This is an optimization exercise on Yosys and OpenROAD, whose aim is small area, not a production implementation.
Function was checked by simulation only, so behaviour that the tests miss may differ from the original.
Some runs may be left out. An edit can pass the tests and still lose a function that they never use.
The clock port is modelled as an ideal driver; clocking choices that lean on that would not hold on a real chip.

**flow/design.v**
```verilog
module cpu
	(output reg [7:0] address,
	 output wire [7:0] to_memory,
	 output wire write,
	 input wire [7:0] from_memory,
	 input wire clk, reset);
	reg [7:0] A, B, PC;
	reg [3:0] CCR;       
	reg [3:0] ph;        
	reg [2:0] cls;       
	reg       rsel;      
	localparam C_HALT = 3'd0, C_ALU = 3'd1, C_BRN = 3'd2, C_BRT = 3'd3,
	           C_IMM = 3'd4, C_DIR = 3'd5, C_ST = 3'd6;
	wire [7:0] m = from_memory;
	wire [3:0] n = m[3:0];
	wire p0 = (ph == 4'd0), p1 = (ph == 4'd1), p2 = (ph == 4'd2);
	wire p4 = (ph == 4'd4), p5 = (ph == 4'd5), p6 = (ph == 4'd6), p7 = (ph == 4'd7);
	wire p8 = (ph == 4'd8);
	wire pr = (ph == 4'd9);    
	wire hi4 = (m[7:4] == 4'h4);
	wire hi2 = (m[7:4] == 4'h2);
	wire is_alu = hi4 && (n >= 4'h2) && (n <= 4'hD);
	wire is_br  = hi2 && (n <= 4'h8);
	wire is_ld  = (m == 8'h86) || (m == 8'h87) || (m == 8'h88) || (m == 8'h89);
	wire is_st  = (m == 8'h96) || (m == 8'h97);
	reg  cond;
	always @(*) begin
		case (n)
			4'h0: cond = 1'b1;
			4'h1: cond = CCR[3];
			4'h2: cond = ~CCR[3];
			4'h3: cond = CCR[2];
			4'h4: cond = ~CCR[2];
			4'h5: cond = CCR[1];
			4'h6: cond = ~CCR[1];
			4'h7: cond = CCR[0];
			default: cond = ~CCR[0];
		endcase
	end
	reg [2:0] dcls;
	always @(*) begin
		if (is_alu) dcls = C_ALU;
		else if (is_br) dcls = cond ? C_BRT : C_BRN;
		else if (is_ld) dcls = m[0] ? C_DIR : C_IMM;
		else if (is_st) dcls = C_ST;
		else dcls = C_HALT;
	end
	wire drsel = m[4] ? m[0] : m[3];    
	reg       xA, xM, xP, yB, yM, inv, k, chain, cout_sel;
	always @(*) begin
		xA = 1'b0; xM = 1'b0; xP = 1'b0; yB = 1'b0; yM = 1'b0; inv = 1'b0;
		k = 1'b0; chain = 1'b1; cout_sel = 1'b0;
		if (pr) ;                                         
		else if (p0 | p4) xP = 1'b1;                      
		else if (p1 | p5) begin xM = 1'b1; k = 1'b1; end  
		else if (p7) begin xA = ~rsel; yB = rsel; end     
		else if (p6 | p8) yM = 1'b1;                      
		else begin                                        
			xA = 1'b1;
			case (n)
				4'h2, 4'hD: yB = 1'b1;                                    
				4'h3: begin yB = 1'b1; inv = 1'b1; k = 1'b1; end          
				4'h4: begin yB = 1'b1; chain = 1'b0; cout_sel = 1'b1; end  
				4'h5: begin yB = 1'b1; chain = 1'b0; k = 1'b1; cout_sel = 1'b1; end  
				4'h6, 4'h7: k = 1'b1;                                     
				4'h8, 4'h9: inv = 1'b1;                                   
				4'hA: begin yB = 1'b1; chain = 1'b0; end                  
				default: begin inv = 1'b1; chain = 1'b0; end              
			endcase
		end
	end
	wire [7:0] X = ({8{xA}} & A) | ({8{xM}} & address) | ({8{xP}} & PC);
	wire [7:0] Y = (({8{yB}} & B) | ({8{yM}} & m)) ^ {8{inv}};
	wire [8:0] c;        
	wire [7:0] ci;       
	wire [7:0] s;
	genvar i;
	generate for (i = 0; i < 8; i = i + 1) begin : rc
		if (i == 0) assign ci[i] = k;
		else assign ci[i] = chain ? c[i] : k;
		assign s[i] = X[i] ^ Y[i] ^ ci[i];
		assign c[i+1] = (X[i] & Y[i]) | (X[i] & ci[i]) | (Y[i] & ci[i]);
	end endgenerate
	wire [7:0] res = cout_sel ? c[8:1] : s;
	wire fN = res[7];
	wire fZ = ~|res;
	wire fV = chain & (c[8] ^ c[7]);
	wire fC = chain & (c[8] ^ inv);
	wire dst_b = (n == 4'h7) || (n == 4'h9) || (n == 4'hC) || (n == 4'hD);
	wire alu_go = p2 & is_alu;
	wire ld_go  = (p6 & (cls == C_IMM)) | p8;
	wire mar_en = p0 | pr | (p4 & (cls != C_ALU)) | (p6 & ((cls == C_DIR) | (cls == C_ST)));
	wire pc_en  = pr | p1 | p5 | (p6 & (cls == C_BRT));
	wire a_en   = pr | (alu_go & ~dst_b) | (ld_go & ~rsel);
	wire b_en   = pr | (alu_go & dst_b) | (ld_go & rsel);
	assign write = p7 & (cls == C_ST);
	assign to_memory = res;
	reg [3:0] nph;
	always @(*) begin
		case (ph)
			4'd0, 4'd9: nph = 4'd1;
			4'd1: nph = 4'd2;
			4'd2: nph = 4'd3;
			4'd3: nph = (cls == C_HALT) ? 4'd3 : 4'd4;
			4'd4: nph = (cls == C_ALU) ? 4'd0 : 4'd5;
			4'd5: nph = (cls == C_BRN) ? 4'd0 : 4'd6;
			4'd6: nph = ((cls == C_IMM) | (cls == C_BRT)) ? 4'd0 : 4'd7;
			4'd7: nph = (cls == C_ST) ? 4'd0 : 4'd8;
			default: nph = 4'd0;
		endcase
	end
	always @(posedge clk or negedge reset)
		if (!reset) ph <= 4'd9;
		else ph <= nph;
	always @(posedge clk)
		if (p2) begin
			cls  <= dcls;
			rsel <= drsel;
		end
	always @(posedge clk or negedge reset)
		if (!reset) begin
			address <= 8'h00; CCR <= 4'h0;
		end else begin
			if (mar_en) address <= res;
			if (alu_go) CCR <= {fN, fZ, fV, fC};
		end
	always @(posedge clk) begin
		if (pc_en) PC <= res;
		if (a_en) A <= res;
		if (b_en) B <= res;
	end
endmodule
```
**flow/run.sh**
```bash
#!/bin/bash
# synth_recipe.tcl (not shown) runs the flow's synth.tcl, then flattens the netlist and writes it again
# the make line also repeats each setting of config.mk as NAME=value (left out here)
make -C /OpenROAD-flow-scripts/flow DESIGN_CONFIG=/design/flow/config.mk WORK_HOME=/design/flow/orfs CLKGATE_MAP_FILE= SYNTH_SCRIPT=/design/flow/synth_recipe.tcl finish
```
**flow/config.mk**
```make
export PLATFORM = sky130hd
export DESIGN_NAME = cpu
export DESIGN_NICKNAME = cpu
export VERILOG_FILES = /design/flow/design.v
export SDC_FILE = /design/flow/constraint.sdc
export NUM_CORES = 4
export LEC_CHECK = 0
export ABC_AREA = 1
export CAP_MARGIN = 20
export CORE_MARGIN = 2
export CORE_UTILIZATION = 40
export SLEW_MARGIN = 20
```
**flow/constraint.sdc**
```tcl
create_clock -name core_clock -period 8.0 [get_ports {clk}]
set_input_delay 1.6000 -clock core_clock [delete_from_list [all_inputs] [get_ports {clk}]]
set_output_delay 1.6000 -clock core_clock [all_outputs]
set_load 0.01 [all_outputs]
```
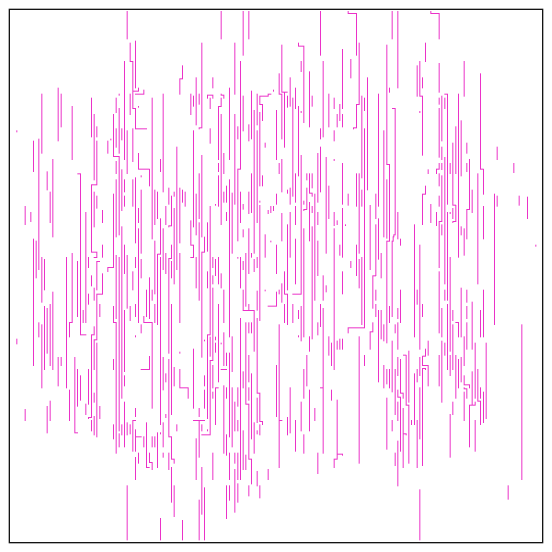
Run 1: met2 routing
(6 px per um)
- main direction: vertical
- wire length on this layer: 3,770 um
- share of all routed wire: 48%
- nets with wire on the layer: 364
- longest straight run: 33.1 um
Routed Wire Length: 7846 um
total number of vias: 2,677
met2 global-route usage: 36.30%

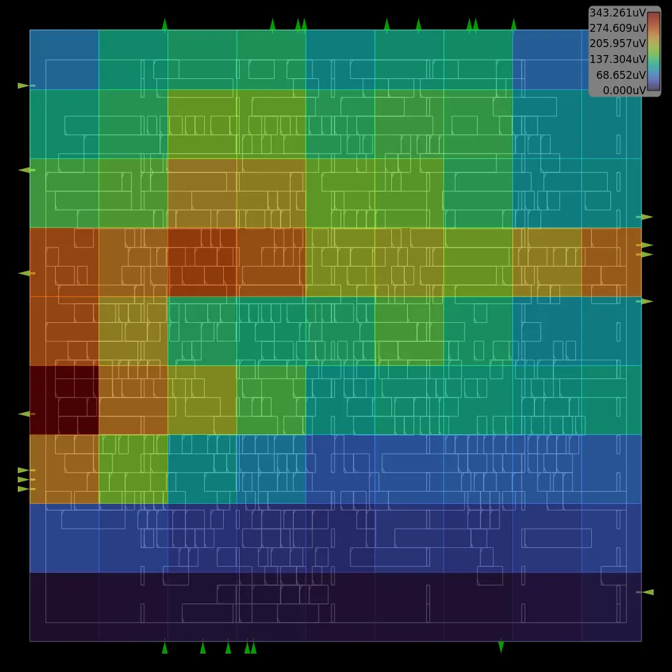
Run 1: static IR drop

==> impl_metrics.toml, run 1 <==
[setup_path]
crit_path_start_kind = "input port"
path_common_cell = "fa_2"
worstPathRequired_ns = 6.40
worstSetupPathType = "input port to output pin"
worst_setup_ep_type = "output pin"
cpMaxStageDelayCell = "fa_1"
cp.arrival_ns = 6.57
critPathMaxFanout = 4
critical_path.max_stage_delay_ns = 0.42

[cts]
cts_tree = "yes"
cts_hold_buffers = 0
tritoncts.num_buffers = 5
cts-root-to-sink-buffers = 2
clock_sinks = 44
ctsHtreeMaxLevel = 2

[logic_synthesis]
asyncSetResetFlopFracSynth_pct = 36.36
netlist_instances = 358
syn-num-nets = 378
ys.flop_type = "edfxtp_1"
synth_seq_area_share_pct = 43.39

[timing]
setup_repair_after_global_routing_missed_its_margin = "yes"
setup_violations = 1
fin_hold_ws_ns = 0.4970
skew_ns = 0.004688
final.setup.tns_ns = -0.1721
max_slew_headroom_at_the_worst_pin_pct = 32.38
report.final.slew_viol_count = 0
worst_slew_pin_slew_ns = 1.010
period_minus_slack_ns = 8.172
post-route-worst-setup-slack_ns = -0.1721
clock.fmax_mhz = 122.4

[run_status]
so_faults = "negative setup slack"
outcome = "finished with violations"

[drt]
ant_nets = 0
post-route-drc-count = 0
detail_route.first_pass.iterations = 5
avgViaCountPerCell = 5.041

[floorplan]
design.die.area_mm2 = 0.007860
fp.dieW_um = 88.66
io_pins = 27
start_util_pct = 41.73
chipHeight_um = 88.66

[grt]
grt-ovfl-total = 0
initial_antenna_violation_count = 0
grt_pass1_wl_um = 12940
grtUsageTotal_pct = 21.86
maximum_number_of_pins_on_one_net_before_global_route_repair = 17

[placement]
dp_slack_ns = -1.234
gpl.final_weighted_congestion = 0.9077
dpl-instance-area_mm2 = 0.003556
buffer_ports.inserted = 26

[finish]
final_util_pct = 55.23
n_antenna_cell = 0
final.fill_count = 643
final_cell_area_mm2 = 0.003794
drive_gt1_share_pct = 25.06
most-common-layout-cells = "nand2_1 (90), buf_4 (49), inv_1 (42)"

[hold_path]
holdCritPathClass = "flop to flop"
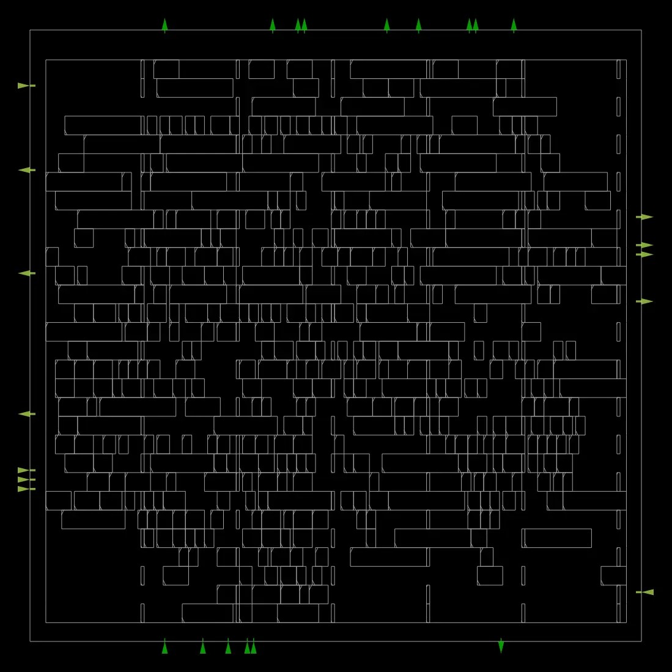
Run 1: cell outlines without signal wires
number of tap cells added at floorplan: 96
placeable core region: 0.006869 mm^2
Seq/total area: 32.78%
number of flip-flops and latches: 44

-- run 1: area by class of cell --
type,count,area (um^2),area share (%)
clock inverter,3,46.29,1.220
multi-input combinational,255,1468,38.69
timing repair buffer,76,636.9,16.79
tap,96,120.1,3.166
inverter,52,210.2,5.541
clock buffer,5,68.82,1.814
sequential,44,1244,32.78
-- run 1: final timing paths --
kind / start / end / slack, ns / depth (start not counted)
min in group asynchronous: reset / ph[2]$_DFF_PN0_ / 1.78 / 1
max: from_memory[1] / to_memory[7] / -0.17 / 34
min: cls[1]$_SDFFCE_PP0P_ / ph[3]$_DFF_PN1_ / 0.50 / 1
max reg2reg: ph[0]$_DFF_PN1_ / B[7]$_DFFE_PP_ / 0.99 / 42
max in group asynchronous: reset / address[5]$_DFFE_PN0P_ / 5.68 / 1
min reg2reg: cls[1]$_SDFFCE_PP0P_ / ph[3]$_DFF_PN1_ / 0.50 / 1
-- run 1: cells by family after synthesis --
logic type | share of synthesized area (%)
DFF | 43.39
and+or+nand+nor | 27.85
AOI/OAI and AO/OA | 13.23
buffers and inverters | 8.468
xor gates and xnor gates | 0.6112
adders and majority gates | 6.460
-- run 1: metal layers --
metal,track usage (%),part of all wire [%],up-vias
met4,5.234,1.0,0
met2,36.30,48,70
li1,-,-,1344
met5,0,0,-
met1,29.90,46,1254
met3,3.731,4.7,9
-- run 1: synth_stat cells (2+ instances only) --
cell type / count / area share, %
a211oi_1: 2 / 0.52
a21oi_1: 12 / 2.1
a31oi_1: 2 / 0.44
buf_2: 2 / 0.35
buf_6: 2 / 0.79
clkbuf_1: 2 / 0.26
dfrtp_1: 14 / 12
dfstp_2: 2 / 1.8
edfxtp_1: 28 / 29
fa_1: 8 / 5.6
ha_1: 2 / 0.87
inv_1: 46 / 6.0
inv_2: 5 / 0.65
nand2_1: 95 / 12
nand2_2: 2 / 0.44
nand3_1: 39 / 6.8
nand4_1: 2 / 0.44
nor2_1: 27 / 3.5
nor2_2: 3 / 0.65
nor3_1: 6 / 1.0
nor4_1: 2 / 0.44
o211ai_1: 15 / 3.9
o21ai_0: 23 / 4.0
o21ai_1: 3 / 0.52
o21ai_2: 3 / 0.92
-- run 1: timing repair --
action                                  4_1_cts  5_1_grt
pin swaps                                    25        4
endpoints found under the setup margin        3        6
resized for setup                            22       20
buffers inserted                             16        4
cloned                                        0        0
-- run 1: flip-flops by register name (all words and copies together) (netlist names) --
register	count
rsel	1
A	8
B	8
PC	8
address	8
cls	3
ph	4
CCR	4
-- run 1: critical path, delay by kind of cell --
family / cells / cell delay (ns)
AO/OA/AOI/OAI: 7 / 0.66
adder cells (fa/ha/maj): 9 / 3.00
buffers and inverters: 6 / 0.44
AND/OR/NAND/NOR: 12 / 0.86
--- run 2 (changed files replaced; the others as in run 1) ---
==> flow/design.v <==
module ALUb
	(output wire [7:0] res,
	 output wire [3:0] NZVC,
	 input wire [7:0] X, Y,
	 input wire k, chain, cout_sel, sub);
	wire [8:0] c;        
	wire [7:0] ci;       
	wire [7:0] s;
	genvar i;
	generate for (i = 0; i < 8; i = i + 1) begin : rc
		if (i == 0) assign ci[i] = k;
		else assign ci[i] = chain ? c[i] : k;
		assign s[i] = X[i] ^ Y[i] ^ ci[i];
		assign c[i+1] = (X[i] & Y[i]) | (X[i] & ci[i]) | (Y[i] & ci[i]);
	end endgenerate
	assign res = cout_sel ? c[8:1] : s;
	assign NZVC = {res[7], ~|res, chain & (c[8] ^ c[7]), chain & (c[8] ^ sub)};
endmodule
module cpu
	(output reg [7:0] address,
	 output wire [7:0] to_memory,
	 output wire write,
	 input wire [7:0] from_memory,
	 input wire clk, reset);
	reg [7:0] A, B, PC;
	reg [3:0] CCR;       
	reg [3:0] ph;
	reg [2:0] cls;       
	reg       rsel;      
	localparam R  = 4'd0,    
	           F0 = 4'd1,    
	           F1 = 4'd2,    
	           F2 = 4'd3,    
	           DA = 4'd4,    
	           XA = 4'd5,    
	           DN = 4'd6,    
	           H  = 4'd7,    
	           S4 = 4'd8,    
	           S5 = 4'd9,    
	           S6 = 4'd10,   
	           S7 = 4'd11,   
	           S8 = 4'd12;   
	wire [7:0] m = from_memory;
	wire [3:0] n = m[3:0];
	wire pR = (ph == R), pF0 = (ph == F0), pF1 = (ph == F1), pF2 = (ph == F2);
	wire pS4 = (ph == S4), pS5 = (ph == S5), pS6 = (ph == S6), pS7 = (ph == S7);
	wire pS8 = (ph == S8);
	wire is_alu = (m[7:4] == 4'h4) && (n >= 4'h2) && (n <= 4'hD);
	wire is_br  = (m[7:4] == 4'h2) && (n <= 4'h8);
	wire is_ld  = (m[7:4] == 4'h8) && (n >= 4'h6) && (n <= 4'h9);
	wire is_st  = (m[7:1] == 7'b1001011);
	reg  taken;
	always @(*) begin
		case (n)
			4'h0: taken = 1'b1;
			4'h1: taken = CCR[3];
			4'h2: taken = ~CCR[3];
			4'h3: taken = CCR[2];
			4'h4: taken = ~CCR[2];
			4'h5: taken = CCR[1];
			4'h6: taken = ~CCR[1];
			4'h7: taken = CCR[0];
			default: taken = ~CCR[0];
		endcase
	end
	wire c_imm = cls[2] & ~cls[1] & ~cls[0];
	wire c_dir = cls[2] & ~cls[1] & cls[0];
	wire c_st  = cls[2] & cls[1];
	wire c_brt = ~cls[2] & cls[1];
	wire c_brn = ~cls[2] & ~cls[1];
	reg f_yB, f_inv, f_k, f_chain, f_cs, f_dstb;
	always @(*) begin
		f_yB = 1'b1; f_inv = 1'b0; f_k = 1'b0; f_chain = 1'b1; f_cs = 1'b0; f_dstb = 1'b0;
		case (n)
			4'h3: begin f_inv = 1'b1; f_k = 1'b1; end
			4'h4: begin f_chain = 1'b0; f_cs = 1'b1; end
			4'h5: begin f_chain = 1'b0; f_cs = 1'b1; f_k = 1'b1; end
			4'h6: begin f_yB = 1'b0; f_k = 1'b1; end
			4'h7: begin f_yB = 1'b0; f_k = 1'b1; f_dstb = 1'b1; end
			4'h8: begin f_yB = 1'b0; f_inv = 1'b1; end
			4'h9: begin f_yB = 1'b0; f_inv = 1'b1; f_dstb = 1'b1; end
			4'hA: f_chain = 1'b0;
			4'hB: begin f_yB = 1'b0; f_inv = 1'b1; f_chain = 1'b0; end
			4'hC: begin f_yB = 1'b0; f_inv = 1'b1; f_chain = 1'b0; f_dstb = 1'b1; end
			4'hD: f_dstb = 1'b1;
			default: ;
		endcase
	end
	wire xA = pF2 | (pS7 & ~rsel);
	wire xM = pF1 | pS5;
	wire xP = pF0 | pS4;
	wire yB = (pF2 & f_yB) | (pS7 & rsel);
	wire yM = pS6 | pS8;
	wire inv = pF2 & f_inv;
	wire k = xM | (pF2 & f_k);
	wire chain = ~pF2 | f_chain;
	wire cout_sel = pF2 & f_cs;
	wire [7:0] X = ({8{xA}} & A) | ({8{xM}} & address) | ({8{xP}} & PC);
	wire [7:0] Y = (({8{yB}} & B) | ({8{yM}} & m)) ^ {8{inv}};
	wire [7:0] res;
	wire [3:0] NZVC;
	ALUb alu (.res(res), .NZVC(NZVC), .X(X), .Y(Y), .k(k), .chain(chain), .cout_sel(cout_sel), .sub(inv));
	wire alu_go = pF2 & is_alu;
	wire ld_go  = (pS6 & c_imm) | pS8;
	wire mar_en = pR | pF0 | pS4 | (pS6 & cls[2] & (cls[1] | cls[0]));
	wire pc_en  = pR | xM | (pS6 & c_brt);
	wire a_en   = pR | (alu_go & ~f_dstb) | (ld_go & ~rsel);
	wire b_en   = pR | (alu_go & f_dstb) | (ld_go & rsel);
	assign write = pS7 & cls[1];
	assign to_memory = X | Y;    
	reg [3:0] nph;
	always @(*) begin
		case (ph)
			R, F0: nph = F1;
			F1: nph = F2;
			F2: nph = is_alu ? DA : (is_br | is_ld | is_st) ? DN : H;
			DA: nph = XA;
			DN: nph = S4;
			H:  nph = H;
			S4: nph = S5;
			S5: nph = c_brn ? F0 : S6;
			S6: nph = (c_imm | c_brt) ? F0 : S7;
			S7: nph = c_st ? F0 : S8;
			default: nph = F0;    
		endcase
	end
	always @(posedge clk or negedge reset)
		if (!reset) ph <= R;
		else ph <= nph;
	always @(posedge clk)
		if (pF2) begin
			cls  <= {m[7], m[7] ? m[4] : taken, m[0]};
			rsel <= m[3] | (m[4] & m[0]);
		end
	always @(posedge clk or negedge reset)
		if (!reset) begin
			address <= 8'h00; CCR <= 4'h0;
		end else begin
			if (mar_en) address <= res;
			if (alu_go) CCR <= NZVC;
		end
	always @(posedge clk) begin
		if (pc_en) PC <= res;
		if (a_en) A <= res;
		if (b_en) B <= res;
	end
endmodule
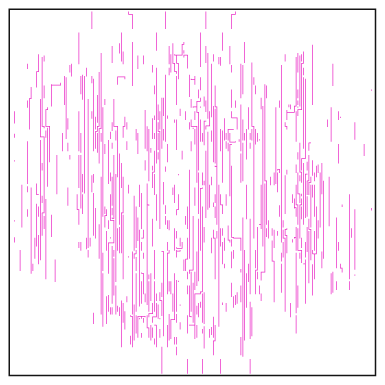
Run 2: met2 routing
(4 px per um)
- share of all routed wire: 46%
- nets with wire on the layer: 344
- main direction: vertical
- wire length on this layer: 3,480 um
- longest straight run: 44.2 um
Routed Wire Length: 7547 um
total number of vias: 2,545

==> run 2 against run 1 <==
  * Now clean on timing, DRC and antenna
  * Synthesized cell count grew 4.5%
  * Via count shrank 4.9%
  * Clock-buffer cell count grew 1
  * Area after synthesis grew 6.1%
  * Maximum frequency grew 11%
  * Critical endpoint is now address[7]$_DFFE_PN0P_
  * Register-to-register slack gained 0.48 ns
  * Sequential cell count is the same
  * Design area shrank 6.0%
  * Largest cell class unchanged
  * Critical path type is now input port to flop
==> impl_metrics.toml, run 2 <==
[grt]
grt-ovfl-total = 0
grt_pass1_wl_um = 12490
grtUsageTotal_pct = 19.38

[logic_synthesis]
asyncSetResetFlopFracSynth_pct = 36.36
ys.flop_type = "edfxtp_1"
netlist_instances = 374
netlist_top_cells_count = "nand2_1 (113), inv_1 (62), edfxtp_1 (28), nand3_1 (22), nor2_1 (21)"
most_numerous_cell_in_the_yosys_netlist = "nand2_1"
synth_top_area_cell = "edfxtp_1"

[finish]
most-common-layout-cells = "nand2_1 (113), inv_1 (62), edfxtp_1 (28)"
n_antenna_cell = 0

[timing]
final.setup.tns_ns = 0
max_slew_headroom_at_the_worst_pin_pct = 32.30
report.final.slew_viol_count = 0
worst_slew_pin_slew_ns = 1.009
setup_violations = 0
skew_ns = 0.005682

[setup_path]
worstSetupPathType = "input port to flop"
worstPathRequired_ns = 8.24
gate_family_responsible_for_the_most_delay_along_the_worst_path = "adder cells"
crit_path_start = "from_memory[1]"
crit_path_start_kind = "input port"
cp.arrival_ns = 7.62
worst-r2r-setup-slack_ns = 1.47
critPathMaxFanout = 7

[placement]
buffer_ports.inserted = 26

[floorplan]
io_pins = 27
chipHeight_um = 91.20
design.core.area_mm2 = 0.007292

[run_status]
outcome = "no timing/DRC/antenna violations"

[drt]
detail_route.first_pass.iterations = 5
post-route-drc-count = 0
avgViaCountPerCell = 4.980

[cts]
cts-root-to-sink-buffers = 2
ctsHtreeMaxLevel = 2
clock_sinks = 44

[hold_path]
launch_point_of_the_worst_hold_path = "CCR[1]$_DFFE_PN0P_"
holdCritPathClass = "flop to flop"
min_to = "CCR[1]$_DFFE_PN0P_"
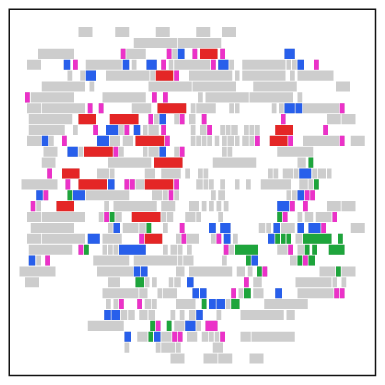
Run 2: selected gate families
(4 px per um)
- fa/ha/maj cells: red (cells 16)
- nor cells: green (cells 28)
- inv cells: magenta (cells 68; where widely spread)
- aoi and oai cells: blue (cells 49; where widely spread)
number of standard cells in the final layout excluding fillers: 511
most common cell after layout, fill and taps aside: nand2_1
fraction of standard cell area in multi-input logic: 41.80%

-- run 2: cell families after synthesis --
kind of cell	after synthesis	share of synthesized area, %
AOI/OAI and AO/OA	55	11.60
xor gates and xnor gates	2	0.5760
adders and majority gates	16	8.556
buffers and inverters	73	10.20
DFF	44	40.81
muxes	1	0.3291
and+or+nand+nor	183	27.93
-- run 2: metal layers --
layer  wire, um  GRT usage, %  vias up  part of all wire, %
li1           -             -     1282                    -
met1       3632         27.60     1197                   48
met2       3478         30.62       55                   46
met3        303         2.822       11                  4.0
met4        133         5.934        0                  1.8
met5          0             0        -                    0
-- run 2: worst max path at each step --
stage | to
after floorplan | CCR[2]$_DFFE_PN0P_
after global placement | address[7]$_DFFE_PN0P_
after detailed placement | address[7]$_DFFE_PN0P_
after CTS | address[7]$_DFFE_PN0P_
after global routing | address[7]$_DFFE_PN0P_
final | address[7]$_DFFE_PN0P_
-- run 2: worst register-to-register path: stages (launching register included) --
cell,delay (ns)
dfrtp_1,0.43
nand2_4,0.13
inv_1,0.09
nand2_2,0.12
nand2_1,0.29
a221oi_1,0.56
fa_1,0.29
mux2i_1,0.09
fa_1,0.38
o21a_1,0.21
fa_1,0.38
o21a_1,0.21
fa_1,0.38
o21a_1,0.20
fa_1,0.37
o21a_1,0.21
fa_1,0.40
o21a_1,0.21
fa_1,0.43
o21ai_0,0.23
fa_1,0.44
nand2_1,0.08
nand2_1,0.07
inv_1,0.11
nand2_1,0.06
o21ai_1,0.08
-- run 2: layout make-up --
| cell class | instances | area [um^2] |
|---|---|---|
| fill | 740 | 3727 |
| multi-input combinational | 257 | 1490 |
| timing repair buffer | 35 | 327.8 |
| inverter | 68 | 260.3 |
| sequential | 44 | 1241 |
| clock buffer | 6 | 82.58 |
| clock inverter | 2 | 38.79 |
| tap | 99 | 123.9 |
-- run 2: stage by stage --
step           instances  worst slack, ns  cell area [um^2]  utilization (%)
2_1_floorplan        374           0.8913              3042                -
3_3_place_gp         503           0.4411              3443            47.22
3_5_place_dp         503           0.3070              3443            47.22
4_1_cts              511           0.5940              3565            48.88
5_1_grt              511           0.1853              3565            48.88
6_report             511           0.6144              3565            48.88
==> run 3, diff against run 2 <==
==> flow/flow/run.sh (new file) <==
#!/bin/bash
# Own layout flow:
#  1. the standard synthesis (standard.sh), unchanged;
#  2. its combinational cells re-mapped by ABC with an area script; the
#     registers stay as the standard synthesis made them (same cells, names);
#  3. the standard layout of that netlist, with the smallest buffer on
#     the ports.
# Each tool's output goes to a log of its own in the work folder.
set -euo pipefail
W=$(pwd)
R=$W/orfs/results/$FLOW_PLATFORM/cpu/base
PDIR=$FLOW_HOME/platforms/$FLOW_PLATFORM
export RS_LIB=$PDIR/lib/sky130_fd_sc_hd__tt_025C_1v80.lib
export RS_DONT_USE=$(sed -n '/^export DONT_USE_CELLS/,/^$/p' $PDIR/config.mk | grep -o 'sky130_fd_sc_hd__[a-z0-9_]*' | tr '\n' ' ')
export RS_IN=$W/synth_standard.v
export RS_OUT=$W/synth_resynth.v
export RS_ABC=$W/flow/resynth.abc

bash standard.sh "$R/1_2_yosys.v" > log_synth_standard.log 2>&1
cp "$R/1_2_yosys.v" "$RS_IN"
yosys -c flow/resynth.tcl > log_resynth.log 2>&1
cp "$RS_OUT" "$R/1_2_yosys.v"
bash standard.sh BUFFER_PORTS_ARGS="-buffer_cell sky130_fd_sc_hd__buf_1" \
  CTS_ARGS="-sink_clustering_enable -repair_clock_nets -dont_use_dummy_load -buf_list sky130_fd_sc_hd__clkbuf_8 -sink_clustering_size 24" \
  finish > log_layout.log 2>&1
==> flow/flow/resynth.abc (new file) <==
strash
&get -n
&deepsyn -T 20
&put
dch -f
map -a
==> flow/flow/resynth.tcl (new file) <==
# Re-map the combinational part of the standard synthesis netlist with ABC.
# Cells are read with their functions; the flip-flop cells are kept as black
# boxes, so the registers keep their cells and instance names.
yosys read_liberty -ignore_miss_func $::env(RS_LIB)
yosys read_verilog $::env(RS_IN)
yosys hierarchy -top cpu
yosys blackbox sky130_fd_sc_hd__df* sky130_fd_sc_hd__edf*
yosys flatten
yosys rename -hide w:*.*
yosys opt -purge
set du {}
foreach c $::env(RS_DONT_USE) { lappend du -dont_use $c }
yosys abc -liberty $::env(RS_LIB) {*}$du -script $::env(RS_ABC)
yosys opt_clean -purge
yosys splitnets
yosys opt_clean -purge
yosys hilomap -singleton -hicell sky130_fd_sc_hd__conb_1 HI -locell sky130_fd_sc_hd__conb_1 LO
yosys insbuf -buf sky130_fd_sc_hd__buf_4 A X
yosys stat -liberty $::env(RS_LIB)
yosys write_verilog -noattr -noexpr -nohex -nodec -selected $::env(RS_OUT)
==> flow/standard.sh (new file) <==
#!/bin/bash
# synth_recipe.tcl (not shown) runs the flow's synth.tcl, then flattens the netlist and writes it again
# the make line also repeats each setting of config.mk as NAME=value (left out here)
make -C /OpenROAD-flow-scripts/flow DESIGN_CONFIG=/design/flow/config.mk WORK_HOME=/design/flow/orfs CLKGATE_MAP_FILE= SYNTH_SCRIPT=/design/flow/synth_recipe.tcl "${@:-finish}"
removed: flow/run.sh
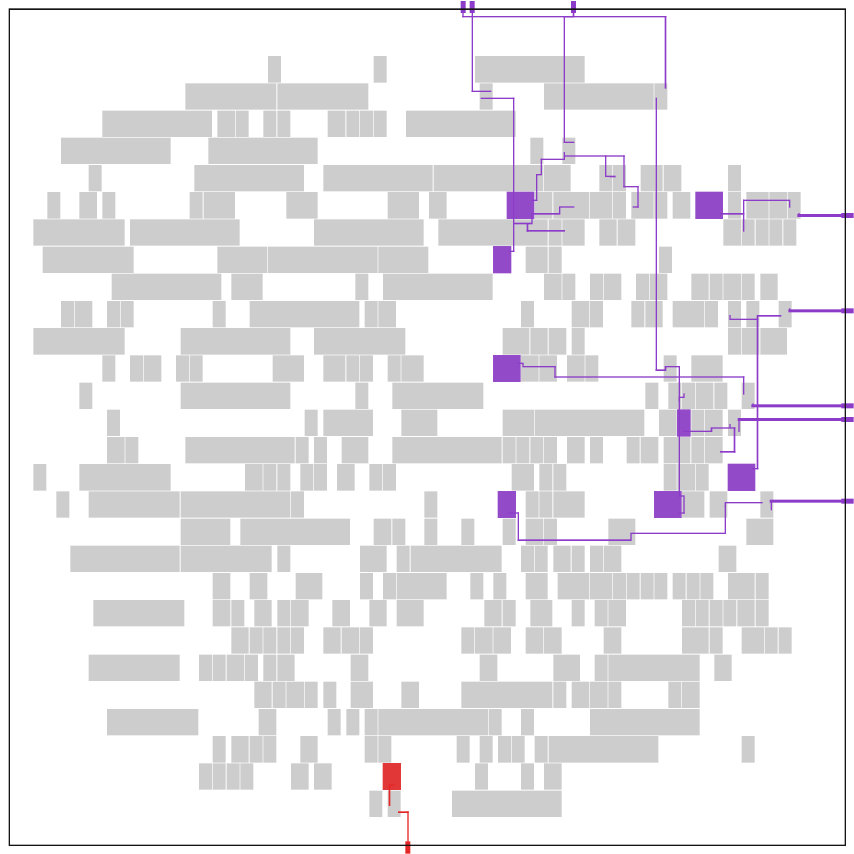
Run 3: nets reached from selected ports
(10 px per um)
- to_memory: purple (direction output; end cells 8; buffers 8; wire 292 um)
- write: red (direction output; end cells 1; buffers 1; wire 6.30 um)
input/output buffers: 26
num ports: 27

==> run 3 against run 2 <==
  * Still clean on timing, DRC and antenna
  * Sequential cell count unchanged
  * Routed wire length down 6.8%
  * Die area down 16%
  * Setup slack better by 1.1 ns
  * Sequential share of layout area up 9.4 points
  * Worst hold slack better by 0.029 ns
  * Synthesized cell count down 15%
  * Non-clock buffer count down 6
  * Largest cell class is now registers
==> impl_metrics.toml, run 3 <==
[timing]
setup_repair_after_global_routing_missed_its_margin = "no"
report.final.slew_viol_count = 0
worst_slew_pin_slew_ns = 1.105
setup_violations = 0
max_slew_headroom_at_the_worst_pin_pct = 25.53
final.setup.tns_ns = 0
fin_hold_ws_ns = 0.5586
period_minus_slack_ns = 6.247

[floorplan]
design.core.area_mm2 = 0.006026
design.die.area_mm2 = 0.006964
chipHeight_um = 83.45
start_util_pct = 41.90
fp.dieW_um = 83.45

[logic_synthesis]
syn-num-nets = 327
netlist_instances = 317

[setup_path]
crit_path_start = "from_memory[2]"
critPathMaxFanout = 16
cp-endpoint = "CCR[2]$_DFFE_PN0P_"
worstPathRequired_ns = 8.24
r2r_cells = 28
worst_setup_ep_type = "flop"
worst-r2r-setup-slack_ns = 1.89
worstReg2RegEnd = "CCR[2]$_DFFE_PN0P_"
cp.arrival_ns = 6.48
r2r-start = "ph[3]$_DFF_PN0_"
worstSetupPathType = "input port to flop"

[placement]
gpl.final_weighted_congestion = 0.9498
dpl-instance-area_mm2 = 0.002739

[cts]
cts-root-to-sink-buffers = 2
clock_sinks = 44
post-cts-setup-buffer-count = 0
cts_tree = "yes"
postcts_resize_cnt = 0
ctsHtreeMaxLevel = 2

[grt]
grt_pass1_wl_um = 11350
initial_antenna_violation_count = 0
maximum_number_of_pins_on_one_net_before_global_route_repair = 17
grt-ovfl-total = 0
grtUsageTotal_pct = 20.62

[run_status]
outcome = "no timing/DRC/antenna violations"

[finish]
drive_gt1_share_pct = 3.134
final.fill_count = 612
final_util_pct = 46.59
final_cell_area_mm2 = 0.002808
sequential_cell_area_in_the_final_layout_mm2 = 0.001241
footprint_of_the_multi_input_gates_mm2 = 0.001085
most-common-layout-cells = "clkinv_1 (53), nand2_1 (50), nor2_1 (46)"
most_common_cell_after_layout_fill_and_taps_aside = "clkinv_1"
design.final.nets = 363

[drt]
detail_route.first_pass.iterations = 5
avgViaCountPerCell = 5.620
ant_nets = 0
post-route-drc-count = 0
detail_route.wirelength_um = 7037
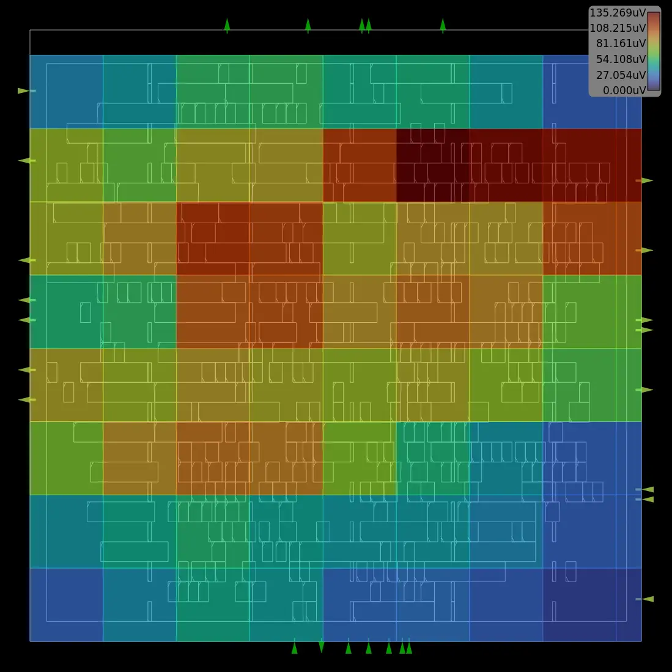
Run 3: static IR drop

[run 3: stage by stage]
step	instances	worst slack, ns
global route	426	1.027
detailed placement	421	1.577
floorplan	317	1.851
global placement	421	1.726
CTS	426	1.846
finish	426	1.753
[run 3: how the worst min path moves through the flow]
stage,to,slack (ns),start
3_3_place_gp,address[3]$_DFFE_PN0P_,0.54,address[3]$_DFFE_PN0P_
3_5_place_dp,address[7]$_DFFE_PN0P_,0.54,address[7]$_DFFE_PN0P_
5_1_grt,address[3]$_DFFE_PN0P_,0.58,address[3]$_DFFE_PN0P_
2_1_floorplan,CCR[2]$_DFFE_PN0P_,0.49,CCR[2]$_DFFE_PN0P_
6_report,address[5]$_DFFE_PN0P_,0.56,address[5]$_DFFE_PN0P_
4_1_cts,CCR[1]$_DFFE_PN0P_,0.56,CCR[1]$_DFFE_PN0P_
[run 3: worst max-delay path, stage by stage]
cell and delay (ns):
buf_1 0.17, clkinv_1 0.15, nor2_1 0.13, clkinv_1 0.11, nor3_1 0.17, buf_4 0.24, o221ai_1 0.33, a21oi_1 0.29
nor2_1 0.08, a21oi_1 0.19, clkinv_1 0.10, o21ai_0 0.22, a21oi_1 0.11, nor2_1 0.17, a311oi_1 0.10, o21ai_0 0.28
o21ai_0 0.19, nand2_1 0.11, o21ai_0 0.14, a22oi_1 0.20, a31oi_1 0.09, o21ai_0 0.36, nor2_1 0.10, xnor2_1 0.27
clkinv_1 0.20, nor2_1 0.18, a32o_1 0.17
[run 3: final cells by class]
cell class              instances  share of cell area, %
multi-input cells             220                  38.64
flip-flops and latches         44                  44.21
repair buffers                 29                  4.278
well taps                      75                  3.342
clock buffers                   5                  2.451
inverters                      53                  7.086
[run 3: metal layers]
| layer | wire [um] | vias to the layer above | GRT usage [%] |
|---|---|---|---|
| li1 | - | 1176 | - |
| met1 | 3462 | 1098 | 31.16 |
| met2 | 2999 | 108 | 30.72 |
| met3 | 461 | 12 | 3.462 |
| met4 | 114 | 0 | 5.425 |
| met5 | 0 | - | 0 |
==> run 4, diff against run 3 <==
--- a/flow/flow/run.sh
+++ b/flow/flow/run.sh
@@ -20,6 +20,4 @@
 cp "$R/1_2_yosys.v" "$RS_IN"
 yosys -c flow/resynth.tcl > log_resynth.log 2>&1
 cp "$RS_OUT" "$R/1_2_yosys.v"
-bash standard.sh BUFFER_PORTS_ARGS="-buffer_cell sky130_fd_sc_hd__buf_1" \
-  CTS_ARGS="-sink_clustering_enable -repair_clock_nets -dont_use_dummy_load -buf_list sky130_fd_sc_hd__clkbuf_8 -sink_clustering_size 24" \
-  finish > log_layout.log 2>&1
+bash standard.sh BUFFER_PORTS_ARGS="-buffer_cell sky130_fd_sc_hd__buf_1" finish > log_layout.log 2>&1
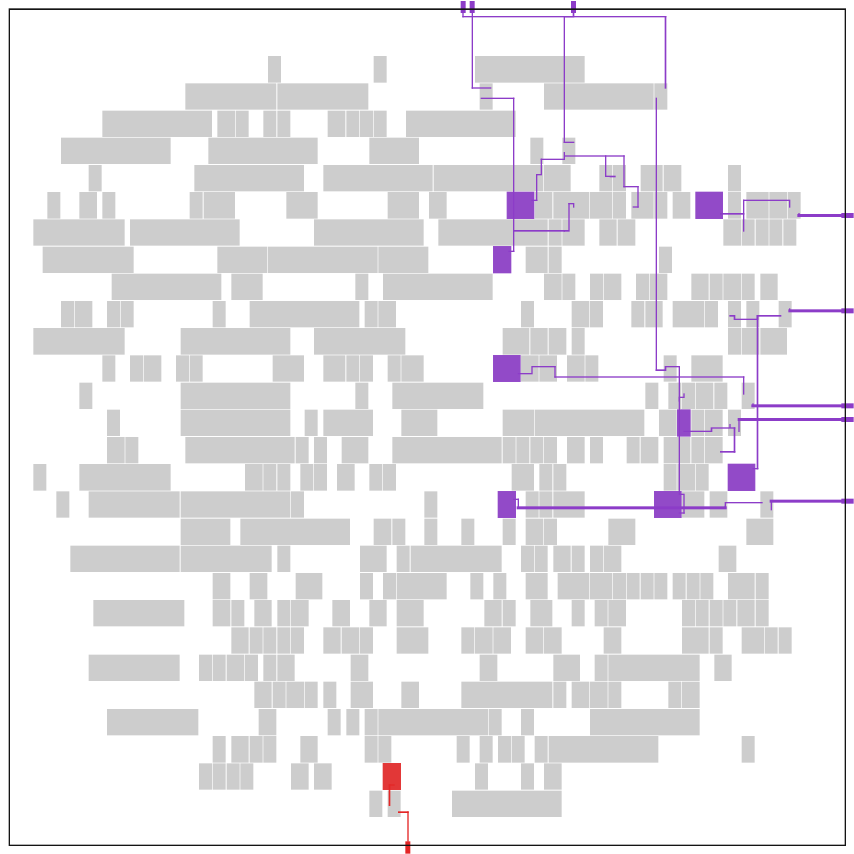
Run 4: nets reached from selected ports
(10 px per um)
- to_memory: purple (direction output; end cells 8; buffers 8; wire 283 um)
- write: red (direction output; end cells 1; buffers 1; wire 6.30 um)

==> run 4 against run 3 <==
  * Largest cell class unchanged
  * Utilization rose by 0.87 points
  * Area after synthesis stayed put
  * Sequential share of layout area fell by 0.81 points
  * Worst hold slack about the same
  * Design area is 1.9% higher
==> impl_metrics.toml, run 4 <==
[timing]
fin_hold_ws_ns = 0.5585
setup_violations = 0
report.final.slew_viol_count = 0
setup_repair_after_global_routing_missed_its_margin = "no"
skew_ns = 0.009181
timing.final.hold_violations = 0
period_minus_slack_ns = 6.270
clock.fmax_mhz = 159.5
final.setup.tns_ns = 0
final.period_utilization_pct = 78.37
worst_slew_pin_slew_ns = 1.061
max_slew_headroom_at_the_worst_pin_pct = 28.50

[cts]
clock_sinks = 44
cts_tree = "yes"
cts_hold_buffers = 0
cts-root-to-sink-buffers = 2
postcts_resize_cnt = 0
tritoncts.num_buffers = 5
post-cts-setup-buffer-count = 0
cts.clk_slew.worst_paths_ns = 0.08
ctsHtreeMaxLevel = 2

[hold_path]
holdCritPathClass = "flop to flop"

[finish]
most-common-layout-cells = "clkinv_1 (53), nand2_1 (50), nor2_1 (46)"
n_antenna_cell = 0
drive_gt1_share_pct = 3.955
design.final.nets = 363

[placement]
dp_hpwl_um = 5534
gpl.final_weighted_congestion = 0.9498
buffer_ports.inserted = 26

[setup_path]
worstSetupPathType = "input port to flop"
crit_path_start_kind = "input port"
worstPathRequired_ns = 8.24
critPathMaxFanout = 16
cp.arrival_ns = 6.51
worst_setup_ep_type = "flop"

[drt]
route.vias.total = 2393
post-route-drc-count = 0
ant_nets = 0
detail_route.first_pass.iterations = 5
detail_route.wirelength_um = 7050
drt-initial-drc-count = 134
avgViaCountPerCell = 5.578

[run_status]
outcome = "no timing/DRC/antenna violations"

[grt]
grtUsageTotal_pct = 20.72
initial_antenna_violation_count = 0
grt-ovfl-total = 0
maximum_number_of_pins_on_one_net_before_global_route_repair = 17
grt_pass1_wl_um = 11390

[logic_synthesis]
netlist_instances = 317
syn-num-nets = 327

[floorplan]
design.core.area_mm2 = 0.006026
design.die.area_mm2 = 0.006964
io_pins = 27
chipHeight_um = 83.45
rows = 28
start_util_pct = 41.90
fp.dieW_um = 83.45

[pwr]
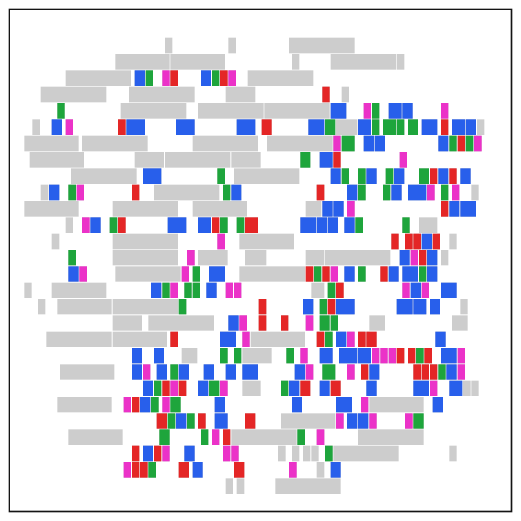
Run 4: selected gate families
(6 px per um)
- nor cells: red (cells 55)
- nand cells: green (cells 62)
- aoi and oai cells: blue (cells 97)
- inv cells: magenta (cells 53)
fraction of standard cell area in multi-input logic: 37.93%
number of standard cells in the final layout excluding fillers: 429
most common cell after layout, fill and taps aside: clkinv_1

-- run 4: final cells by class --
| type | count | area, um^2 |
|---|---|---|
| Tap cell | 75 | 93.84 |
| Sequential cell | 44 | 1241 |
| Timing Repair Buffer | 29 | 120.1 |
| Clock inverter | 2 | 38.79 |
| Multi-Input combinational cell | 220 | 1085 |
| Clock buffer | 6 | 82.58 |
| Fill cell | 613 | 3166 |
| Inverter | 53 | 198.9 |
-- run 4: worst paths after layout --
kind / start / to / slack [ns] / cells past startpoint
worst min register to register: address[5]$_DFFE_PN0P_ / address[5]$_DFFE_PN0P_ / 0.56 / 2
max in group asynchronous: reset / address[0]$_DFFE_PN0P_ / 5.95 / 1
min in group asynchronous: reset / CCR[2]$_DFFE_PN0P_ / 1.44 / 1
worst max register to register: ph[3]$_DFF_PN0_ / CCR[2]$_DFFE_PN0P_ / 1.85 / 28
worst min-delay path: address[5]$_DFFE_PN0P_ / address[5]$_DFFE_PN0P_ / 0.56 / 2
worst max-delay path: from_memory[2] / CCR[2]$_DFFE_PN0P_ / 1.73 / 27
-- run 4: critical path: stages --
cell,delay (ns)
buf_1,0.17
clkinv_1,0.15
nor2_1,0.13
clkinv_1,0.12
nor3_1,0.18
buf_4,0.24
o221ai_1,0.33
a21oi_1,0.29
nor2_1,0.08
a21oi_1,0.19
clkinv_1,0.11
o21ai_0,0.22
a21oi_1,0.11
nor2_1,0.17
a311oi_1,0.10
o21ai_0,0.29
o21ai_0,0.19
nand2_1,0.11
o21ai_0,0.14
a22oi_1,0.20
a31oi_1,0.10
o21ai_0,0.37
nor2_1,0.10
xnor2_1,0.27
clkinv_1,0.20
nor2_1,0.18
a32o_1,0.18
-- run 4: per-stage QoR --
stage | setup WS (ns) | cells | area (um^2) | util, %
after global placement | 1.726 | 421 | 2739 | 45.45
after detailed placement | 1.577 | 421 | 2739 | 45.45
final | 1.730 | 429 | 2860 | 47.47
after CTS | 1.857 | 429 | 2860 | 47.47
after global routing | 1.037 | 429 | 2860 | 47.47
after floorplan | 1.851 | 317 | 2525 | -
-- run 4: layer usage --
layer	wire length (um)	GRT usage (%)	up-vias
met5	0	0	-
met4	123	5.865	0
met3	449	3.462	13
met2	2992	30.87	104
met1	3485	31.16	1094
li1	-	-	1182
==> run 5, diff against run 4 <==
==> flow/flow/run.sh (replaced) <==
#!/bin/bash
# Own layout flow:
#  1. the standard synthesis (standard.sh), unchanged;
#  2. its combinational cells re-mapped by ABC with an area script
#     (deepsyn with a few seeds; the smallest result is kept); the registers
#     stay as the standard synthesis made them (same cells, same names);
#  3. the standard layout of that netlist, with the smallest buffer on
#     the ports and a clock tree of small buffers without dummy loads.
# Each tool's output goes to a log of its own in the work folder.
set -euo pipefail
W=$(pwd)
R=$W/orfs/results/$FLOW_PLATFORM/cpu/base
PDIR=$FLOW_HOME/platforms/$FLOW_PLATFORM
export RS_LIB=$PDIR/lib/sky130_fd_sc_hd__tt_025C_1v80.lib
export RS_DONT_USE=$(sed -n '/^export DONT_USE_CELLS/,/^$/p' $PDIR/config.mk | grep -o 'sky130_fd_sc_hd__[a-z0-9_]*' | tr '\n' ' ')
export RS_IN=$W/synth_standard.v
SEEDS="1 2 3 4 5 6 7 8"
source flow/settings.sh

bash standard.sh "$R/1_2_yosys.v" > log_synth_standard.log 2>&1
cp "$R/1_2_yosys.v" "$RS_IN"

run_seed() {
  local s=$1
  sed "s/@SEED@/$s/" flow/resynth.abc > $W/resynth_$s.abc
  RS_ABC=$W/resynth_$s.abc RS_OUT=$W/synth_resynth_$s.v yosys -c flow/resynth.tcl > log_resynth_$s.log 2>&1 || true
}
n=0
for s in $SEEDS; do
  run_seed $s &
  n=$((n + 1))
  if (( n % ${NUM_CORES:-4} == 0 )); then wait; fi
done
wait
best=""; best_area=""
for s in $SEEDS; do
  a=$(grep "Chip area for module" log_resynth_$s.log | tail -1 | awk '{print $NF}') || true
  [[ -n "$a" && -s synth_resynth_$s.v ]] || continue
  if [[ -z "$best" ]] || awk -v a=$a -v b=$best_area 'BEGIN{exit !(a<b)}'; then best=$s; best_area=$a; fi
done
echo "resynthesis: seed $best, area $best_area" > log_resynth_choice.log
cp "synth_resynth_$best.v" "$R/1_2_yosys.v"

bash standard.sh BUFFER_PORTS_ARGS="-buffer_cell sky130_fd_sc_hd__buf_1" \
  CTS_ARGS="$CTS_ARGS" finish > log_layout.log 2>&1
==> flow/flow/resynth.abc (replaced) <==
strash
&get -n
&deepsyn -S @SEED@ -T 20
&put
dch -f
map -a
==> flow/flow/settings.sh (new file) <==
CTS_ARGS="-sink_clustering_enable -repair_clock_nets -dont_use_dummy_load -buf_list sky130_fd_sc_hd__clkbuf_8 -sink_clustering_size 24"
--- a/flow/config.mk
+++ b/flow/config.mk
@@ -8,5 +8,5 @@
 export ABC_AREA = 1
 export CAP_MARGIN = 20
 export CORE_MARGIN = 2
-export CORE_UTILIZATION = 40
+export CORE_UTILIZATION = 70
 export SLEW_MARGIN = 20
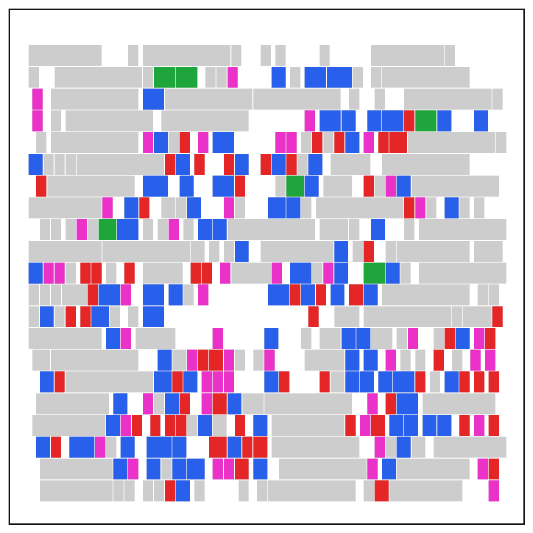
Run 5: selected gate families
(8 px per um)
- inv cells: magenta (cells 49; where widely spread)
- aoi and oai cells: blue (cells 90)
- nor cells: red (cells 63)
- and/or cells: green (cells 6)
number of standard cells in the final layout excluding fillers: 403
most common cell after layout, fill and taps aside: nand2_1
fraction of standard cell area in multi-input logic: 39.90%

==> run 5 against run 4 <==
  * Sequential share of layout area is 1.2 points higher
  * Register-to-register slack worse by 0.33 ns
  * Clock skew is 0.013 ns higher
  * Largest cell class unchanged
  * Maximum frequency fell by 7.6%
  * Design area fell by 2.8%
  * Critical path type unchanged
  * Via count increased by 5.6%
  * Clock-buffer cell count down 1
  * Synthesized cell count rose by 1.9%
  * Area after synthesis increased by 0.40%
  * Utilization grew 34 points
==> impl_metrics.toml, run 5 <==
[finish]
final_cell_area_mm2 = 0.002781
design.final.nets = 369
most-common-layout-cells = "nand2_1 (58), nor2_1 (54), clkinv_1 (49)"
sequential_cell_area_in_the_final_layout_mm2 = 0.001241
n_antenna_cell = 0
final.fill_count = 234
drive_gt1_share_pct = 4.482
footprint_of_the_multi_input_gates_mm2 = 0.001110

[grt]
grt_pass1_wl_um = 11310
initial_antenna_violation_count = 0
maximum_number_of_pins_on_one_net_before_global_route_repair = 17
grt.busiest_layer = "met2"
gr-usage-met2_pct = 63.02
grt.met3_usage_pct = 7.042
use_met1_pct = 46.21

[cts]
tritoncts.num_buffers = 5
ctsHtreeMaxLevel = 2
clock_sinks = 44
cts_tree = "yes"
postcts_resize_cnt = 0
cts.clk_slew.worst_paths_ns = 0.06
cts_hold_buffers = 0
post-cts-setup-buffer-count = 0

[hold_path]
holdCritPathClass = "flop to flop"

[logic_synthesis]
netlist_instances = 323

[timing]
setup_repair_after_global_routing_missed_its_margin = "no"
fin_hold_ws_ns = 0.5242
max_slew_headroom_at_the_worst_pin_pct = 31.99
report.final.slew_viol_count = 0
period_minus_slack_ns = 6.785
clock.fmax_mhz = 147.4
final.setup.tns_ns = 0

[run_status]
outcome = "no timing/DRC/antenna violations"

[drt]
detail_route.wirelength_um = 7086
post-route-drc-count = 0
ant_nets = 0

[floorplan]
fp.dieW_um = 64.18
chipHeight_um = 64.18
design.die.area_mm2 = 0.004118

[placement]
buffer_ports.inserted = 26
dpl-instance-area_mm2 = 0.002713
gpl.final_weighted_congestion = 0.9534
dpl.cell_count = 398

[setup_path]
critPathMaxFanout = 11
crit_path_start_kind = "input port"
critical_path.max_stage_delay_ns = 0.62
cp.depth = 29
gate_family_responsible_for_the_most_delay_along_the_worst_path = "compound AO/OA/AOI/OAI gates"
worstSetupPathType = "input port to flop"
critical_path_buf_inv_count = 7
r2r_cells = 30
worst_setup_ep_type = "flop"
cpMaxStageDelayCell = "a21oi_1"

[pwr]
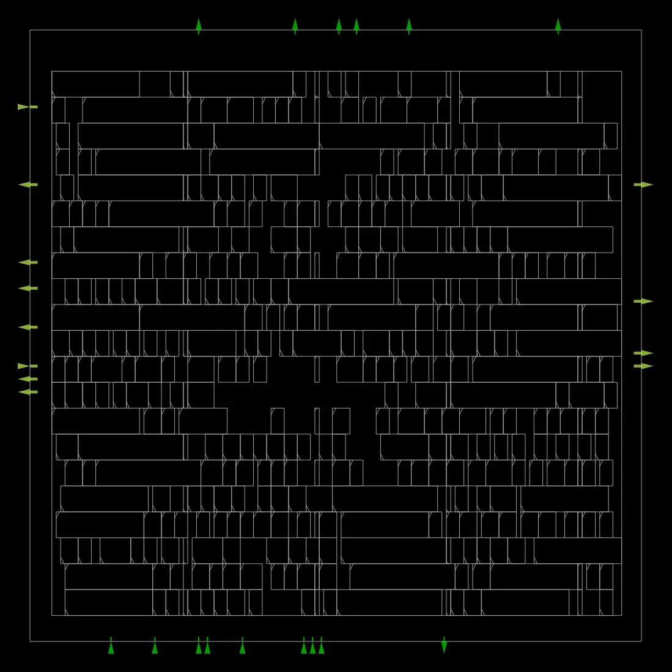
Run 5: cell outlines without signal wires
fraction of the core area covered by cells at the end of the flow: 81.43%
placeable core region: 0.003416 mm^2
Std-Cell Rows: 21
Seq/total area: 44.62%
number of tap cells added at floorplan: 46

run 5: cell types whose count changed in the layout (fill, tap and decap cells not counted), moves of 3 or more:
cell / delta
nand2_1: +8
and2_2: +3
a221oi_1: -5
nor2_1: +8
o211ai_1: -3
clkinv_1: -4
o21ai_0: -5
a31oi_1: -5
a21oi_1: +8
nand3_1: -3
run 5: worst reg2reg max path, delay by kind of cell (launching register included):
kind,cells,cell delay (ns)
simple gates,13,2.36
flops,1,0.45
buf+inv,6,1.22
compound gates,10,2.17
xor+xnor,1,0.20
run 5: metal layers:
| layer | share of wire [%] | vias to the layer above |
|---|---|---|
| met5 | 0 | - |
| met4 | 4.4 | 0 |
| met2 | 48 | 171 |
| met3 | 9.5 | 38 |
| met1 | 38 | 1139 |
| li1 | - | 1179 |
run 5: through the flow:
stage / worst slack (ns)
6_report: 1.215
5_1_grt: 0.5566
4_1_cts: 1.413
3_5_place_dp: 1.202
3_3_place_gp: 1.500
2_1_floorplan: 2.463
run 5: layout make-up:
cell class	instances	area share (%)
clock buffer	5	2.474
inverter	49	6.613
multi-input combinational	230	39.90
sequential	44	44.62
tap	46	2.069
timing repair buffer	29	4.318
run 5: worst paths after layout:
check	to	start	slack, ns
max in group asynchronous	address[7]$_DFFE_PN0P_	reset	5.91
min in group asynchronous	address[1]$_DFFE_PN0P_	reset	1.45
worst max-delay path	CCR[2]$_DFFE_PN0P_	from_memory[2]	1.22
worst min-delay path	CCR[3]$_DFFE_PN0P_	CCR[3]$_DFFE_PN0P_	0.52
worst max register to register	CCR[2]$_DFFE_PN0P_	ph[0]$_DFF_PN0_	1.52
worst min register to register	CCR[3]$_DFFE_PN0P_	CCR[3]$_DFFE_PN0P_	0.52
==> run 6, diff against run 5 <==
--- a/flow/design.v
+++ b/flow/design.v
@@ -133,13 +133,10 @@
 			rsel <= m[3] | (m[4] & m[0]);
 		end
 	always @(posedge clk or negedge reset)
-		if (!reset) begin
-			address <= 8'h00; CCR <= 4'h0;
-		end else begin
-			if (mar_en) address <= res;
-			if (alu_go) CCR <= NZVC;
-		end
+		if (!reset) address <= 8'h00;
+		else if (mar_en) address <= res;
 	always @(posedge clk) begin
+		if (alu_go | pR) CCR <= {NZVC[3], NZVC[2] & ~pR, NZVC[1:0]};
 		if (pc_en) PC <= res;
 		if (a_en) A <= res;
 		if (b_en) B <= res;
--- a/flow/flow/run.sh
+++ b/flow/flow/run.sh
@@ -14,7 +14,7 @@
 export RS_LIB=$PDIR/lib/sky130_fd_sc_hd__tt_025C_1v80.lib
 export RS_DONT_USE=$(sed -n '/^export DONT_USE_CELLS/,/^$/p' $PDIR/config.mk | grep -o 'sky130_fd_sc_hd__[a-z0-9_]*' | tr '\n' ' ')
 export RS_IN=$W/synth_standard.v
-SEEDS="1 2 3 4 5 6 7 8"
+SEEDS="0 1 2 3 4 5 6 7"
 source flow/settings.sh
 
 bash standard.sh "$R/1_2_yosys.v" > log_synth_standard.log 2>&1
@@ -22,7 +22,7 @@
 
 run_seed() {
   local s=$1
-  sed "s/@SEED@/$s/" flow/resynth.abc > $W/resynth_$s.abc
+  if [[ $s == 0 ]]; then sed "s/-S @SEED@ //" flow/resynth.abc; else sed "s/@SEED@/$s/" flow/resynth.abc; fi > $W/resynth_$s.abc
   RS_ABC=$W/resynth_$s.abc RS_OUT=$W/synth_resynth_$s.v yosys -c flow/resynth.tcl > log_resynth_$s.log 2>&1 || true
 }
 n=0
--- a/flow/config.mk
+++ b/flow/config.mk
@@ -8,5 +8,5 @@
 export ABC_AREA = 1
 export CAP_MARGIN = 20
 export CORE_MARGIN = 2
-export CORE_UTILIZATION = 70
+export CORE_UTILIZATION = 40
 export SLEW_MARGIN = 20
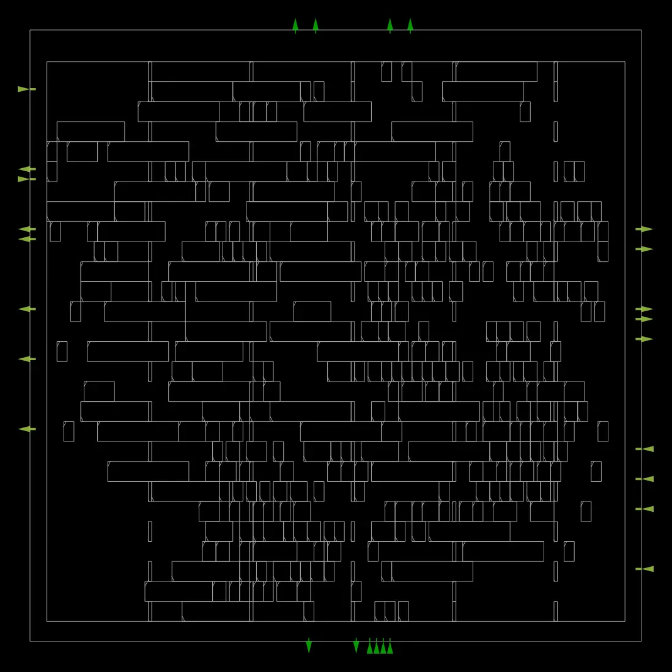
Run 6: cell outlines without signal wires
number of tap cells added at floorplan: 75
fill cell total of the finished layout: 595
number of standard cells in the final layout excluding fillers: 407
fraction of the core area covered by cells at the end of the flow: 46.68%

==> run 6 against run 5 <==
  * Routed wire length decreased by 9.2%
  * Synthesized cell count shrank 7.4%
  * Design area increased by 0.54%
  * Die area rose by 68%
  * Worst hold slack improved by 0.018 ns
  * Critical path depth fell by 2
  * Clock skew rose by 0.0020 ns
  * Sequential share of layout area grew 0.48 points
  * Setup slack improved by 1.0 ns
  * Sequential cell count unchanged
  * First-iteration DRC count decreased by 45%
  * Critical path type unchanged
==> impl_metrics.toml, run 6 <==
[run_status]
outcome = "no timing/DRC/antenna violations"

[setup_path]
cpMaxStageDelayCell = "a32oi_1"
gate_family_responsible_for_the_most_delay_along_the_worst_path = "compound AO/OA/AOI/OAI gates"
worst_setup_ep_type = "flop"
worstSetupPathType = "input port to flop"

[placement]
gpl.final_weighted_congestion = 0.9413
buffer_ports.inserted = 26

[cts]
cts_hold_buffers = 0
tritoncts.num_buffers = 5
ctsHtreeMaxLevel = 2
cts-root-to-sink-buffers = 2

[timing]
worst_slew_pin_slew_ns = 0.9938
report.final.slew_viol_count = 0
timing.final.hold_violations = 0
setup_repair_after_global_routing_missed_its_margin = "no"

[floorplan]
io_pins = 27
start_util_pct = 41.88

[grt]
grt_pass1_wl_um = 10440
initial_antenna_violation_count = 0
maximum_number_of_pins_on_one_net_before_global_route_repair = 16

[finish]
n_antenna_cell = 0
design.final.nets = 344
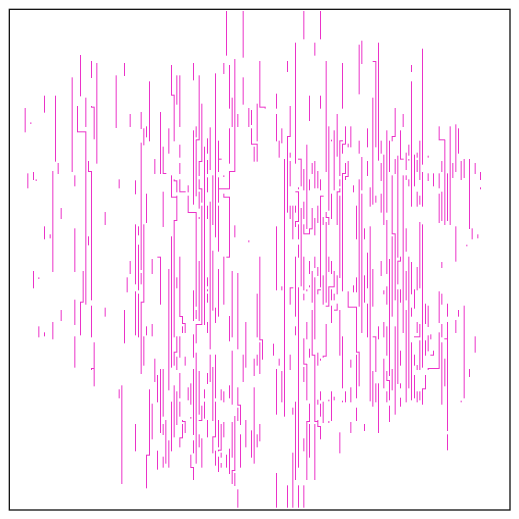
Run 6: met2 routing
(6 px per um)
- wire length on this layer: 2,800 um
- share of all routed wire: 44%
- nets with wire on the layer: 278
- longest straight run: 42.8 um
- main direction: vertical
total number of vias: 2,261
Routed Wire Length: 6434 um
met2 global-route usage: 28.23%

==> run 6: changes by cell type in the layout (fill, tap and decap cells not counted), sizes merged, moves of 5 or more <==
cell,change
o21ai,-20
nor2,-17
nand3,+7
clkinv,-6
mux2,+5
==> run 6: area by class of cell <==
cell class	instances	area (um^2)
tap	75	93.84
clock buffer	5	68.82
timing repair buffer	28	112.6
sequential	44	1261
inverter	43	161.4
multi-input combinational	212	1099
fill	595	3194
==> run 6: worst paths after layout <==
check | startpoint | to | cells after the start
max in group asynchronous | reset | ph[0]$_DFF_PN0_ | 1
setup / recovery | from_memory[2] | CCR[2]$_DFFE_PP_ | 27
setup reg to reg | ph[1]$_DFF_PN0_ | CCR[2]$_DFFE_PP_ | 26
hold reg to reg | address[5]$_DFFE_PN0P_ | address[5]$_DFFE_PN0P_ | 1
min in group asynchronous | reset | address[2]$_DFFE_PN0P_ | 1
hold / removal | address[5]$_DFFE_PN0P_ | address[5]$_DFFE_PN0P_ | 1
==> run 6: per-stage QoR <==
stage	std cells	setup slack, ns	area (um^2)	utilization (%)	hold WS, ns
2_1_floorplan	299	2.618	2509	-	0.5719
5_1_grt	407	1.530	2796	46.68	0.5777
6_report	407	2.239	2796	46.68	0.5426
4_1_cts	407	2.014	2791	46.60	0.5552
3_5_place_dp	402	1.731	2723	45.45	0.5327
3_3_place_gp	402	2.007	2723	45.45	0.5312
==> run 6: per-layer routing <==
layer / track usage, % / routed length (um) / vias up
met5: 0 / 0 / -
met4: 6.855 / 75 / 0
met3: 2.883 / 383 / 8
met2: 28.23 / 2799 / 66
met1: 28.43 / 3175 / 1058
li1: - / - / 1129
==> run 7, diff against run 6 <==
--- a/flow/design.v
+++ b/flow/design.v
@@ -27,19 +27,19 @@
 	reg [3:0] ph;
 	reg [2:0] cls;       
 	reg       rsel;      
-	localparam R  = 4'd0,    
-	           F0 = 4'd1,    
-	           F1 = 4'd2,    
-	           F2 = 4'd3,    
-	           DA = 4'd4,    
-	           XA = 4'd5,    
+	localparam R  = 4'd4,    
+	           F0 = 4'd0,    
+	           F1 = 4'd13,    
+	           F2 = 4'd11,    
+	           DA = 4'd8,    
+	           XA = 4'd10,    
 	           DN = 4'd6,    
-	           H  = 4'd7,    
-	           S4 = 4'd8,    
-	           S5 = 4'd9,    
-	           S6 = 4'd10,   
-	           S7 = 4'd11,   
-	           S8 = 4'd12;   
+	           H  = 4'd12,    
+	           S4 = 4'd2,    
+	           S5 = 4'd15,    
+	           S6 = 4'd9,   
+	           S7 = 4'd5,   
+	           S8 = 4'd14;   
 	wire [7:0] m = from_memory;
 	wire [3:0] n = m[3:0];
 	wire pR = (ph == R), pF0 = (ph == F0), pF1 = (ph == F1), pF2 = (ph == F2);
==> flow/flow/resynth.abc (replaced) <==
strash
&get -n
&deepsyn -S @SEED@ -T 60
&put
dch -f
map -a
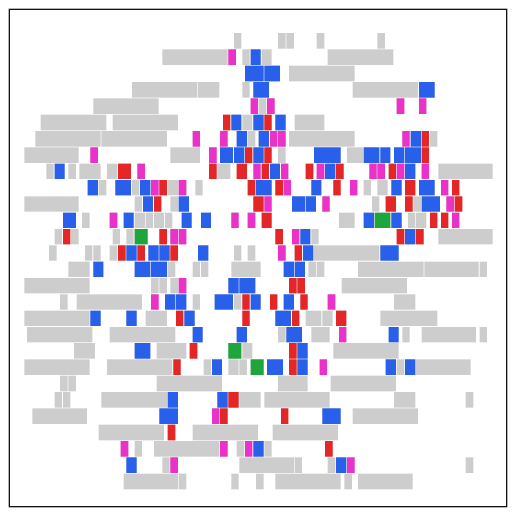
Run 7: selected gate families
(6 px per um)
- nor cells: red (cells 54)
- aoi and oai cells: blue (cells 83)
- and/or cells: green (cells 4; where centre)
- inv cells: magenta (cells 47)
number of standard cells in the final layout excluding fillers: 406
most common cell after layout, fill and taps aside: clkinv_1
fraction of standard cell area in multi-input logic: 37.71%

==> run 7 against run 6 <==
  * Die area decreased by 1.3%
  * Maximum frequency increased by 1.8%
  * Design area decreased by 1.2%
  * Critical path depth decreased by 3
  * Largest cell class unchanged
  * Worst hold slack got worse by 0.020 ns
  * Critical path type unchanged
==> impl_metrics.toml, run 7 <==
[placement]
dpl-instance-area_mm2 = 0.002689

[setup_path]
worstPathRequired_ns = 8.09
worstSetupPathType = "input port to flop"
cp.arrival_ns = 5.75

[run_status]
outcome = "no timing/DRC/antenna violations"

[timing]
period_minus_slack_ns = 5.658
clock.fmax_mhz = 176.7
max_slew_headroom_at_the_worst_pin_pct = 37.12
timing.final.hold_violations = 0
final.setup.tns_ns = 0
setup_repair_after_global_routing_missed_its_margin = "no"
skew_ns = 0.02058
final.period_utilization_pct = 70.73
worst_slew_pin_slew_ns = 0.9397

[drt]
drt-initial-drc-count = 189
post-route-drc-count = 0
detail_route.first_pass.iterations = 5

[finish]
final.fill_count = 619
drive_gt1_share_pct = 4.230

[cts]
postcts_resize_cnt = 0
cts.clk_slew.worst_paths_ns = 0.09
ctsHtreeMaxLevel = 2
cts-root-to-sink-buffers = 2
cts_hold_buffers = 0

[grt]
grt_pass1_wl_um = 11260

[floorplan]
design.die.area_mm2 = 0.006833
design.core.area_mm2 = 0.005956
start_util_pct = 41.55
rows = 28

[logic_synthesis]
syn-num-nets = 307
netlist_instances = 297
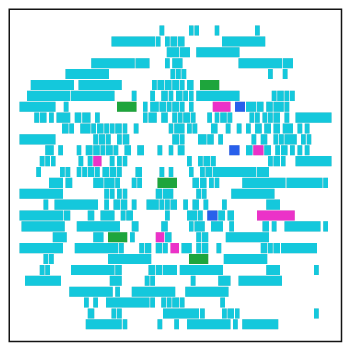
Run 7: sizing map
(4 px per um)
- _3 and _4 cells: blue (cells 3)
- _2 cells: magenta (cells 6)
- _0 and _1 cells: cyan (cells 317)
- _6 and larger: green (cells 5)
fin worst setup slack: 2.342 ns
Design Area, Final: 0.002764 mm^2
Syn-to-layout area delta: 11.68%
non-clock buffer total of the final layout: 29

==> run 7: cell type report <==
cell class	instances	area share (%)
Clock buffer	5	2.490
Inverter	47	6.383
Multi-Input combinational cell	206	37.71
Sequential cell	44	45.68
Tap cell	75	3.395
Timing Repair Buffer	29	4.346
==> run 7: metrics by stage <==
stage	util (%)	hold WS (ns)	setup slack (ns)
2_1_floorplan	-	0.5342	3.162
3_3_place_gp	45.15	0.4972	2.346
3_5_place_dp	45.15	0.5047	2.133
4_1_cts	46.30	0.5206	2.418
5_1_grt	46.41	0.5475	1.684
6_report	46.41	0.5226	2.342
==> run 7: worst paths after layout <==
check                                  startpoint  depth (start not counted)  slack, ns                      to
max                                from_memory[0]                         24       2.34        CCR[2]$_DFFE_PP_
min                        address[4]$_DFFE_PN0P_                          2       0.52  address[4]$_DFFE_PN0P_
min in group asynchronous                   reset                          1       1.33  address[4]$_DFFE_PN0P_
min reg2reg                address[4]$_DFFE_PN0P_                          2       0.52  address[4]$_DFFE_PN0P_
max reg2reg                       ph[3]$_DFF_PN0_                         23       2.73        CCR[2]$_DFFE_PP_
max in group asynchronous                   reset                          1       6.18  address[7]$_DFFE_PN0P_
==> run 7: worst max-delay path, cell delays in order <==
cell,delay [ns]
buf_1,0.32
clkinv_1,0.24
a21oi_1,0.20
clkinv_1,0.10
nor3_1,0.28
clkinv_1,0.32
nor2_1,0.16
a21oi_1,0.08
a21oi_1,0.22
nor2_1,0.07
a21oi_1,0.11
nor2_1,0.07
a211oi_1,0.32
a221oi_1,0.15
o21ai_0,0.19
o211ai_1,0.14
o31ai_1,0.10
or2_2,0.17
nand2_1,0.06
nor2_1,0.14
clkinv_1,0.08
a21boi_0,0.32
nand3_1,0.11
nor4_1,0.21
==> run 7: layer usage <==
layer | part of all wire [%] | up-vias | wire length (um) | global-route usage [%]
met5 | 0 | - | 0 | 0
met4 | 1.9 | 0 | 131 | 7.705
met3 | 7.2 | 14 | 507 | 4.674
met2 | 47 | 94 | 3311 | 37.74
met1 | 44 | 1047 | 3046 | 30.37
li1 | - | 1114 | - | -
==> run 8, diff against run 7 <==
--- a/flow/design.v
+++ b/flow/design.v
@@ -27,19 +27,19 @@
 	reg [3:0] ph;
 	reg [2:0] cls;       
 	reg       rsel;      
-	localparam R  = 4'd4,    
+	localparam R  = 4'd10,    
 	           F0 = 4'd0,    
-	           F1 = 4'd13,    
-	           F2 = 4'd11,    
-	           DA = 4'd8,    
-	           XA = 4'd10,    
-	           DN = 4'd6,    
-	           H  = 4'd12,    
-	           S4 = 4'd2,    
-	           S5 = 4'd15,    
-	           S6 = 4'd9,   
-	           S7 = 4'd5,   
-	           S8 = 4'd14;   
+	           F1 = 4'd8,    
+	           F2 = 4'd1,    
+	           DA = 4'd6,    
+	           XA = 4'd9,    
+	           DN = 4'd5,    
+	           H  = 4'd14,    
+	           S4 = 4'd4,    
+	           S5 = 4'd12,    
+	           S6 = 4'd3,   
+	           S7 = 4'd2,   
+	           S8 = 4'd11;   
 	wire [7:0] m = from_memory;
 	wire [3:0] n = m[3:0];
 	wire pR = (ph == R), pF0 = (ph == F0), pF1 = (ph == F1), pF2 = (ph == F2);
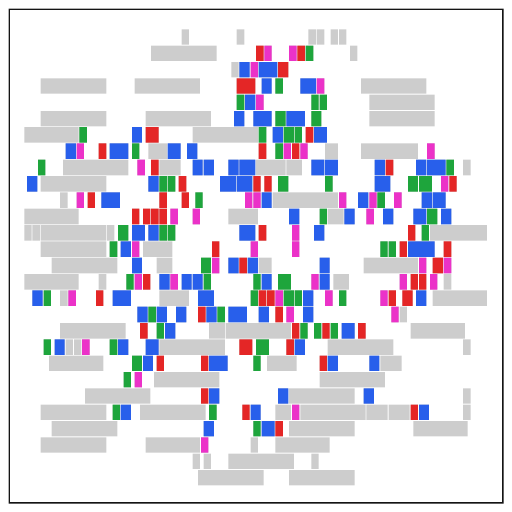
Run 8: selected gate families
(6 px per um)
- inv cells: magenta (cells 42)
- nand cells: green (cells 57)
- nor cells: red (cells 52)
- aoi and oai cells: blue (cells 84)
most common cell after layout, fill and taps aside: nor2_1
number of standard cells in the final layout excluding fillers: 398
fraction of standard cell area in multi-input logic: 37.41%

==> run 8 against run 7 <==
  * Cell count down 2.0%
  * Clock-buffer cell count did not move
  * Via count decreased by 3.0%
  * Sequential cell count unchanged
  * Critical endpoint unchanged
  * Highest routed layer unchanged
==> impl_metrics.toml, run 8 <==
[finish]
design.final.nets = 335
sequential_cell_area_in_the_final_layout_mm2 = 0.001264
most-common-layout-cells = "nor2_1 (46), nand2_1 (44), clkinv_1 (42)"
n_antenna_cell = 0
final_cell_area_mm2 = 0.002723
final_util_pct = 46.26

[grt]
grt-ovfl-total = 0
grt_pass1_wl_um = 10810
grtUsageTotal_pct = 22.10
maximum_number_of_pins_on_one_net_before_global_route_repair = 13
initial_antenna_violation_count = 0

[logic_synthesis]
netlist_instances = 289
syn-num-nets = 299

[floorplan]
design.core.area_mm2 = 0.005886
fp.dieW_um = 82.02
design.die.area_mm2 = 0.006727
io_pins = 27
chipHeight_um = 82.02

[cts]
post-cts-setup-buffer-count = 0
tritoncts.num_buffers = 5
cts-root-to-sink-buffers = 2
postcts_resize_cnt = 0
cts_hold_buffers = 0
cts.clk_slew.worst_paths_ns = 0.08
clock_sinks = 44
cts_tree = "yes"
ctsHtreeMaxLevel = 2

[timing]
report.final.slew_viol_count = 0
skew_ns = 0.01399
setup_violations = 0
setup_repair_after_global_routing_missed_its_margin = "no"
final.setup.tns_ns = 0
final.period_utilization_pct = 65.46
worst_slew_pin_slew_ns = 1.007
max_slew_headroom_at_the_worst_pin_pct = 32.44
period_minus_slack_ns = 5.237
fin_hold_ws_ns = 0.5545
clock.fmax_mhz = 191.0

[hold_path]
holdCritPathClass = "flop to flop"

[drt]
detail_route.wirelength_um = 6703
ant_nets = 0
post-route-drc-count = 0
avgViaCountPerCell = 5.533
detail_route.first_pass.iterations = 4
drt-initial-drc-count = 262

[setup_path]
crit_path_start_kind = "input port"
worstSetupPathType = "input port to flop"
critPathMaxFanout = 10
worstPathRequired_ns = 8.03

[placement]
dp_hpwl_um = 5095
dpl-instance-area_mm2 = 0.002654
buffer_ports.inserted = 26
gpl.final_weighted_congestion = 0.9535

[run_status]
outcome = "no timing/DRC/antenna violations"
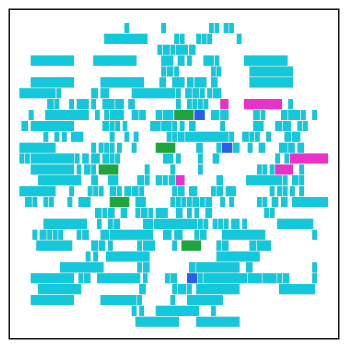
Run 8: sizing map
(4 px per um)
- _3 and _4 cells: blue (cells 3)
- _2 cells: magenta (cells 5)
- _6 and larger: green (cells 5)
- _0 and _1 cells: cyan (cells 310)
fin worst setup slack: 2.763 ns
Syn-to-layout area delta: 11.82%

run 8: layout make-up:
type	instances	area share, %
sequential	44	46.42
tap	75	3.447
clock buffer	5	2.528
inverter	42	5.790
multi-input combinational	203	37.41
timing repair buffer	29	4.412
run 8: per-stage QoR:
step | worst slack [ns] | instances
2_1_floorplan | 3.393 | 289
3_3_place_gp | 2.403 | 393
3_5_place_dp | 2.463 | 393
4_1_cts | 2.769 | 398
5_1_grt | 2.421 | 398
6_report | 2.763 | 398
run 8: worst max-delay path, cell delays in order:
cell      delay [ns]
buf_1           0.31
nand2_1         0.19
nand3_1         0.42
nor2_1          0.07
a21oi_1         0.28
o211ai_1        0.25
o21a_1          0.20
nand2_1         0.07
o311ai_0        0.14
nor2_1          0.17
clkinv_1        0.10
nand4_1         0.07
nand2_1         0.06
or2_2           0.30
nand3_1         0.10
o21a_1          0.15
a31oi_1         0.05
nor2_1          0.20
nor2_1          0.08
xnor2_1         0.37
nor4_1          0.08
run 8: path summary, 6_finish.rpt:
kind	from	endpoint	slack, ns	depth (start not counted)
setup / recovery	from_memory[0]	CCR[2]$_DFFE_PP_	2.76	21
hold / removal	address[5]$_DFFE_PN0P_	address[5]$_DFFE_PN0P_	0.55	2
setup reg to reg	ph[0]$_DFF_PN0_	CCR[2]$_DFFE_PP_	3.20	23
hold reg to reg	address[5]$_DFFE_PN0P_	address[5]$_DFFE_PN0P_	0.55	2
max in group asynchronous	reset	ph[0]$_DFF_PN0_	6.17	1
min in group asynchronous	reset	address[2]$_DFFE_PN0P_	1.34	1
run 8: layer usage:
layer | GRT usage (%) | share of wire [%] | up-vias
met1 | 29.79 | 42 | 1011
met5 | 0 | 0 | -
li1 | - | - | 1100
met2 | 35.93 | 48 | 79
met4 | 7.000 | 2.0 | 0
met3 | 4.176 | 7.7 | 12
==> run 9, diff against run 8 <==
==> flow/flow/run.sh (replaced) <==
#!/bin/bash
# Own layout flow:
#  1. the standard synthesis (standard.sh), unchanged;
#  2. its combinational cells re-mapped by ABC with an area script
#     (deepsyn and amap, a few seeds; the smallest result is kept); the registers
#     stay as the standard synthesis made them (same cells, same names);
#  3. the standard layout of that netlist, with the smallest buffer on
#     the ports and a clock tree of small buffers without dummy loads.
# Each tool's output goes to a log of its own in the work folder.
set -euo pipefail
W=$(pwd)
R=$W/orfs/results/$FLOW_PLATFORM/cpu/base
PDIR=$FLOW_HOME/platforms/$FLOW_PLATFORM
export RS_LIB=$PDIR/lib/sky130_fd_sc_hd__tt_025C_1v80.lib
export RS_DONT_USE=$(sed -n '/^export DONT_USE_CELLS/,/^$/p' $PDIR/config.mk | grep -o 'sky130_fd_sc_hd__[a-z0-9_]*' | tr '\n' ' ')
export RS_IN=$W/synth_standard.v
SEEDS="0"
POSTS="a"
source flow/settings.sh

bash standard.sh "$R/1_2_yosys.v" > log_synth_standard.log 2>&1
cp "$R/1_2_yosys.v" "$RS_IN"

run_job() {
  local s=$1 p=$2 seedarg="" post="amap"
  [[ $s == 0 ]] || seedarg="-S $s"
  [[ $p == b ]] && post="dch -f; amap"
  sed -e "s/@SEEDARG@/$seedarg/" -e "s/@POST@/$post/" flow/resynth.abc | tr ';' '\n' > $W/resynth_$s$p.abc
  RS_ABC=$W/resynth_$s$p.abc RS_OUT=$W/synth_resynth_$s$p.v yosys -c flow/resynth.tcl > log_resynth_$s$p.log 2>&1 || true
}
JOBS=""
for s in $SEEDS; do for p in $POSTS; do JOBS="$JOBS $s$p"; done; done
n=0
for j in $JOBS; do
  run_job ${j%?} ${j: -1} &
  n=$((n + 1))
  if (( n % ${NUM_CORES:-4} == 0 )); then wait; fi
done
wait
best=""; best_area=""
for j in $JOBS; do
  a=$(grep "Chip area for module" log_resynth_$j.log | tail -1 | awk '{print $NF}') || true
  [[ -n "$a" && -s synth_resynth_$j.v ]] || continue
  if [[ -z "$best" ]] || awk -v a=$a -v b=$best_area 'BEGIN{exit !(a<b)}'; then best=$j; best_area=$a; fi
done
echo "resynthesis: job $best, area $best_area" > log_resynth_choice.log
cp "synth_resynth_$best.v" "$R/1_2_yosys.v"

bash standard.sh BUFFER_PORTS_ARGS="-buffer_cell sky130_fd_sc_hd__buf_1" \
  CTS_ARGS="$CTS_ARGS" finish > log_layout.log 2>&1
==> flow/flow/resynth.abc (replaced) <==
strash
&get -n
&deepsyn @SEEDARG@ -T 60
&put
@POST@
--- a/flow/config.mk
+++ b/flow/config.mk
@@ -6,7 +6,8 @@
 export NUM_CORES = 4
 export LEC_CHECK = 0
 export ABC_AREA = 1
-export CAP_MARGIN = 20
+export CAP_MARGIN = 0
 export CORE_MARGIN = 2
 export CORE_UTILIZATION = 40
-export SLEW_MARGIN = 20
+export GPL_TIMING_DRIVEN = 0
+export SLEW_MARGIN = 0
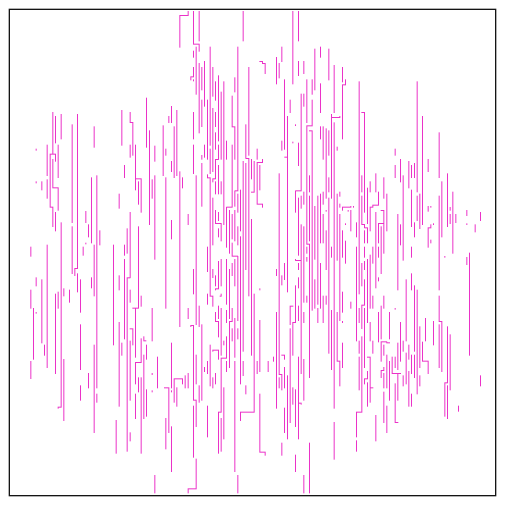
Run 9: met2 routing
(6 px per um)
- wire length on this layer: 2,920 um
- nets with wire on the layer: 240
Routed Wire Length: 6419 um
total number of vias: 2,074
met2 global-route usage: 33.31%

==> run 9 against run 8 <==
  * Still clean
  * Non-clock buffer count down 3
  * First-iteration DRC count decreased by 12%
  * Setup slack got worse by 2.0 ns
  * Global-route usage fell by 1.1 points
  * Area after synthesis down 3.0%
  * Maximum frequency down 27%
  * Register-to-register slack worse by 2.4 ns
  * Via count shrank 5.8%
  * Sequential cell count unchanged
  * Highest routed layer unchanged
==> impl_metrics.toml, run 9 <==
[floorplan]
start_util_pct = 42.10
chipHeight_um = 80.83
fp.dieW_um = 80.83
rows = 27
design.die.area_mm2 = 0.006533

[grt]
grtUsageTotal_pct = 20.97
maximum_number_of_pins_on_one_net_before_global_route_repair = 15
initial_antenna_violation_count = 0
grt-ovfl-total = 0

[finish]
n_antenna_cell = 0
design.final.nets = 285
most_common_cell_after_layout_fill_and_taps_aside = "clkinv_1"
most-common-layout-cells = "clkinv_1 (36), edfxtp_1 (32), nor2_1 (28)"

[timing]
setup_repair_after_global_routing_missed_its_margin = "no"
final.setup.tns_ns = 0
skew_ns = 0.01351
timing.final.hold_violations = 0
report.final.slew_viol_count = 0
clock.fmax_mhz = 139.0
period_minus_slack_ns = 7.192

[drt]
post-route-drc-count = 0
detail_route.first_pass.iterations = 5
ant_nets = 0
drt-initial-drc-count = 231
avgViaCountPerCell = 6.012

[cts]
cts.clk_slew.worst_paths_ns = 0.07
cts_tree = "yes"

[setup_path]
cp.arrival_ns = 7.22
critPathMaxFanout = 8
path_common_cell = "o21ai_0"

[run_status]
outcome = "no timing/DRC/antenna violations"

[placement]
dp_hpwl_um = 4605
gpl.final_weighted_congestion = 0.9315

[logic_synthesis]
netlist_instances = 242
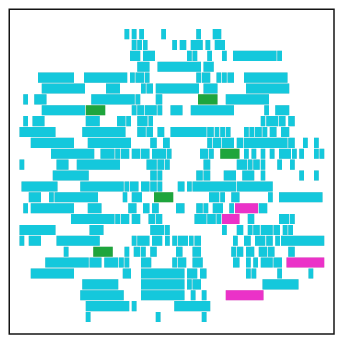
Run 9: sizing map
(4 px per um)
- _2 cells: magenta (cells 4)
- _6 and larger: green (cells 5)
- _0 and _1 cells: cyan (cells 264)
non-clock buffer total of the final layout: 26
Design Area, Final: 0.002630 mm^2
fin worst setup slack: 0.8077 ns
Syn-to-layout area delta: 11.39%

-- run 9: final timing paths --
check | startpoint | endpoint | slack, ns | cells after the start
max | ph[0]$_DFF_PN0_ | CCR[2]$_DFFE_PP_ | 0.81 | 20
min | address[1]$_DFFE_PN0P_ | address[1]$_DFFE_PN0P_ | 0.55 | 1
max reg2reg | ph[0]$_DFF_PN0_ | CCR[2]$_DFFE_PP_ | 0.81 | 20
min reg2reg | address[1]$_DFFE_PN0P_ | address[1]$_DFFE_PN0P_ | 0.55 | 1
max in group asynchronous | reset | ph[0]$_DFF_PN0_ | 6.12 | 1
min in group asynchronous | reset | address[3]$_DFFE_PN0P_ | 1.36 | 1
-- run 9: final cells by class --
class                      instances  area [um^2]  share of cell area [%]
clock buffer                       5        68.82                   2.617
sequential                        44         1264                   48.05
timing repair buffer              26        97.59                   3.711
inverter                          36        135.1                   5.138
tap                               72        90.09                   3.425
multi-input combinational        162        974.7                   37.06
-- run 9: through the flow --
stage	instance area [um^2]	setup slack, ns	hold WS [ns]	cells	util (%)
after floorplan	2361	2.594	0.5500	242	-
after global placement	2549	0.9139	0.5223	340	45.45
after detailed placement	2556	0.8496	0.5208	340	45.58
after CTS	2625	0.7837	0.5463	345	46.81
after global routing	2630	0.07847	0.5679	345	46.90
final	2630	0.8077	0.5494	345	46.90
-- run 9: worst max-delay path: cells and delay by family, from the launching register on --
family,cells,cell delay [ns]
AO/OA/AOI/OAI,11,2.94
buffers and inverters,4,1.27
flip-flops,1,0.42
AND/OR/NAND/NOR,5,2.29
-- run 9: metal layers --
metal | global-route usage, % | vias up | part of all wire [%]
li1 | - | 1002 | -
met4 | 9.661 | 0 | 2.5
met2 | 33.31 | 63 | 45
met3 | 5.000 | 15 | 6.3
met5 | 0 | - | 0
met1 | 27.14 | 994 | 46
==> run 10, diff against run 9 <==
--- a/flow/flow/run.sh
+++ b/flow/flow/run.sh
@@ -14,8 +14,8 @@
 export RS_LIB=$PDIR/lib/sky130_fd_sc_hd__tt_025C_1v80.lib
 export RS_DONT_USE=$(sed -n '/^export DONT_USE_CELLS/,/^$/p' $PDIR/config.mk | grep -o 'sky130_fd_sc_hd__[a-z0-9_]*' | tr '\n' ' ')
 export RS_IN=$W/synth_standard.v
-SEEDS="0"
-POSTS="a"
+SEEDS="0 1 2 3 4 5 6 7"
+POSTS="a b"
 source flow/settings.sh
 
 bash standard.sh "$R/1_2_yosys.v" > log_synth_standard.log 2>&1
--- a/flow/config.mk
+++ b/flow/config.mk
@@ -6,8 +6,7 @@
 export NUM_CORES = 4
 export LEC_CHECK = 0
 export ABC_AREA = 1
-export CAP_MARGIN = 0
+export CAP_MARGIN = 20
 export CORE_MARGIN = 2
 export CORE_UTILIZATION = 40
-export GPL_TIMING_DRIVEN = 0
-export SLEW_MARGIN = 0
+export SLEW_MARGIN = 20
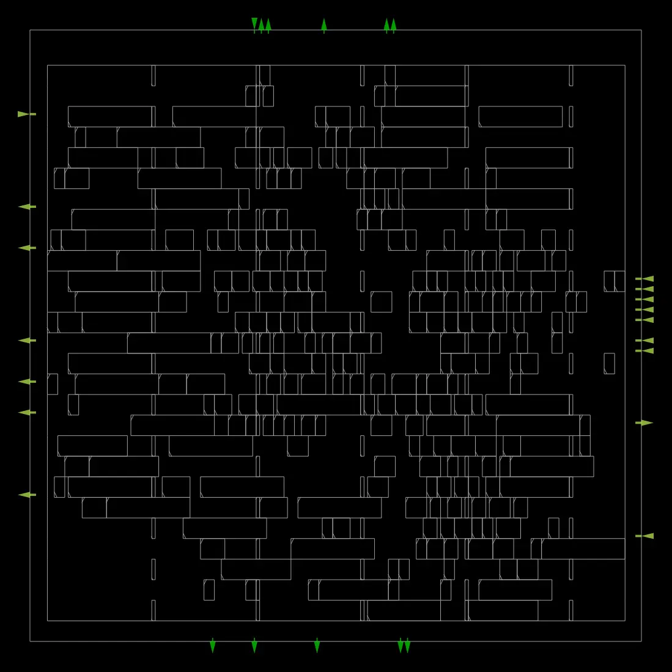
Run 10: cell outlines without signal wires
fill cell total of the finished layout: 548
number of standard cells in the final layout excluding fillers: 350
number of tap cells added at floorplan: 72
Seq/total area: 47.60%
Std-Cell Rows: 27

==> run 10 against run 9 <==
  * Still clean on timing, DRC and antenna
  * Utilization up 0.45 points
  * Design area up 0.95%
  * Register-to-register slack improved by 1.2 ns
  * First-iteration DRC count is 30% lower
  * Maximum frequency rose by 9.6%
  * Area after synthesis is the same
  * Routed wire length fell by 0.98%
==> impl_metrics.toml, run 10 <==
[run_status]
outcome = "no timing/DRC/antenna violations"

[timing]
timing.final.hold_violations = 0
period_minus_slack_ns = 6.561
worst_slew_pin_slew_ns = 1.076
setup_repair_after_global_routing_missed_its_margin = "no"
report.final.slew_viol_count = 0
final.setup.tns_ns = 0
max_slew_headroom_at_the_worst_pin_pct = 27.98
skew_ns = 0.02194
fin_hold_ws_ns = 0.5370

[drt]
ant_nets = 0
detail_route.first_pass.iterations = 7
route.vias.total = 2062
post-route-drc-count = 0

[cts]
cts_hold_buffers = 0
postcts_resize_cnt = 0
clock_sinks = 44
tritoncts.num_buffers = 5
cts.clk_slew.worst_paths_ns = 0.08
cts_tree = "yes"

[setup_path]
cp.arrival_ns = 6.56
worstPathRequired_ns = 8.00
crit_path_start_kind = "input port"
worstSetupPathType = "input port to flop"

[finish]
most_common_cell_after_layout_fill_and_taps_aside = "clkinv_1"
n_antenna_cell = 0
drive_gt1_share_pct = 4.317
final_util_pct = 47.34
areaGrowthSynthToFinish_pct = 12.45

[placement]
gpl.final_weighted_congestion = 0.9896
dpl.cell_count = 345
dpl-instance-area_mm2 = 0.002586
buffer_ports.inserted = 26
dp_hpwl_um = 4650

[floorplan]
io_pins = 27
design.core.area_mm2 = 0.005608
design.die.area_mm2 = 0.006533

[grt]
grt-ovfl-total = 0
maximum_number_of_pins_on_one_net_before_global_route_repair = 15
grt_pass1_wl_um = 9908
initial_antenna_violation_count = 0

[logic_synthesis]
syn-num-nets = 252
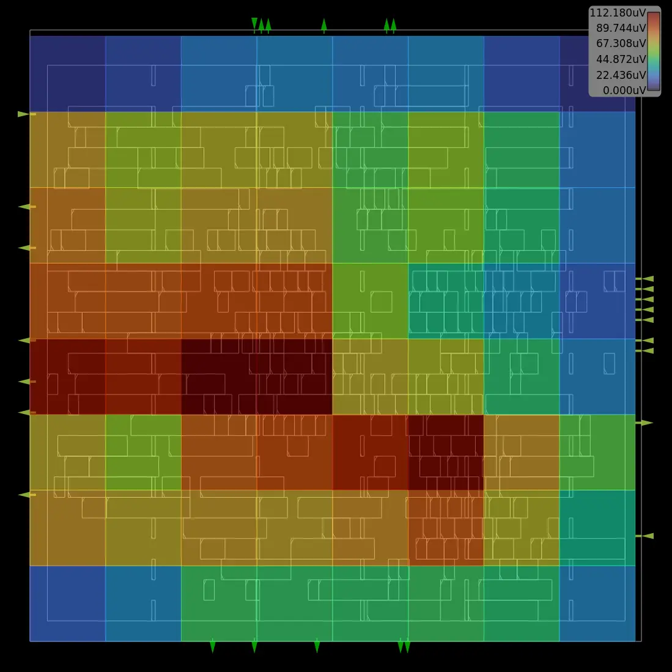
Run 10: static IR drop

==> run 10: final timing paths <==
kind,start,to,cells past startpoint
setup / recovery,from_memory[2],CCR[2]$_DFFE_PP_,19
hold / removal,address[5]$_DFFE_PN0P_,address[5]$_DFFE_PN0P_,1
setup reg to reg,ph[0]$_DFF_PN0_,CCR[2]$_DFFE_PP_,21
hold reg to reg,address[5]$_DFFE_PN0P_,address[5]$_DFFE_PN0P_,1
max in group asynchronous,reset,address[7]$_DFFE_PN0P_,1
min in group asynchronous,reset,address[1]$_DFFE_PN0P_,1
==> run 10: cell type report <==
cell class | instances | area [um^2]
Fill cell | 548 | 2953
Sequential cell | 44 | 1264
Multi-Input combinational cell | 162 | 962.2
Timing Repair Buffer | 31 | 135.1
Inverter | 36 | 135.1
Tap cell | 72 | 90.09
Clock buffer | 5 | 68.82
==> run 10: metal layers <==
layer	up-vias	wire (um)	global-route usage, %
met5	-	0	0
met4	0	218	6.780
met3	23	416	3.889
met2	87	2955	33.31
met1	945	2765	28.35
li1	1007	-	-
==> run 10: worst max-delay path: stages <==
cell,delay (ns)
buf_1,0.17
clkinv_1,0.23
nor4_1,0.91
clkinv_1,0.41
o221ai_1,0.37
o22ai_1,0.17
nand3b_1,0.19
o21ai_0,0.16
o21ai_0,0.26
clkinv_1,0.11
o21ai_0,0.29
a21oi_1,0.13
o21ai_0,0.30
a21oi_1,0.14
o21ai_0,0.23
a22o_1,0.21
nor2_1,0.06
o21ai_0,0.51
nor3_1,0.09
==> run 11, diff against run 10 <==
--- a/flow/design.v
+++ b/flow/design.v
@@ -26,7 +26,6 @@
 	reg [3:0] CCR;       
 	reg [3:0] ph;
 	reg [2:0] cls;       
-	reg       rsel;      
 	localparam R  = 4'd10,    
 	           F0 = 4'd0,    
 	           F1 = 4'd8,    
@@ -63,11 +62,11 @@
 			default: taken = ~CCR[0];
 		endcase
 	end
-	wire c_imm = cls[2] & ~cls[1] & ~cls[0];
-	wire c_dir = cls[2] & ~cls[1] & cls[0];
+	wire c_brn = ~cls[2] & ~cls[1] & ~cls[0];
+	wire c_brt = ~cls[2] & ~cls[1] & cls[0];
+	wire c_imm = ~cls[2] & cls[1];
 	wire c_st  = cls[2] & cls[1];
-	wire c_brt = ~cls[2] & cls[1];
-	wire c_brn = ~cls[2] & ~cls[1];
+	wire rsel  = cls[0];
 	reg f_yB, f_inv, f_k, f_chain, f_cs, f_dstb;
 	always @(*) begin
 		f_yB = 1'b1; f_inv = 1'b0; f_k = 1'b0; f_chain = 1'b1; f_cs = 1'b0; f_dstb = 1'b0;
@@ -102,7 +101,7 @@
 	ALUb alu (.res(res), .NZVC(NZVC), .X(X), .Y(Y), .k(k), .chain(chain), .cout_sel(cout_sel), .sub(inv));
 	wire alu_go = pF2 & is_alu;
 	wire ld_go  = (pS6 & c_imm) | pS8;
-	wire mar_en = pR | pF0 | pS4 | (pS6 & cls[2] & (cls[1] | cls[0]));
+	wire mar_en = pR | pF0 | pS4 | (pS6 & cls[2]);
 	wire pc_en  = pR | xM | (pS6 & c_brt);
 	wire a_en   = pR | (alu_go & ~f_dstb) | (ld_go & ~rsel);
 	wire b_en   = pR | (alu_go & f_dstb) | (ld_go & rsel);
@@ -129,8 +128,7 @@
 		else ph <= nph;
 	always @(posedge clk)
 		if (pF2) begin
-			cls  <= {m[7], m[7] ? m[4] : taken, m[0]};
-			rsel <= m[3] | (m[4] & m[0]);
+			cls <= m[7] ? {m[4] | m[0], m[4] | ~m[0], m[4] ? m[0] : m[3]} : {2'b00, taken};
 		end
 	always @(posedge clk or negedge reset)
 		if (!reset) address <= 8'h00;
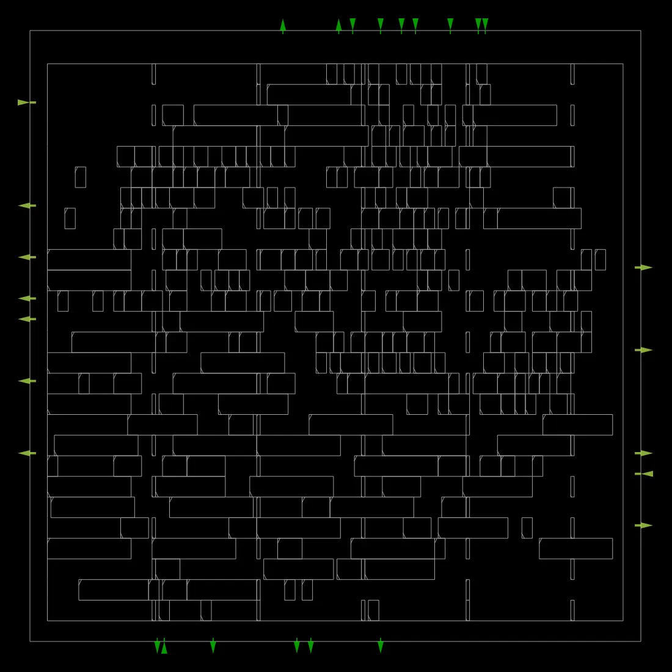
Run 11: cell outlines without signal wires
number of standard cells in the final layout excluding fillers: 354
placeable core region: 0.005574 mm^2
fill cell total of the finished layout: 559

==> run 11 against run 10 <==
  * Still clean
  * Utilization grew 0.11 points
  * Cell count rose by 1.1%
  * Sequential share of layout area fell by 0.96 points
  * Synthesized cell count increased by 1.2%
  * Sequential cell count down 1
  * Clock-buffer cell count unchanged
  * Global-route usage increased by 0.28 points
  * Critical path depth up 5
  * Critical endpoint is now address[7]$_DFFE_PN0P_
==> impl_metrics.toml, run 11 <==
[hold_path]
launch_point_of_the_worst_hold_path = "address[1]$_DFFE_PN0P_"
min_delay_path_depth = 1

[floorplan]
start_util_pct = 42.04

[grt]
grtUsageTotal_pct = 20.99
initial_antenna_violation_count = 0

[setup_path]
critical_path.max_stage_delay_ns = 0.58
gate_family_responsible_for_the_most_delay_along_the_worst_path = "simple AND/OR/NAND/NOR gates"
crit_path_start_kind = "input port"
cpMaxStageDelayCell = "nor2_1"
worstReg2RegEnd = "CCR[2]$_DFFE_PP_"
critical_path_buf_inv_count = 3
worstPathRequired_ns = 8.19
r2r_cells = 23
r2r-start = "ph[1]$_DFF_PN1_"

[timing]
clock.fmax_mhz = 166.8
final.setup.tns_ns = 0

[logic_synthesis]
netlist_instances = 245

[placement]
gpl.final_weighted_congestion = 0.8948

[finish]
most-common-layout-cells = "nor2_1 (38), clkinv_1 (37), edfxtp_1 (31)"
final_util_pct = 47.45
sequential_cell_area_in_the_final_layout_mm2 = 0.001234
drive_gt1_share_pct = 4.610
footprint_of_the_multi_input_gates_um2 = 970.9

[cts]
postcts_resize_cnt = 0
cts_tree = "yes"
cts_hold_buffers = 0
clock_sinks = 43

[drt]
avgViaCountPerCell = 5.912

[run_status]
outcome = "no timing/DRC/antenna violations"
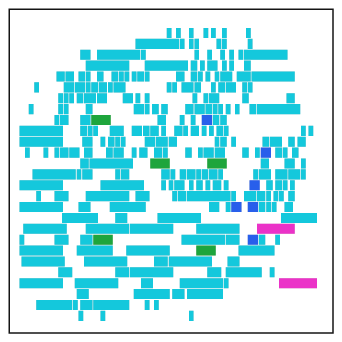
Run 11: sizing map
(4 px per um)
- _0 and _1 cells: cyan (cells 269)
- _3 and _4 cells: blue (cells 6)
- _6 and larger: green (cells 5)
- _2 cells: magenta (cells 2)
non-clock buffer total of the final layout: 32
Syn-to-layout area delta: 12.87%
Design Area, Final: 0.002645 mm^2

run 11: metal layers:
metal	global-route usage, %	vias up	part of all wire [%]
met3	5.955	9	6.2
li1	-	1014	-
met4	6.441	0	1.6
met2	34.17	63	48
met5	0	-	0
met1	27.06	1007	44
run 11: worst reg2reg max path, stage by stage (launching register included):
cell      delay (ns)
dfstp_2         0.62
clkinv_1        0.17
nor3_1          0.59
nor4_1          0.09
buf_4           0.20
nand2_1         0.05
o21ai_0         0.34
o22ai_1         0.29
o211ai_1        0.18
a21oi_1         0.22
o21ai_0         0.15
nor2_1          0.17
or2_0           0.16
o22ai_1         0.10
o211a_1         0.25
nand2_1         0.07
o21ai_0         0.15
a22o_1          0.25
nand2_1         0.08
o21ai_0         0.14
and2_0          0.20
nor2_1          0.10
o22a_1          0.25
nor3_1          0.07
run 11: worst max-delay path by stage:
stage,from,to,slack [ns],depth (start not counted)
2_1_floorplan,from_memory[3],address[7]$_DFFE_PN0P_,2.84,23
3_3_place_gp,from_memory[3],CCR[2]$_DFFE_PP_,1.73,19
3_5_place_dp,from_memory[3],address[7]$_DFFE_PN0P_,1.80,24
4_1_cts,from_memory[3],CCR[2]$_DFFE_PP_,2.08,19
5_1_grt,from_memory[3],address[7]$_DFFE_PN0P_,1.45,24
6_report,from_memory[3],address[7]$_DFFE_PN0P_,2.01,24
run 11: cell type report:
cell class,instances,share of cell area (%)
clock buffer,5,2.602
inverter,37,5.251
multi-input combinational,165,36.71
sequential,43,46.64
tap,72,3.406
timing repair buffer,32,5.393
run 11: metrics by stage:
step                setup slack [ns]  instances
floorplan                      2.837        245
global placement               1.733        349
detailed placement             1.801        349
CTS                            2.084        354
global route                   1.445        354
finish                         2.005        354
==> run 12, diff against run 11 <==
--- a/flow/config.mk
+++ b/flow/config.mk
@@ -6,7 +6,8 @@
 export NUM_CORES = 4
 export LEC_CHECK = 0
 export ABC_AREA = 1
-export CAP_MARGIN = 20
+export CAP_MARGIN = 0
 export CORE_MARGIN = 2
 export CORE_UTILIZATION = 40
-export SLEW_MARGIN = 20
+export GPL_TIMING_DRIVEN = 0
+export SLEW_MARGIN = 0
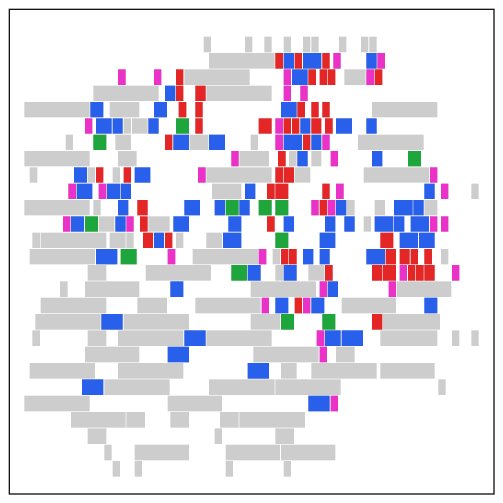
Run 12: selected gate families
(6 px per um)
- nor cells: red (cells 52)
- and/or cells: green (cells 12)
- aoi and oai cells: blue (cells 68)
- inv cells: magenta (cells 37)
number of standard cells in the final layout excluding fillers: 349
fraction of standard cell area in multi-input logic: 37.24%

==> run 12 against run 11 <==
  * Largest cell class unchanged
  * Design area decreased by 1.4%
  * Highest routed layer unchanged
  * Via count down 0.62%
  * Sequential share of layout area up 0.67 points
  * Critical path type is now flop to flop
  * Critical endpoint is now CCR[2]$_DFFE_PP_
==> impl_metrics.toml, run 12 <==
[run_status]
outcome = "no timing/DRC/antenna violations"

[grt]
grt-ovfl-total = 0
grt_pass1_wl_um = 9549
initial_antenna_violation_count = 0
grtUsageTotal_pct = 19.55

[setup_path]
crit_path_start_kind = "flop"
worstSetupPathType = "flop to flop"
cp.arrival_ns = 6.34
worst_setup_ep_type = "flop"
critPathMaxFanout = 10

[floorplan]
start_util_pct = 42.04
rows = 27
design.die.area_mm2 = 0.006487
chipHeight_um = 80.54
design.core.area_mm2 = 0.005574
io_pins = 27

[drt]
avgViaCountPerCell = 5.960
detail_route.first_pass.iterations = 5
drt-initial-drc-count = 265
post-route-drc-count = 0

[cts]
clock_sinks = 43
postcts_resize_cnt = 0
cts_tree = "yes"
post-cts-setup-buffer-count = 0
cts-root-to-sink-buffers = 2
ctsHtreeMaxLevel = 2
cts.clk_slew.worst_paths_ns = 0.08

[placement]
gpl.final_weighted_congestion = 0.8925
dp_hpwl_um = 4501
dpl.cell_count = 343
dpl-instance-area_mm2 = 0.002531

[timing]
setup_repair_after_global_routing_missed_its_margin = "no"
fin_hold_ws_ns = 0.5396
setup_violations = 0
final.setup.tns_ns = 0
report.final.slew_viol_count = 0
final.period_utilization_pct = 77.85
max_slew_headroom_at_the_worst_pin_pct = 6.930
clock.fmax_mhz = 160.6
skew_ns = 0.02203
timing.final.hold_violations = 0
period_minus_slack_ns = 6.228

[finish]
areaGrowthSynthToFinish_pct = 11.27
n_antenna_cell = 0
most-common-layout-cells = "nor2_1 (38), clkinv_1 (37), edfxtp_1 (31)"
final_cell_area_mm2 = 0.002608
most_common_cell_after_layout_fill_and_taps_aside = "nor2_1"
drive_gt1_share_pct = 2.888

[logic_synthesis]
syn-num-nets = 255
netlist_instances = 245
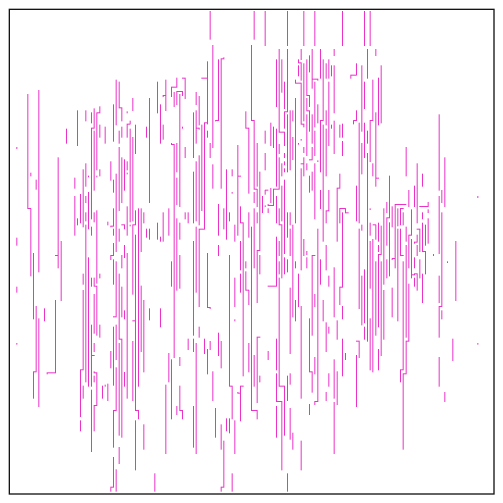
Run 12: met2 routing
(6 px per um)
- share of all routed wire: 48%
- wire length on this layer: 2,910 um
total number of vias: 2,080
Routed Wire Length: 6075 um
met2 global-route usage: 31.33%

run 12: changes by cell type in the layout (fill, tap and decap cells not counted), sizes merged:
cell    previous run  this run
buf               32        26
clkbuf             5         6
run 12: worst paths after layout:
| kind | from | end | slack, ns | cells past startpoint |
|---|---|---|---|---|
| worst max-delay path | ph[1]$_DFF_PN1_ | CCR[2]$_DFFE_PP_ | 1.77 | 21 |
| worst min-delay path | address[1]$_DFFE_PN0P_ | address[1]$_DFFE_PN0P_ | 0.54 | 1 |
| worst max register to register | ph[1]$_DFF_PN1_ | CCR[2]$_DFFE_PP_ | 1.77 | 21 |
| worst min register to register | address[1]$_DFFE_PN0P_ | address[1]$_DFFE_PN0P_ | 0.54 | 1 |
| max in group asynchronous | reset | address[7]$_DFFE_PN0P_ | 6.25 | 1 |
| min in group asynchronous | reset | address[2]$_DFFE_PN0P_ | 1.31 | 1 |
run 12: per-layer routing:
layer / GRT usage [%] / vias up / wire length (um) / share of wire [%]
li1: - / 995 / - / -
met1: 26.67 / 1011 / 2797 / 46
met2: 31.33 / 62 / 2905 / 48
met3: 3.596 / 12 / 281 / 4.6
met4: 6.441 / 0 / 91 / 1.5
met5: 0 / - / 0 / 0
run 12: metrics by stage:
stage               setup WS [ns]  utilization (%)
floorplan                   2.837                -
global placement            1.685            45.41
detailed placement          1.646            45.41
CTS                         1.844            46.64
global route                1.136            46.78
finish                      1.772            46.78
run 12: layout make-up:
class                           count  area, um^2
Fill cell                         555        2967
Sequential cell                    43        1234
Multi-Input combinational cell    165       970.9
Inverter                           37       138.9
Timing Repair Buffer               27       105.1
Tap cell                           72       90.09
Clock buffer                        5       68.82
run 12: worst max-delay path, cell delays in order, from the launching register on:
cell and delay (ns):
dfstp_2 0.42, clkinv_1 0.12, nor3_1 0.13, nor4_1 0.95
clkinv_1 0.34, nor3_1 1.08, o22ai_1 0.20, or3_1 0.40
o21ai_0 0.23, nor2_1 0.09, or2_0 0.23, o22ai_1 0.19
o211a_1 0.18, nand2_1 0.06, o21ai_0 0.15, a22o_1 0.22
nand2_1 0.07, o21ai_0 0.15, and2_0 0.24, nor2_1 0.06
o22a_1 0.32, nor3_1 0.22
==> run 13, diff against run 12 <==
--- a/flow/design.v
+++ b/flow/design.v
@@ -26,6 +26,7 @@
 	reg [3:0] CCR;       
 	reg [3:0] ph;
 	reg [2:0] cls;       
+	reg       rsel;      
 	localparam R  = 4'd10,    
 	           F0 = 4'd0,    
 	           F1 = 4'd8,    
@@ -62,11 +63,11 @@
 			default: taken = ~CCR[0];
 		endcase
 	end
-	wire c_brn = ~cls[2] & ~cls[1] & ~cls[0];
-	wire c_brt = ~cls[2] & ~cls[1] & cls[0];
-	wire c_imm = ~cls[2] & cls[1];
+	wire c_imm = cls[2] & ~cls[1] & ~cls[0];
+	wire c_dir = cls[2] & ~cls[1] & cls[0];
 	wire c_st  = cls[2] & cls[1];
-	wire rsel  = cls[0];
+	wire c_brt = ~cls[2] & cls[1];
+	wire c_brn = ~cls[2] & ~cls[1];
 	reg f_yB, f_inv, f_k, f_chain, f_cs, f_dstb;
 	always @(*) begin
 		f_yB = 1'b1; f_inv = 1'b0; f_k = 1'b0; f_chain = 1'b1; f_cs = 1'b0; f_dstb = 1'b0;
@@ -101,7 +102,7 @@
 	ALUb alu (.res(res), .NZVC(NZVC), .X(X), .Y(Y), .k(k), .chain(chain), .cout_sel(cout_sel), .sub(inv));
 	wire alu_go = pF2 & is_alu;
 	wire ld_go  = (pS6 & c_imm) | pS8;
-	wire mar_en = pR | pF0 | pS4 | (pS6 & cls[2]);
+	wire mar_en = pR | pF0 | pS4 | (pS6 & cls[2] & (cls[1] | cls[0]));
 	wire pc_en  = pR | xM | (pS6 & c_brt);
 	wire a_en   = pR | (alu_go & ~f_dstb) | (ld_go & ~rsel);
 	wire b_en   = pR | (alu_go & f_dstb) | (ld_go & rsel);
@@ -128,7 +129,8 @@
 		else ph <= nph;
 	always @(posedge clk)
 		if (pF2) begin
-			cls <= m[7] ? {m[4] | m[0], m[4] | ~m[0], m[4] ? m[0] : m[3]} : {2'b00, taken};
+			cls  <= {m[7], m[7] ? m[4] : taken, m[0]};
+			rsel <= m[3] | (m[4] & m[0]);
 		end
 	always @(posedge clk or negedge reset)
 		if (!reset) address <= 8'h00;
--- a/flow/flow/run.sh
+++ b/flow/flow/run.sh
@@ -14,8 +14,8 @@
 export RS_LIB=$PDIR/lib/sky130_fd_sc_hd__tt_025C_1v80.lib
 export RS_DONT_USE=$(sed -n '/^export DONT_USE_CELLS/,/^$/p' $PDIR/config.mk | grep -o 'sky130_fd_sc_hd__[a-z0-9_]*' | tr '\n' ' ')
 export RS_IN=$W/synth_standard.v
-SEEDS="0 1 2 3 4 5 6 7"
-POSTS="a b"
+SEEDS="0"
+POSTS="a"
 source flow/settings.sh
 
 bash standard.sh "$R/1_2_yosys.v" > log_synth_standard.log 2>&1
@@ -44,7 +44,8 @@
   if [[ -z "$best" ]] || awk -v a=$a -v b=$best_area 'BEGIN{exit !(a<b)}'; then best=$j; best_area=$a; fi
 done
 echo "resynthesis: job $best, area $best_area" > log_resynth_choice.log
-cp "synth_resynth_$best.v" "$R/1_2_yosys.v"
+# one clock buffer drives every register's clock pin
+python3 flow/clkbuf.py "synth_resynth_$best.v" "$R/1_2_yosys.v" > log_clkbuf.log 2>&1
 
 bash standard.sh BUFFER_PORTS_ARGS="-buffer_cell sky130_fd_sc_hd__buf_1" \
   CTS_ARGS="$CTS_ARGS" finish > log_layout.log 2>&1
==> flow/flow/clkbuf.py (new file) <==
# Put one clock buffer between the clock port and the registers' clock pins.
import re, sys
src, dst = sys.argv[1], sys.argv[2]
v = open(src).read()
n = len(re.findall(r'\.CLK\(clk\)', v))
v = re.sub(r'\.CLK\(clk\)', '.CLK(clk_root)', v)
m = re.search(r'\n(\s*)wire ', v)
v = v[:m.start()] + '\n  wire clk_root;' + v[m.start():]
i = v.rindex('endmodule')
v = v[:i] + '  sky130_fd_sc_hd__clkbuf_16 clk_root_buf (\n    .A(clk),\n    .X(clk_root)\n  );\n' + v[i:]
open(dst, 'w').write(v)
print(f"clock pins moved to the buffer: {n}")
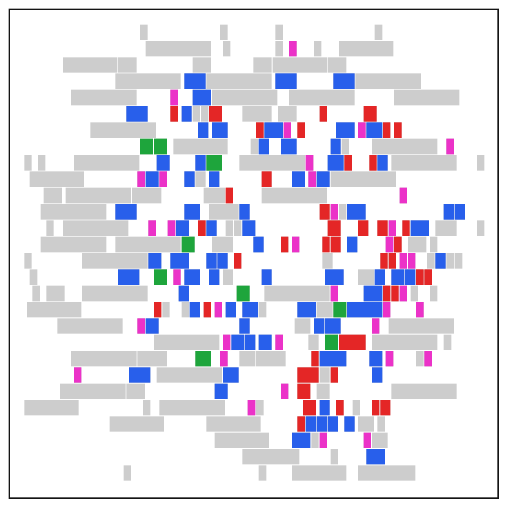
Run 13: selected gate families
(6 px per um)
- aoi and oai cells: blue (cells 75)
- and/or cells: green (cells 9)
- inv cells: magenta (cells 36)
- nor cells: red (cells 41)
number of standard cells in the final layout excluding fillers: 351
most common cell after layout, fill and taps aside: clkinv_1
fraction of standard cell area in multi-input logic: 36.75%

==> run 13 against run 12 <==
  * Global-route usage grew 1.2 points
  * Die area up 1.7%
  * Sequential share of layout area decreased by 0.20 points
  * Highest routed layer unchanged
  * Non-clock buffer count increased by 2
  * Clock-buffer cell count stayed put
  * Sequential cell count increased by 1
  * Largest cell class unchanged
==> impl_metrics.toml, run 13 <==
[run_status]
outcome = "no timing/DRC/antenna violations"

[setup_path]
cpMaxStageDelayCell = "nor4_1"
gate_family_responsible_for_the_most_delay_along_the_worst_path = "compound AO/OA/AOI/OAI gates"
critPathMaxFanout = 8
worstSetupPathType = "flop to flop"
worst_setup_ep_type = "flop"

[placement]
dp_hpwl_um = 4732
dpl.cell_count = 345

[cts]
cts.clk_slew.worst_paths_ns = 0.08
post-cts-setup-buffer-count = 0

[drt]
avgViaCountPerCell = 6.057
highest-signal-layer = "met4"
detailroute.wirelength.met2_um = 3050
route.vias.total = 2126
detail_route.wirelength_um = 6575

[floorplan]
io_pins = 27
fp.dieW_um = 81.24
start_util_pct = 40.78

[timing]
max_slew_headroom_at_the_worst_pin_pct = 21.53
setup_repair_after_global_routing_missed_its_margin = "no"
final.setup.tns_ns = 0
final.period_utilization_pct = 86.07
timing.final.hold_violations = 0

[grt]
grt_pass1_wl_um = 10020
maximum_number_of_pins_on_one_net_before_global_route_repair = 15

[hold_path]
launch_point_of_the_worst_hold_path = "address[7]$_DFFE_PN0P_"

[finish]
drive_gt1_share_pct = 5.072
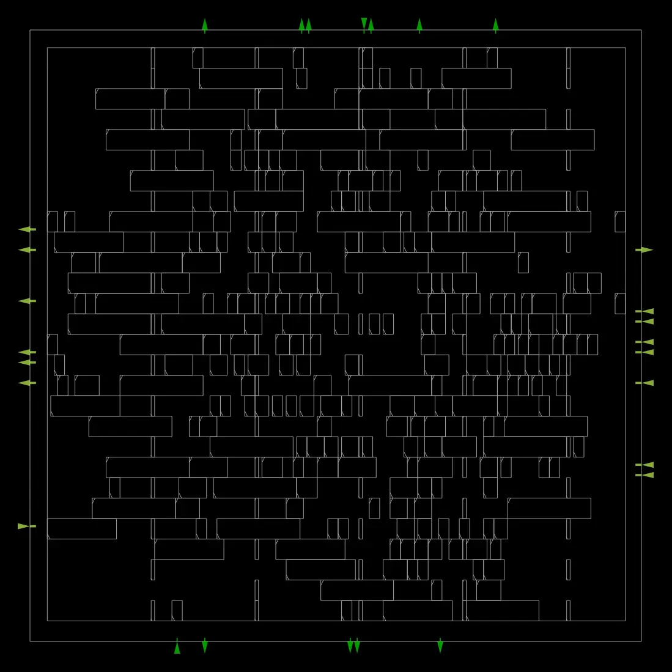
Run 13: cell outlines without signal wires
Std-Cell Rows: 28
placeable core region: 0.005851 mm^2
fraction of the core area covered by cells at the end of the flow: 45.85%
number of tap cells added at floorplan: 75
fill cell total of the finished layout: 560

==> run 13: stage by stage <==
stage / hold slack (ns) / setup WS, ns / cell area [um^2] / util (%)
floorplan: 0.5500 / 2.594 / 2386 / -
global placement: 0.5091 / 0.9254 / 2577 / 44.05
detailed placement: 0.5119 / 0.8394 / 2597 / 44.40
CTS: 0.5300 / 0.8445 / 2666 / 45.57
global route: 0.5397 / 0.4098 / 2683 / 45.85
finish: 0.5317 / 1.115 / 2683 / 45.85
==> run 13: area by class of cell <==
class,instances,area [um^2]
Buffer,1,25.02
Clock buffer,5,68.82
Fill cell,560,3168
Inverter,36,135.1
Multi-Input combinational cell,162,985.9
Sequential cell,44,1264
Tap cell,75,93.84
Timing Repair Buffer,28,110.1
==> run 13: layer usage <==
metal	global-route usage [%]	vias to the layer above
li1	-	1003
met1	30.31	1018
met2	31.98	94
met3	3.444	11
met4	5.593	0
met5	0	-
==> run 13: final timing paths <==
path | end | slack, ns | cells past startpoint
max | CCR[2]$_DFFE_PP_ | 1.11 | 20
min | address[7]$_DFFE_PN0P_ | 0.53 | 1
max reg2reg | CCR[2]$_DFFE_PP_ | 1.11 | 20
min reg2reg | address[7]$_DFFE_PN0P_ | 0.53 | 1
max in group asynchronous | address[2]$_DFFE_PN0P_ | 6.24 | 1
min in group asynchronous | address[3]$_DFFE_PN0P_ | 1.24 | 1
==> run 14, diff against run 13 <==
==> flow/flow/clkbuf.py (replaced) <==
# Clock distribution: the clock port drives three clkbuf_8 buffers, and each
# buffer drives the clock pins of one group of registers (A and B; PC and
# MAR; the control registers). Every register is one buffer from the port.
import re, sys
src, dst = sys.argv[1], sys.argv[2]
v = open(src).read()
groups = {'clk_g0': ('A[', 'B['), 'clk_g1': ('PC[', 'address[')}
count = {'clk_g0': 0, 'clk_g1': 0, 'clk_g2': 0}

def fix(m):
    body = m.group(0)
    if '.CLK(clk)' not in body:
        return body
    name = m.group(2).lstrip('\\')
    g = 'clk_g2'
    for net, prefixes in groups.items():
        if name.startswith(prefixes):
            g = net
    count[g] += 1
    return body.replace('.CLK(clk)', '.CLK(%s)' % g)

v = re.sub(r'(sky130_fd_sc_hd__\w+)\s+(\S+)\s*\((.*?)\);', fix, v, flags=re.S)
assert '.CLK(clk)' not in v
m = re.search(r'\n(\s*)wire ', v)
v = v[:m.start()] + '\n  wire clk_g0;\n  wire clk_g1;\n  wire clk_g2;' + v[m.start():]
i = v.rindex('endmodule')
bufs = ''.join('  sky130_fd_sc_hd__clkbuf_8 %s_buf (\n    .A(clk),\n    .X(%s)\n  );\n' % (g, g) for g in count)
v = v[:i] + bufs + v[i:]
open(dst, 'w').write(v)
print('registers per clock buffer:', count)
==> flow/flow/settings.sh (replaced) <==
CTS_ARGS="-clk_nets clk -dont_use_dummy_load -buf_list sky130_fd_sc_hd__clkbuf_8"
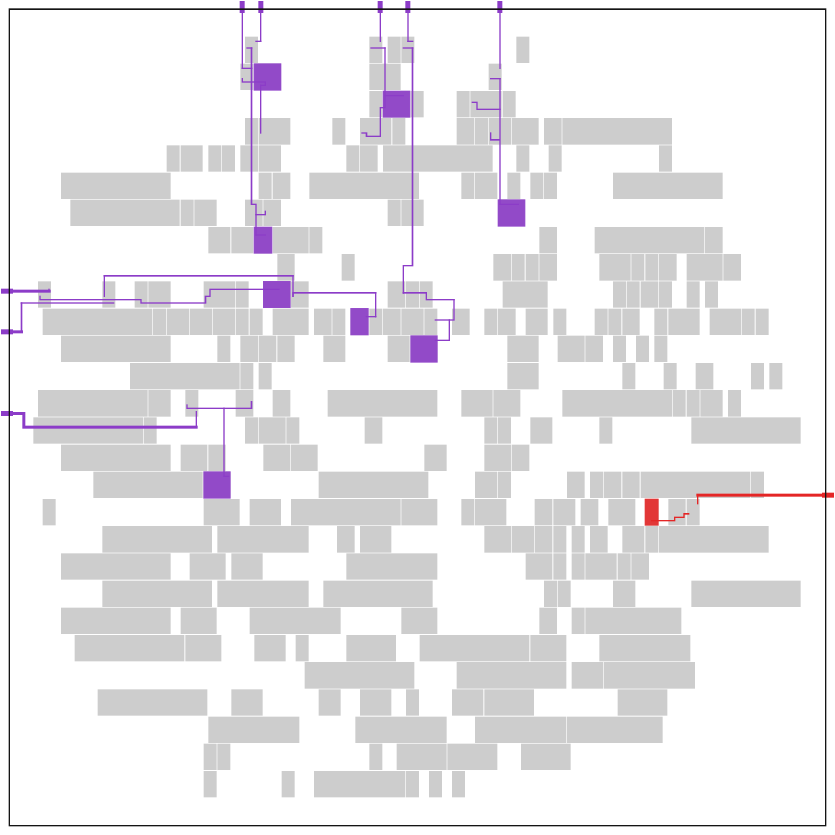
Run 14: nets reached from selected ports
(10 px per um)
- write: red (direction output; end cells 1; buffers 1; wire 17.5 um)
- to_memory: purple (direction output; end cells 8; buffers 8; wire 239 um)

==> run 14 against run 13 <==
  * Sequential cell count is the same
  * Critical endpoint unchanged
  * Worst hold slack gained 0.020 ns
  * Clock skew grew 0.013 ns
  * Synthesized cell count grew 0.82%
  * Utilization shrank 0.62 points
  * Still clean
==> impl_metrics.toml, run 14 <==
[run_status]
outcome = "no timing/DRC/antenna violations"

[floorplan]
fp.dieW_um = 81.50
io_pins = 27
chipHeight_um = 81.50

[setup_path]
worstSetupPathType = "flop to flop"

[finish]
n_antenna_cell = 0
most_common_cell_after_layout_fill_and_taps_aside = "clkinv_1"
final.fill_count = 566
sequential_cell_area_in_the_final_layout_mm2 = 0.001264
footprint_of_the_multi_input_gates_um2 = 968.4

[drt]
avgViaCountPerCell = 5.900
post-route-drc-count = 0
route.vias.total = 2065
drt-initial-drc-count = 168
detail_route.first_pass.iterations = 5

[timing]
max_slew_headroom_at_the_worst_pin_pct = 28.06
setup_repair_after_global_routing_missed_its_margin = "no"
period_minus_slack_ns = 6.874

[cts]
cts_tree = "yes"
tritoncts.num_buffers = 3

[hold_path]
launch_point_of_the_worst_hold_path = "address[6]$_DFFE_PN0P_"

[placement]
gpl.final_weighted_congestion = 0.9541

[logic_synthesis]
netlist_instances = 245

[grt]
maximum_number_of_pins_on_one_net_before_global_route_repair = 17
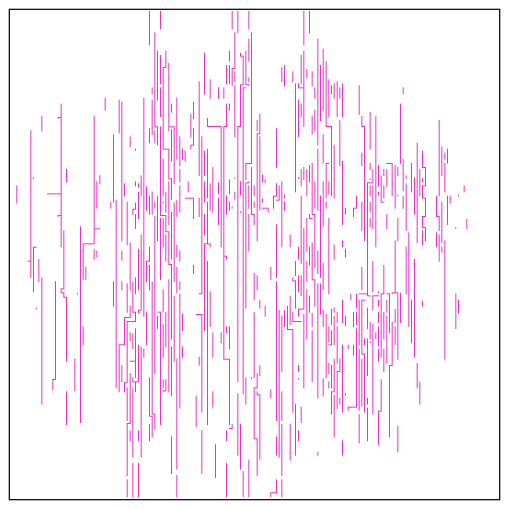
Run 14: met2 routing
(6 px per um)
- main direction: vertical
- nets with wire on the layer: 245
- wire length on this layer: 2,940 um
- share of all routed wire: 48%
- longest straight run: 51.0 um
Routed Wire Length: 6111 um
met2 global-route usage: 32.38%

==> run 14: how the worst max path moves through the flow <==
stage                                from          endpoint  cells after the start
after floorplan            from_memory[2]  CCR[2]$_DFFE_PP_                     18
after global placement     from_memory[2]  CCR[2]$_DFFE_PP_                     19
after detailed placement   from_memory[2]  CCR[2]$_DFFE_PP_                     19
after CTS                 ph[0]$_DFF_PN0_  CCR[2]$_DFFE_PP_                     20
after global routing      ph[0]$_DFF_PN0_  CCR[2]$_DFFE_PP_                     20
final                     ph[0]$_DFF_PN0_  CCR[2]$_DFFE_PP_                     18
==> run 14: cell type report <==
type / count / area share [%]
tap: 75 / 3.546
inverter: 36 / 5.106
sequential: 44 / 47.75
buffer: 3 / 1.560
clock buffer: 3 / 1.560
timing repair buffer: 27 / 3.877
multi-input combinational: 162 / 36.60
==> run 14: stage by stage <==
step / hold WS (ns) / worst slack [ns] / area, um^2 / utilization (%) / instances
2_1_floorplan: 0.5500 / 2.594 / 2402 / - / 245
3_3_place_gp: 0.5188 / 0.8140 / 2594 / 44.33 / 346
3_5_place_dp: 0.5231 / 0.7172 / 2599 / 44.42 / 347
4_1_cts: 0.5499 / 0.7640 / 2640 / 45.12 / 350
5_1_grt: 0.5688 / 0.3430 / 2646 / 45.23 / 350
6_report: 0.5520 / 1.126 / 2646 / 45.23 / 350
==> run 14: routing by layer <==
metal / share of wire [%] / GRT usage [%]
met2: 48 / 32.38
met4: 1.2 / 3.051
met3: 5.8 / 2.527
met1: 45 / 27.82
met5: 0 / 0
==> run 14: worst max-delay path, stage by stage, from the launching register on <==
cell      delay, ns
dfrtp_1        0.44
clkinv_1       0.22
nor4_1         0.85
clkinv_1       0.46
o41ai_1        0.86
o221ai_1       0.53
o22ai_1        0.31
o21ai_0        0.18
o21ai_0        0.27
clkinv_1       0.12
o21ai_0        0.30
a21oi_1        0.15
o21ai_0        0.36
a21oi_1        0.14
o21ai_0        0.26
a22o_1         0.23
nor2_1         0.06
o21ai_0        0.70
nor3_1         0.14

## re-timing with driven ports
How much do the figures lean on ideal ports? The routed layouts below were timed once more, with nothing changed but the port constraints.
Step 1: set_driving_cell puts a clkbuf_16 on clk and a buf_2 on each other input, an assumption about the parent block.
Step 2 also shifts input and output timing later by t, the mid clock arrival at the registers, as if the neighbouring blocks saw the same clock.
Three values: ideal, step 1, step 2; two values: the first two.
run | shift t [ns] | setup WS [ns] | hold WS [ns] | latest minus earliest clock arrival (ns)
run 1 | 0.332 | -0.172 / -0.233 / -0.233 | 0.497 / 0.497 / 0.497 | 0.004 / 0.005
run 2 | 0.340 | 0.614 / 0.621 / 0.281 | 0.530 / 0.530 / 0.530 | 0.006 / 0.006
run 3 | 0.312 | 1.753 / 1.757 / 1.444 | 0.559 / 0.559 / 0.559 | 0.018 / 0.019
run 4 | 0.325 | 1.730 / 1.735 / 1.410 | 0.559 / 0.559 / 0.559 | 0.010 / 0.010
run 5 | 0.317 | 1.215 / 1.223 / 0.906 | 0.524 / 0.524 / 0.524 | 0.022 / 0.023
run 6 | 0.317 | 2.239 / 2.243 / 1.926 | 0.543 / 0.543 / 0.543 | 0.025 / 0.025
run 7 | 0.320 | 2.342 / 2.348 / 2.028 | 0.523 / 0.523 / 0.523 | 0.020 / 0.021
run 8 | 0.312 | 2.763 / 2.768 / 2.456 | 0.554 / 0.554 / 0.554 | 0.014 / 0.014
run 9 | 0.328 | 0.808 / 0.808 / 0.808 | 0.549 / 0.549 / 0.549 | 0.014 / 0.014
run 10 | 0.314 | 1.439 / 1.441 / 1.127 | 0.537 / 0.537 / 0.537 | 0.022 / 0.022
run 11 | 0.314 | 2.005 / 2.009 / 1.696 | 0.541 / 0.541 / 0.541 | 0.028 / 0.027
run 12 | 0.309 | 1.772 / 1.772 / 1.582 | 0.540 / 0.540 / 0.540 | 0.022 / 0.022
run 13 | 0.426 | 1.115 / 1.115 / 0.999 | 0.532 / 0.532 / 0.532 | 0.020 / 0.020
run 14 | 0.399 | 1.126 / 1.126 / 0.792 | 0.552 / 0.552 / 0.552 | 0.032 / 0.033
The setup slack of run 14, which loses most, moves by 0.000 ns with the drivers and by -0.334 ns with both steps.
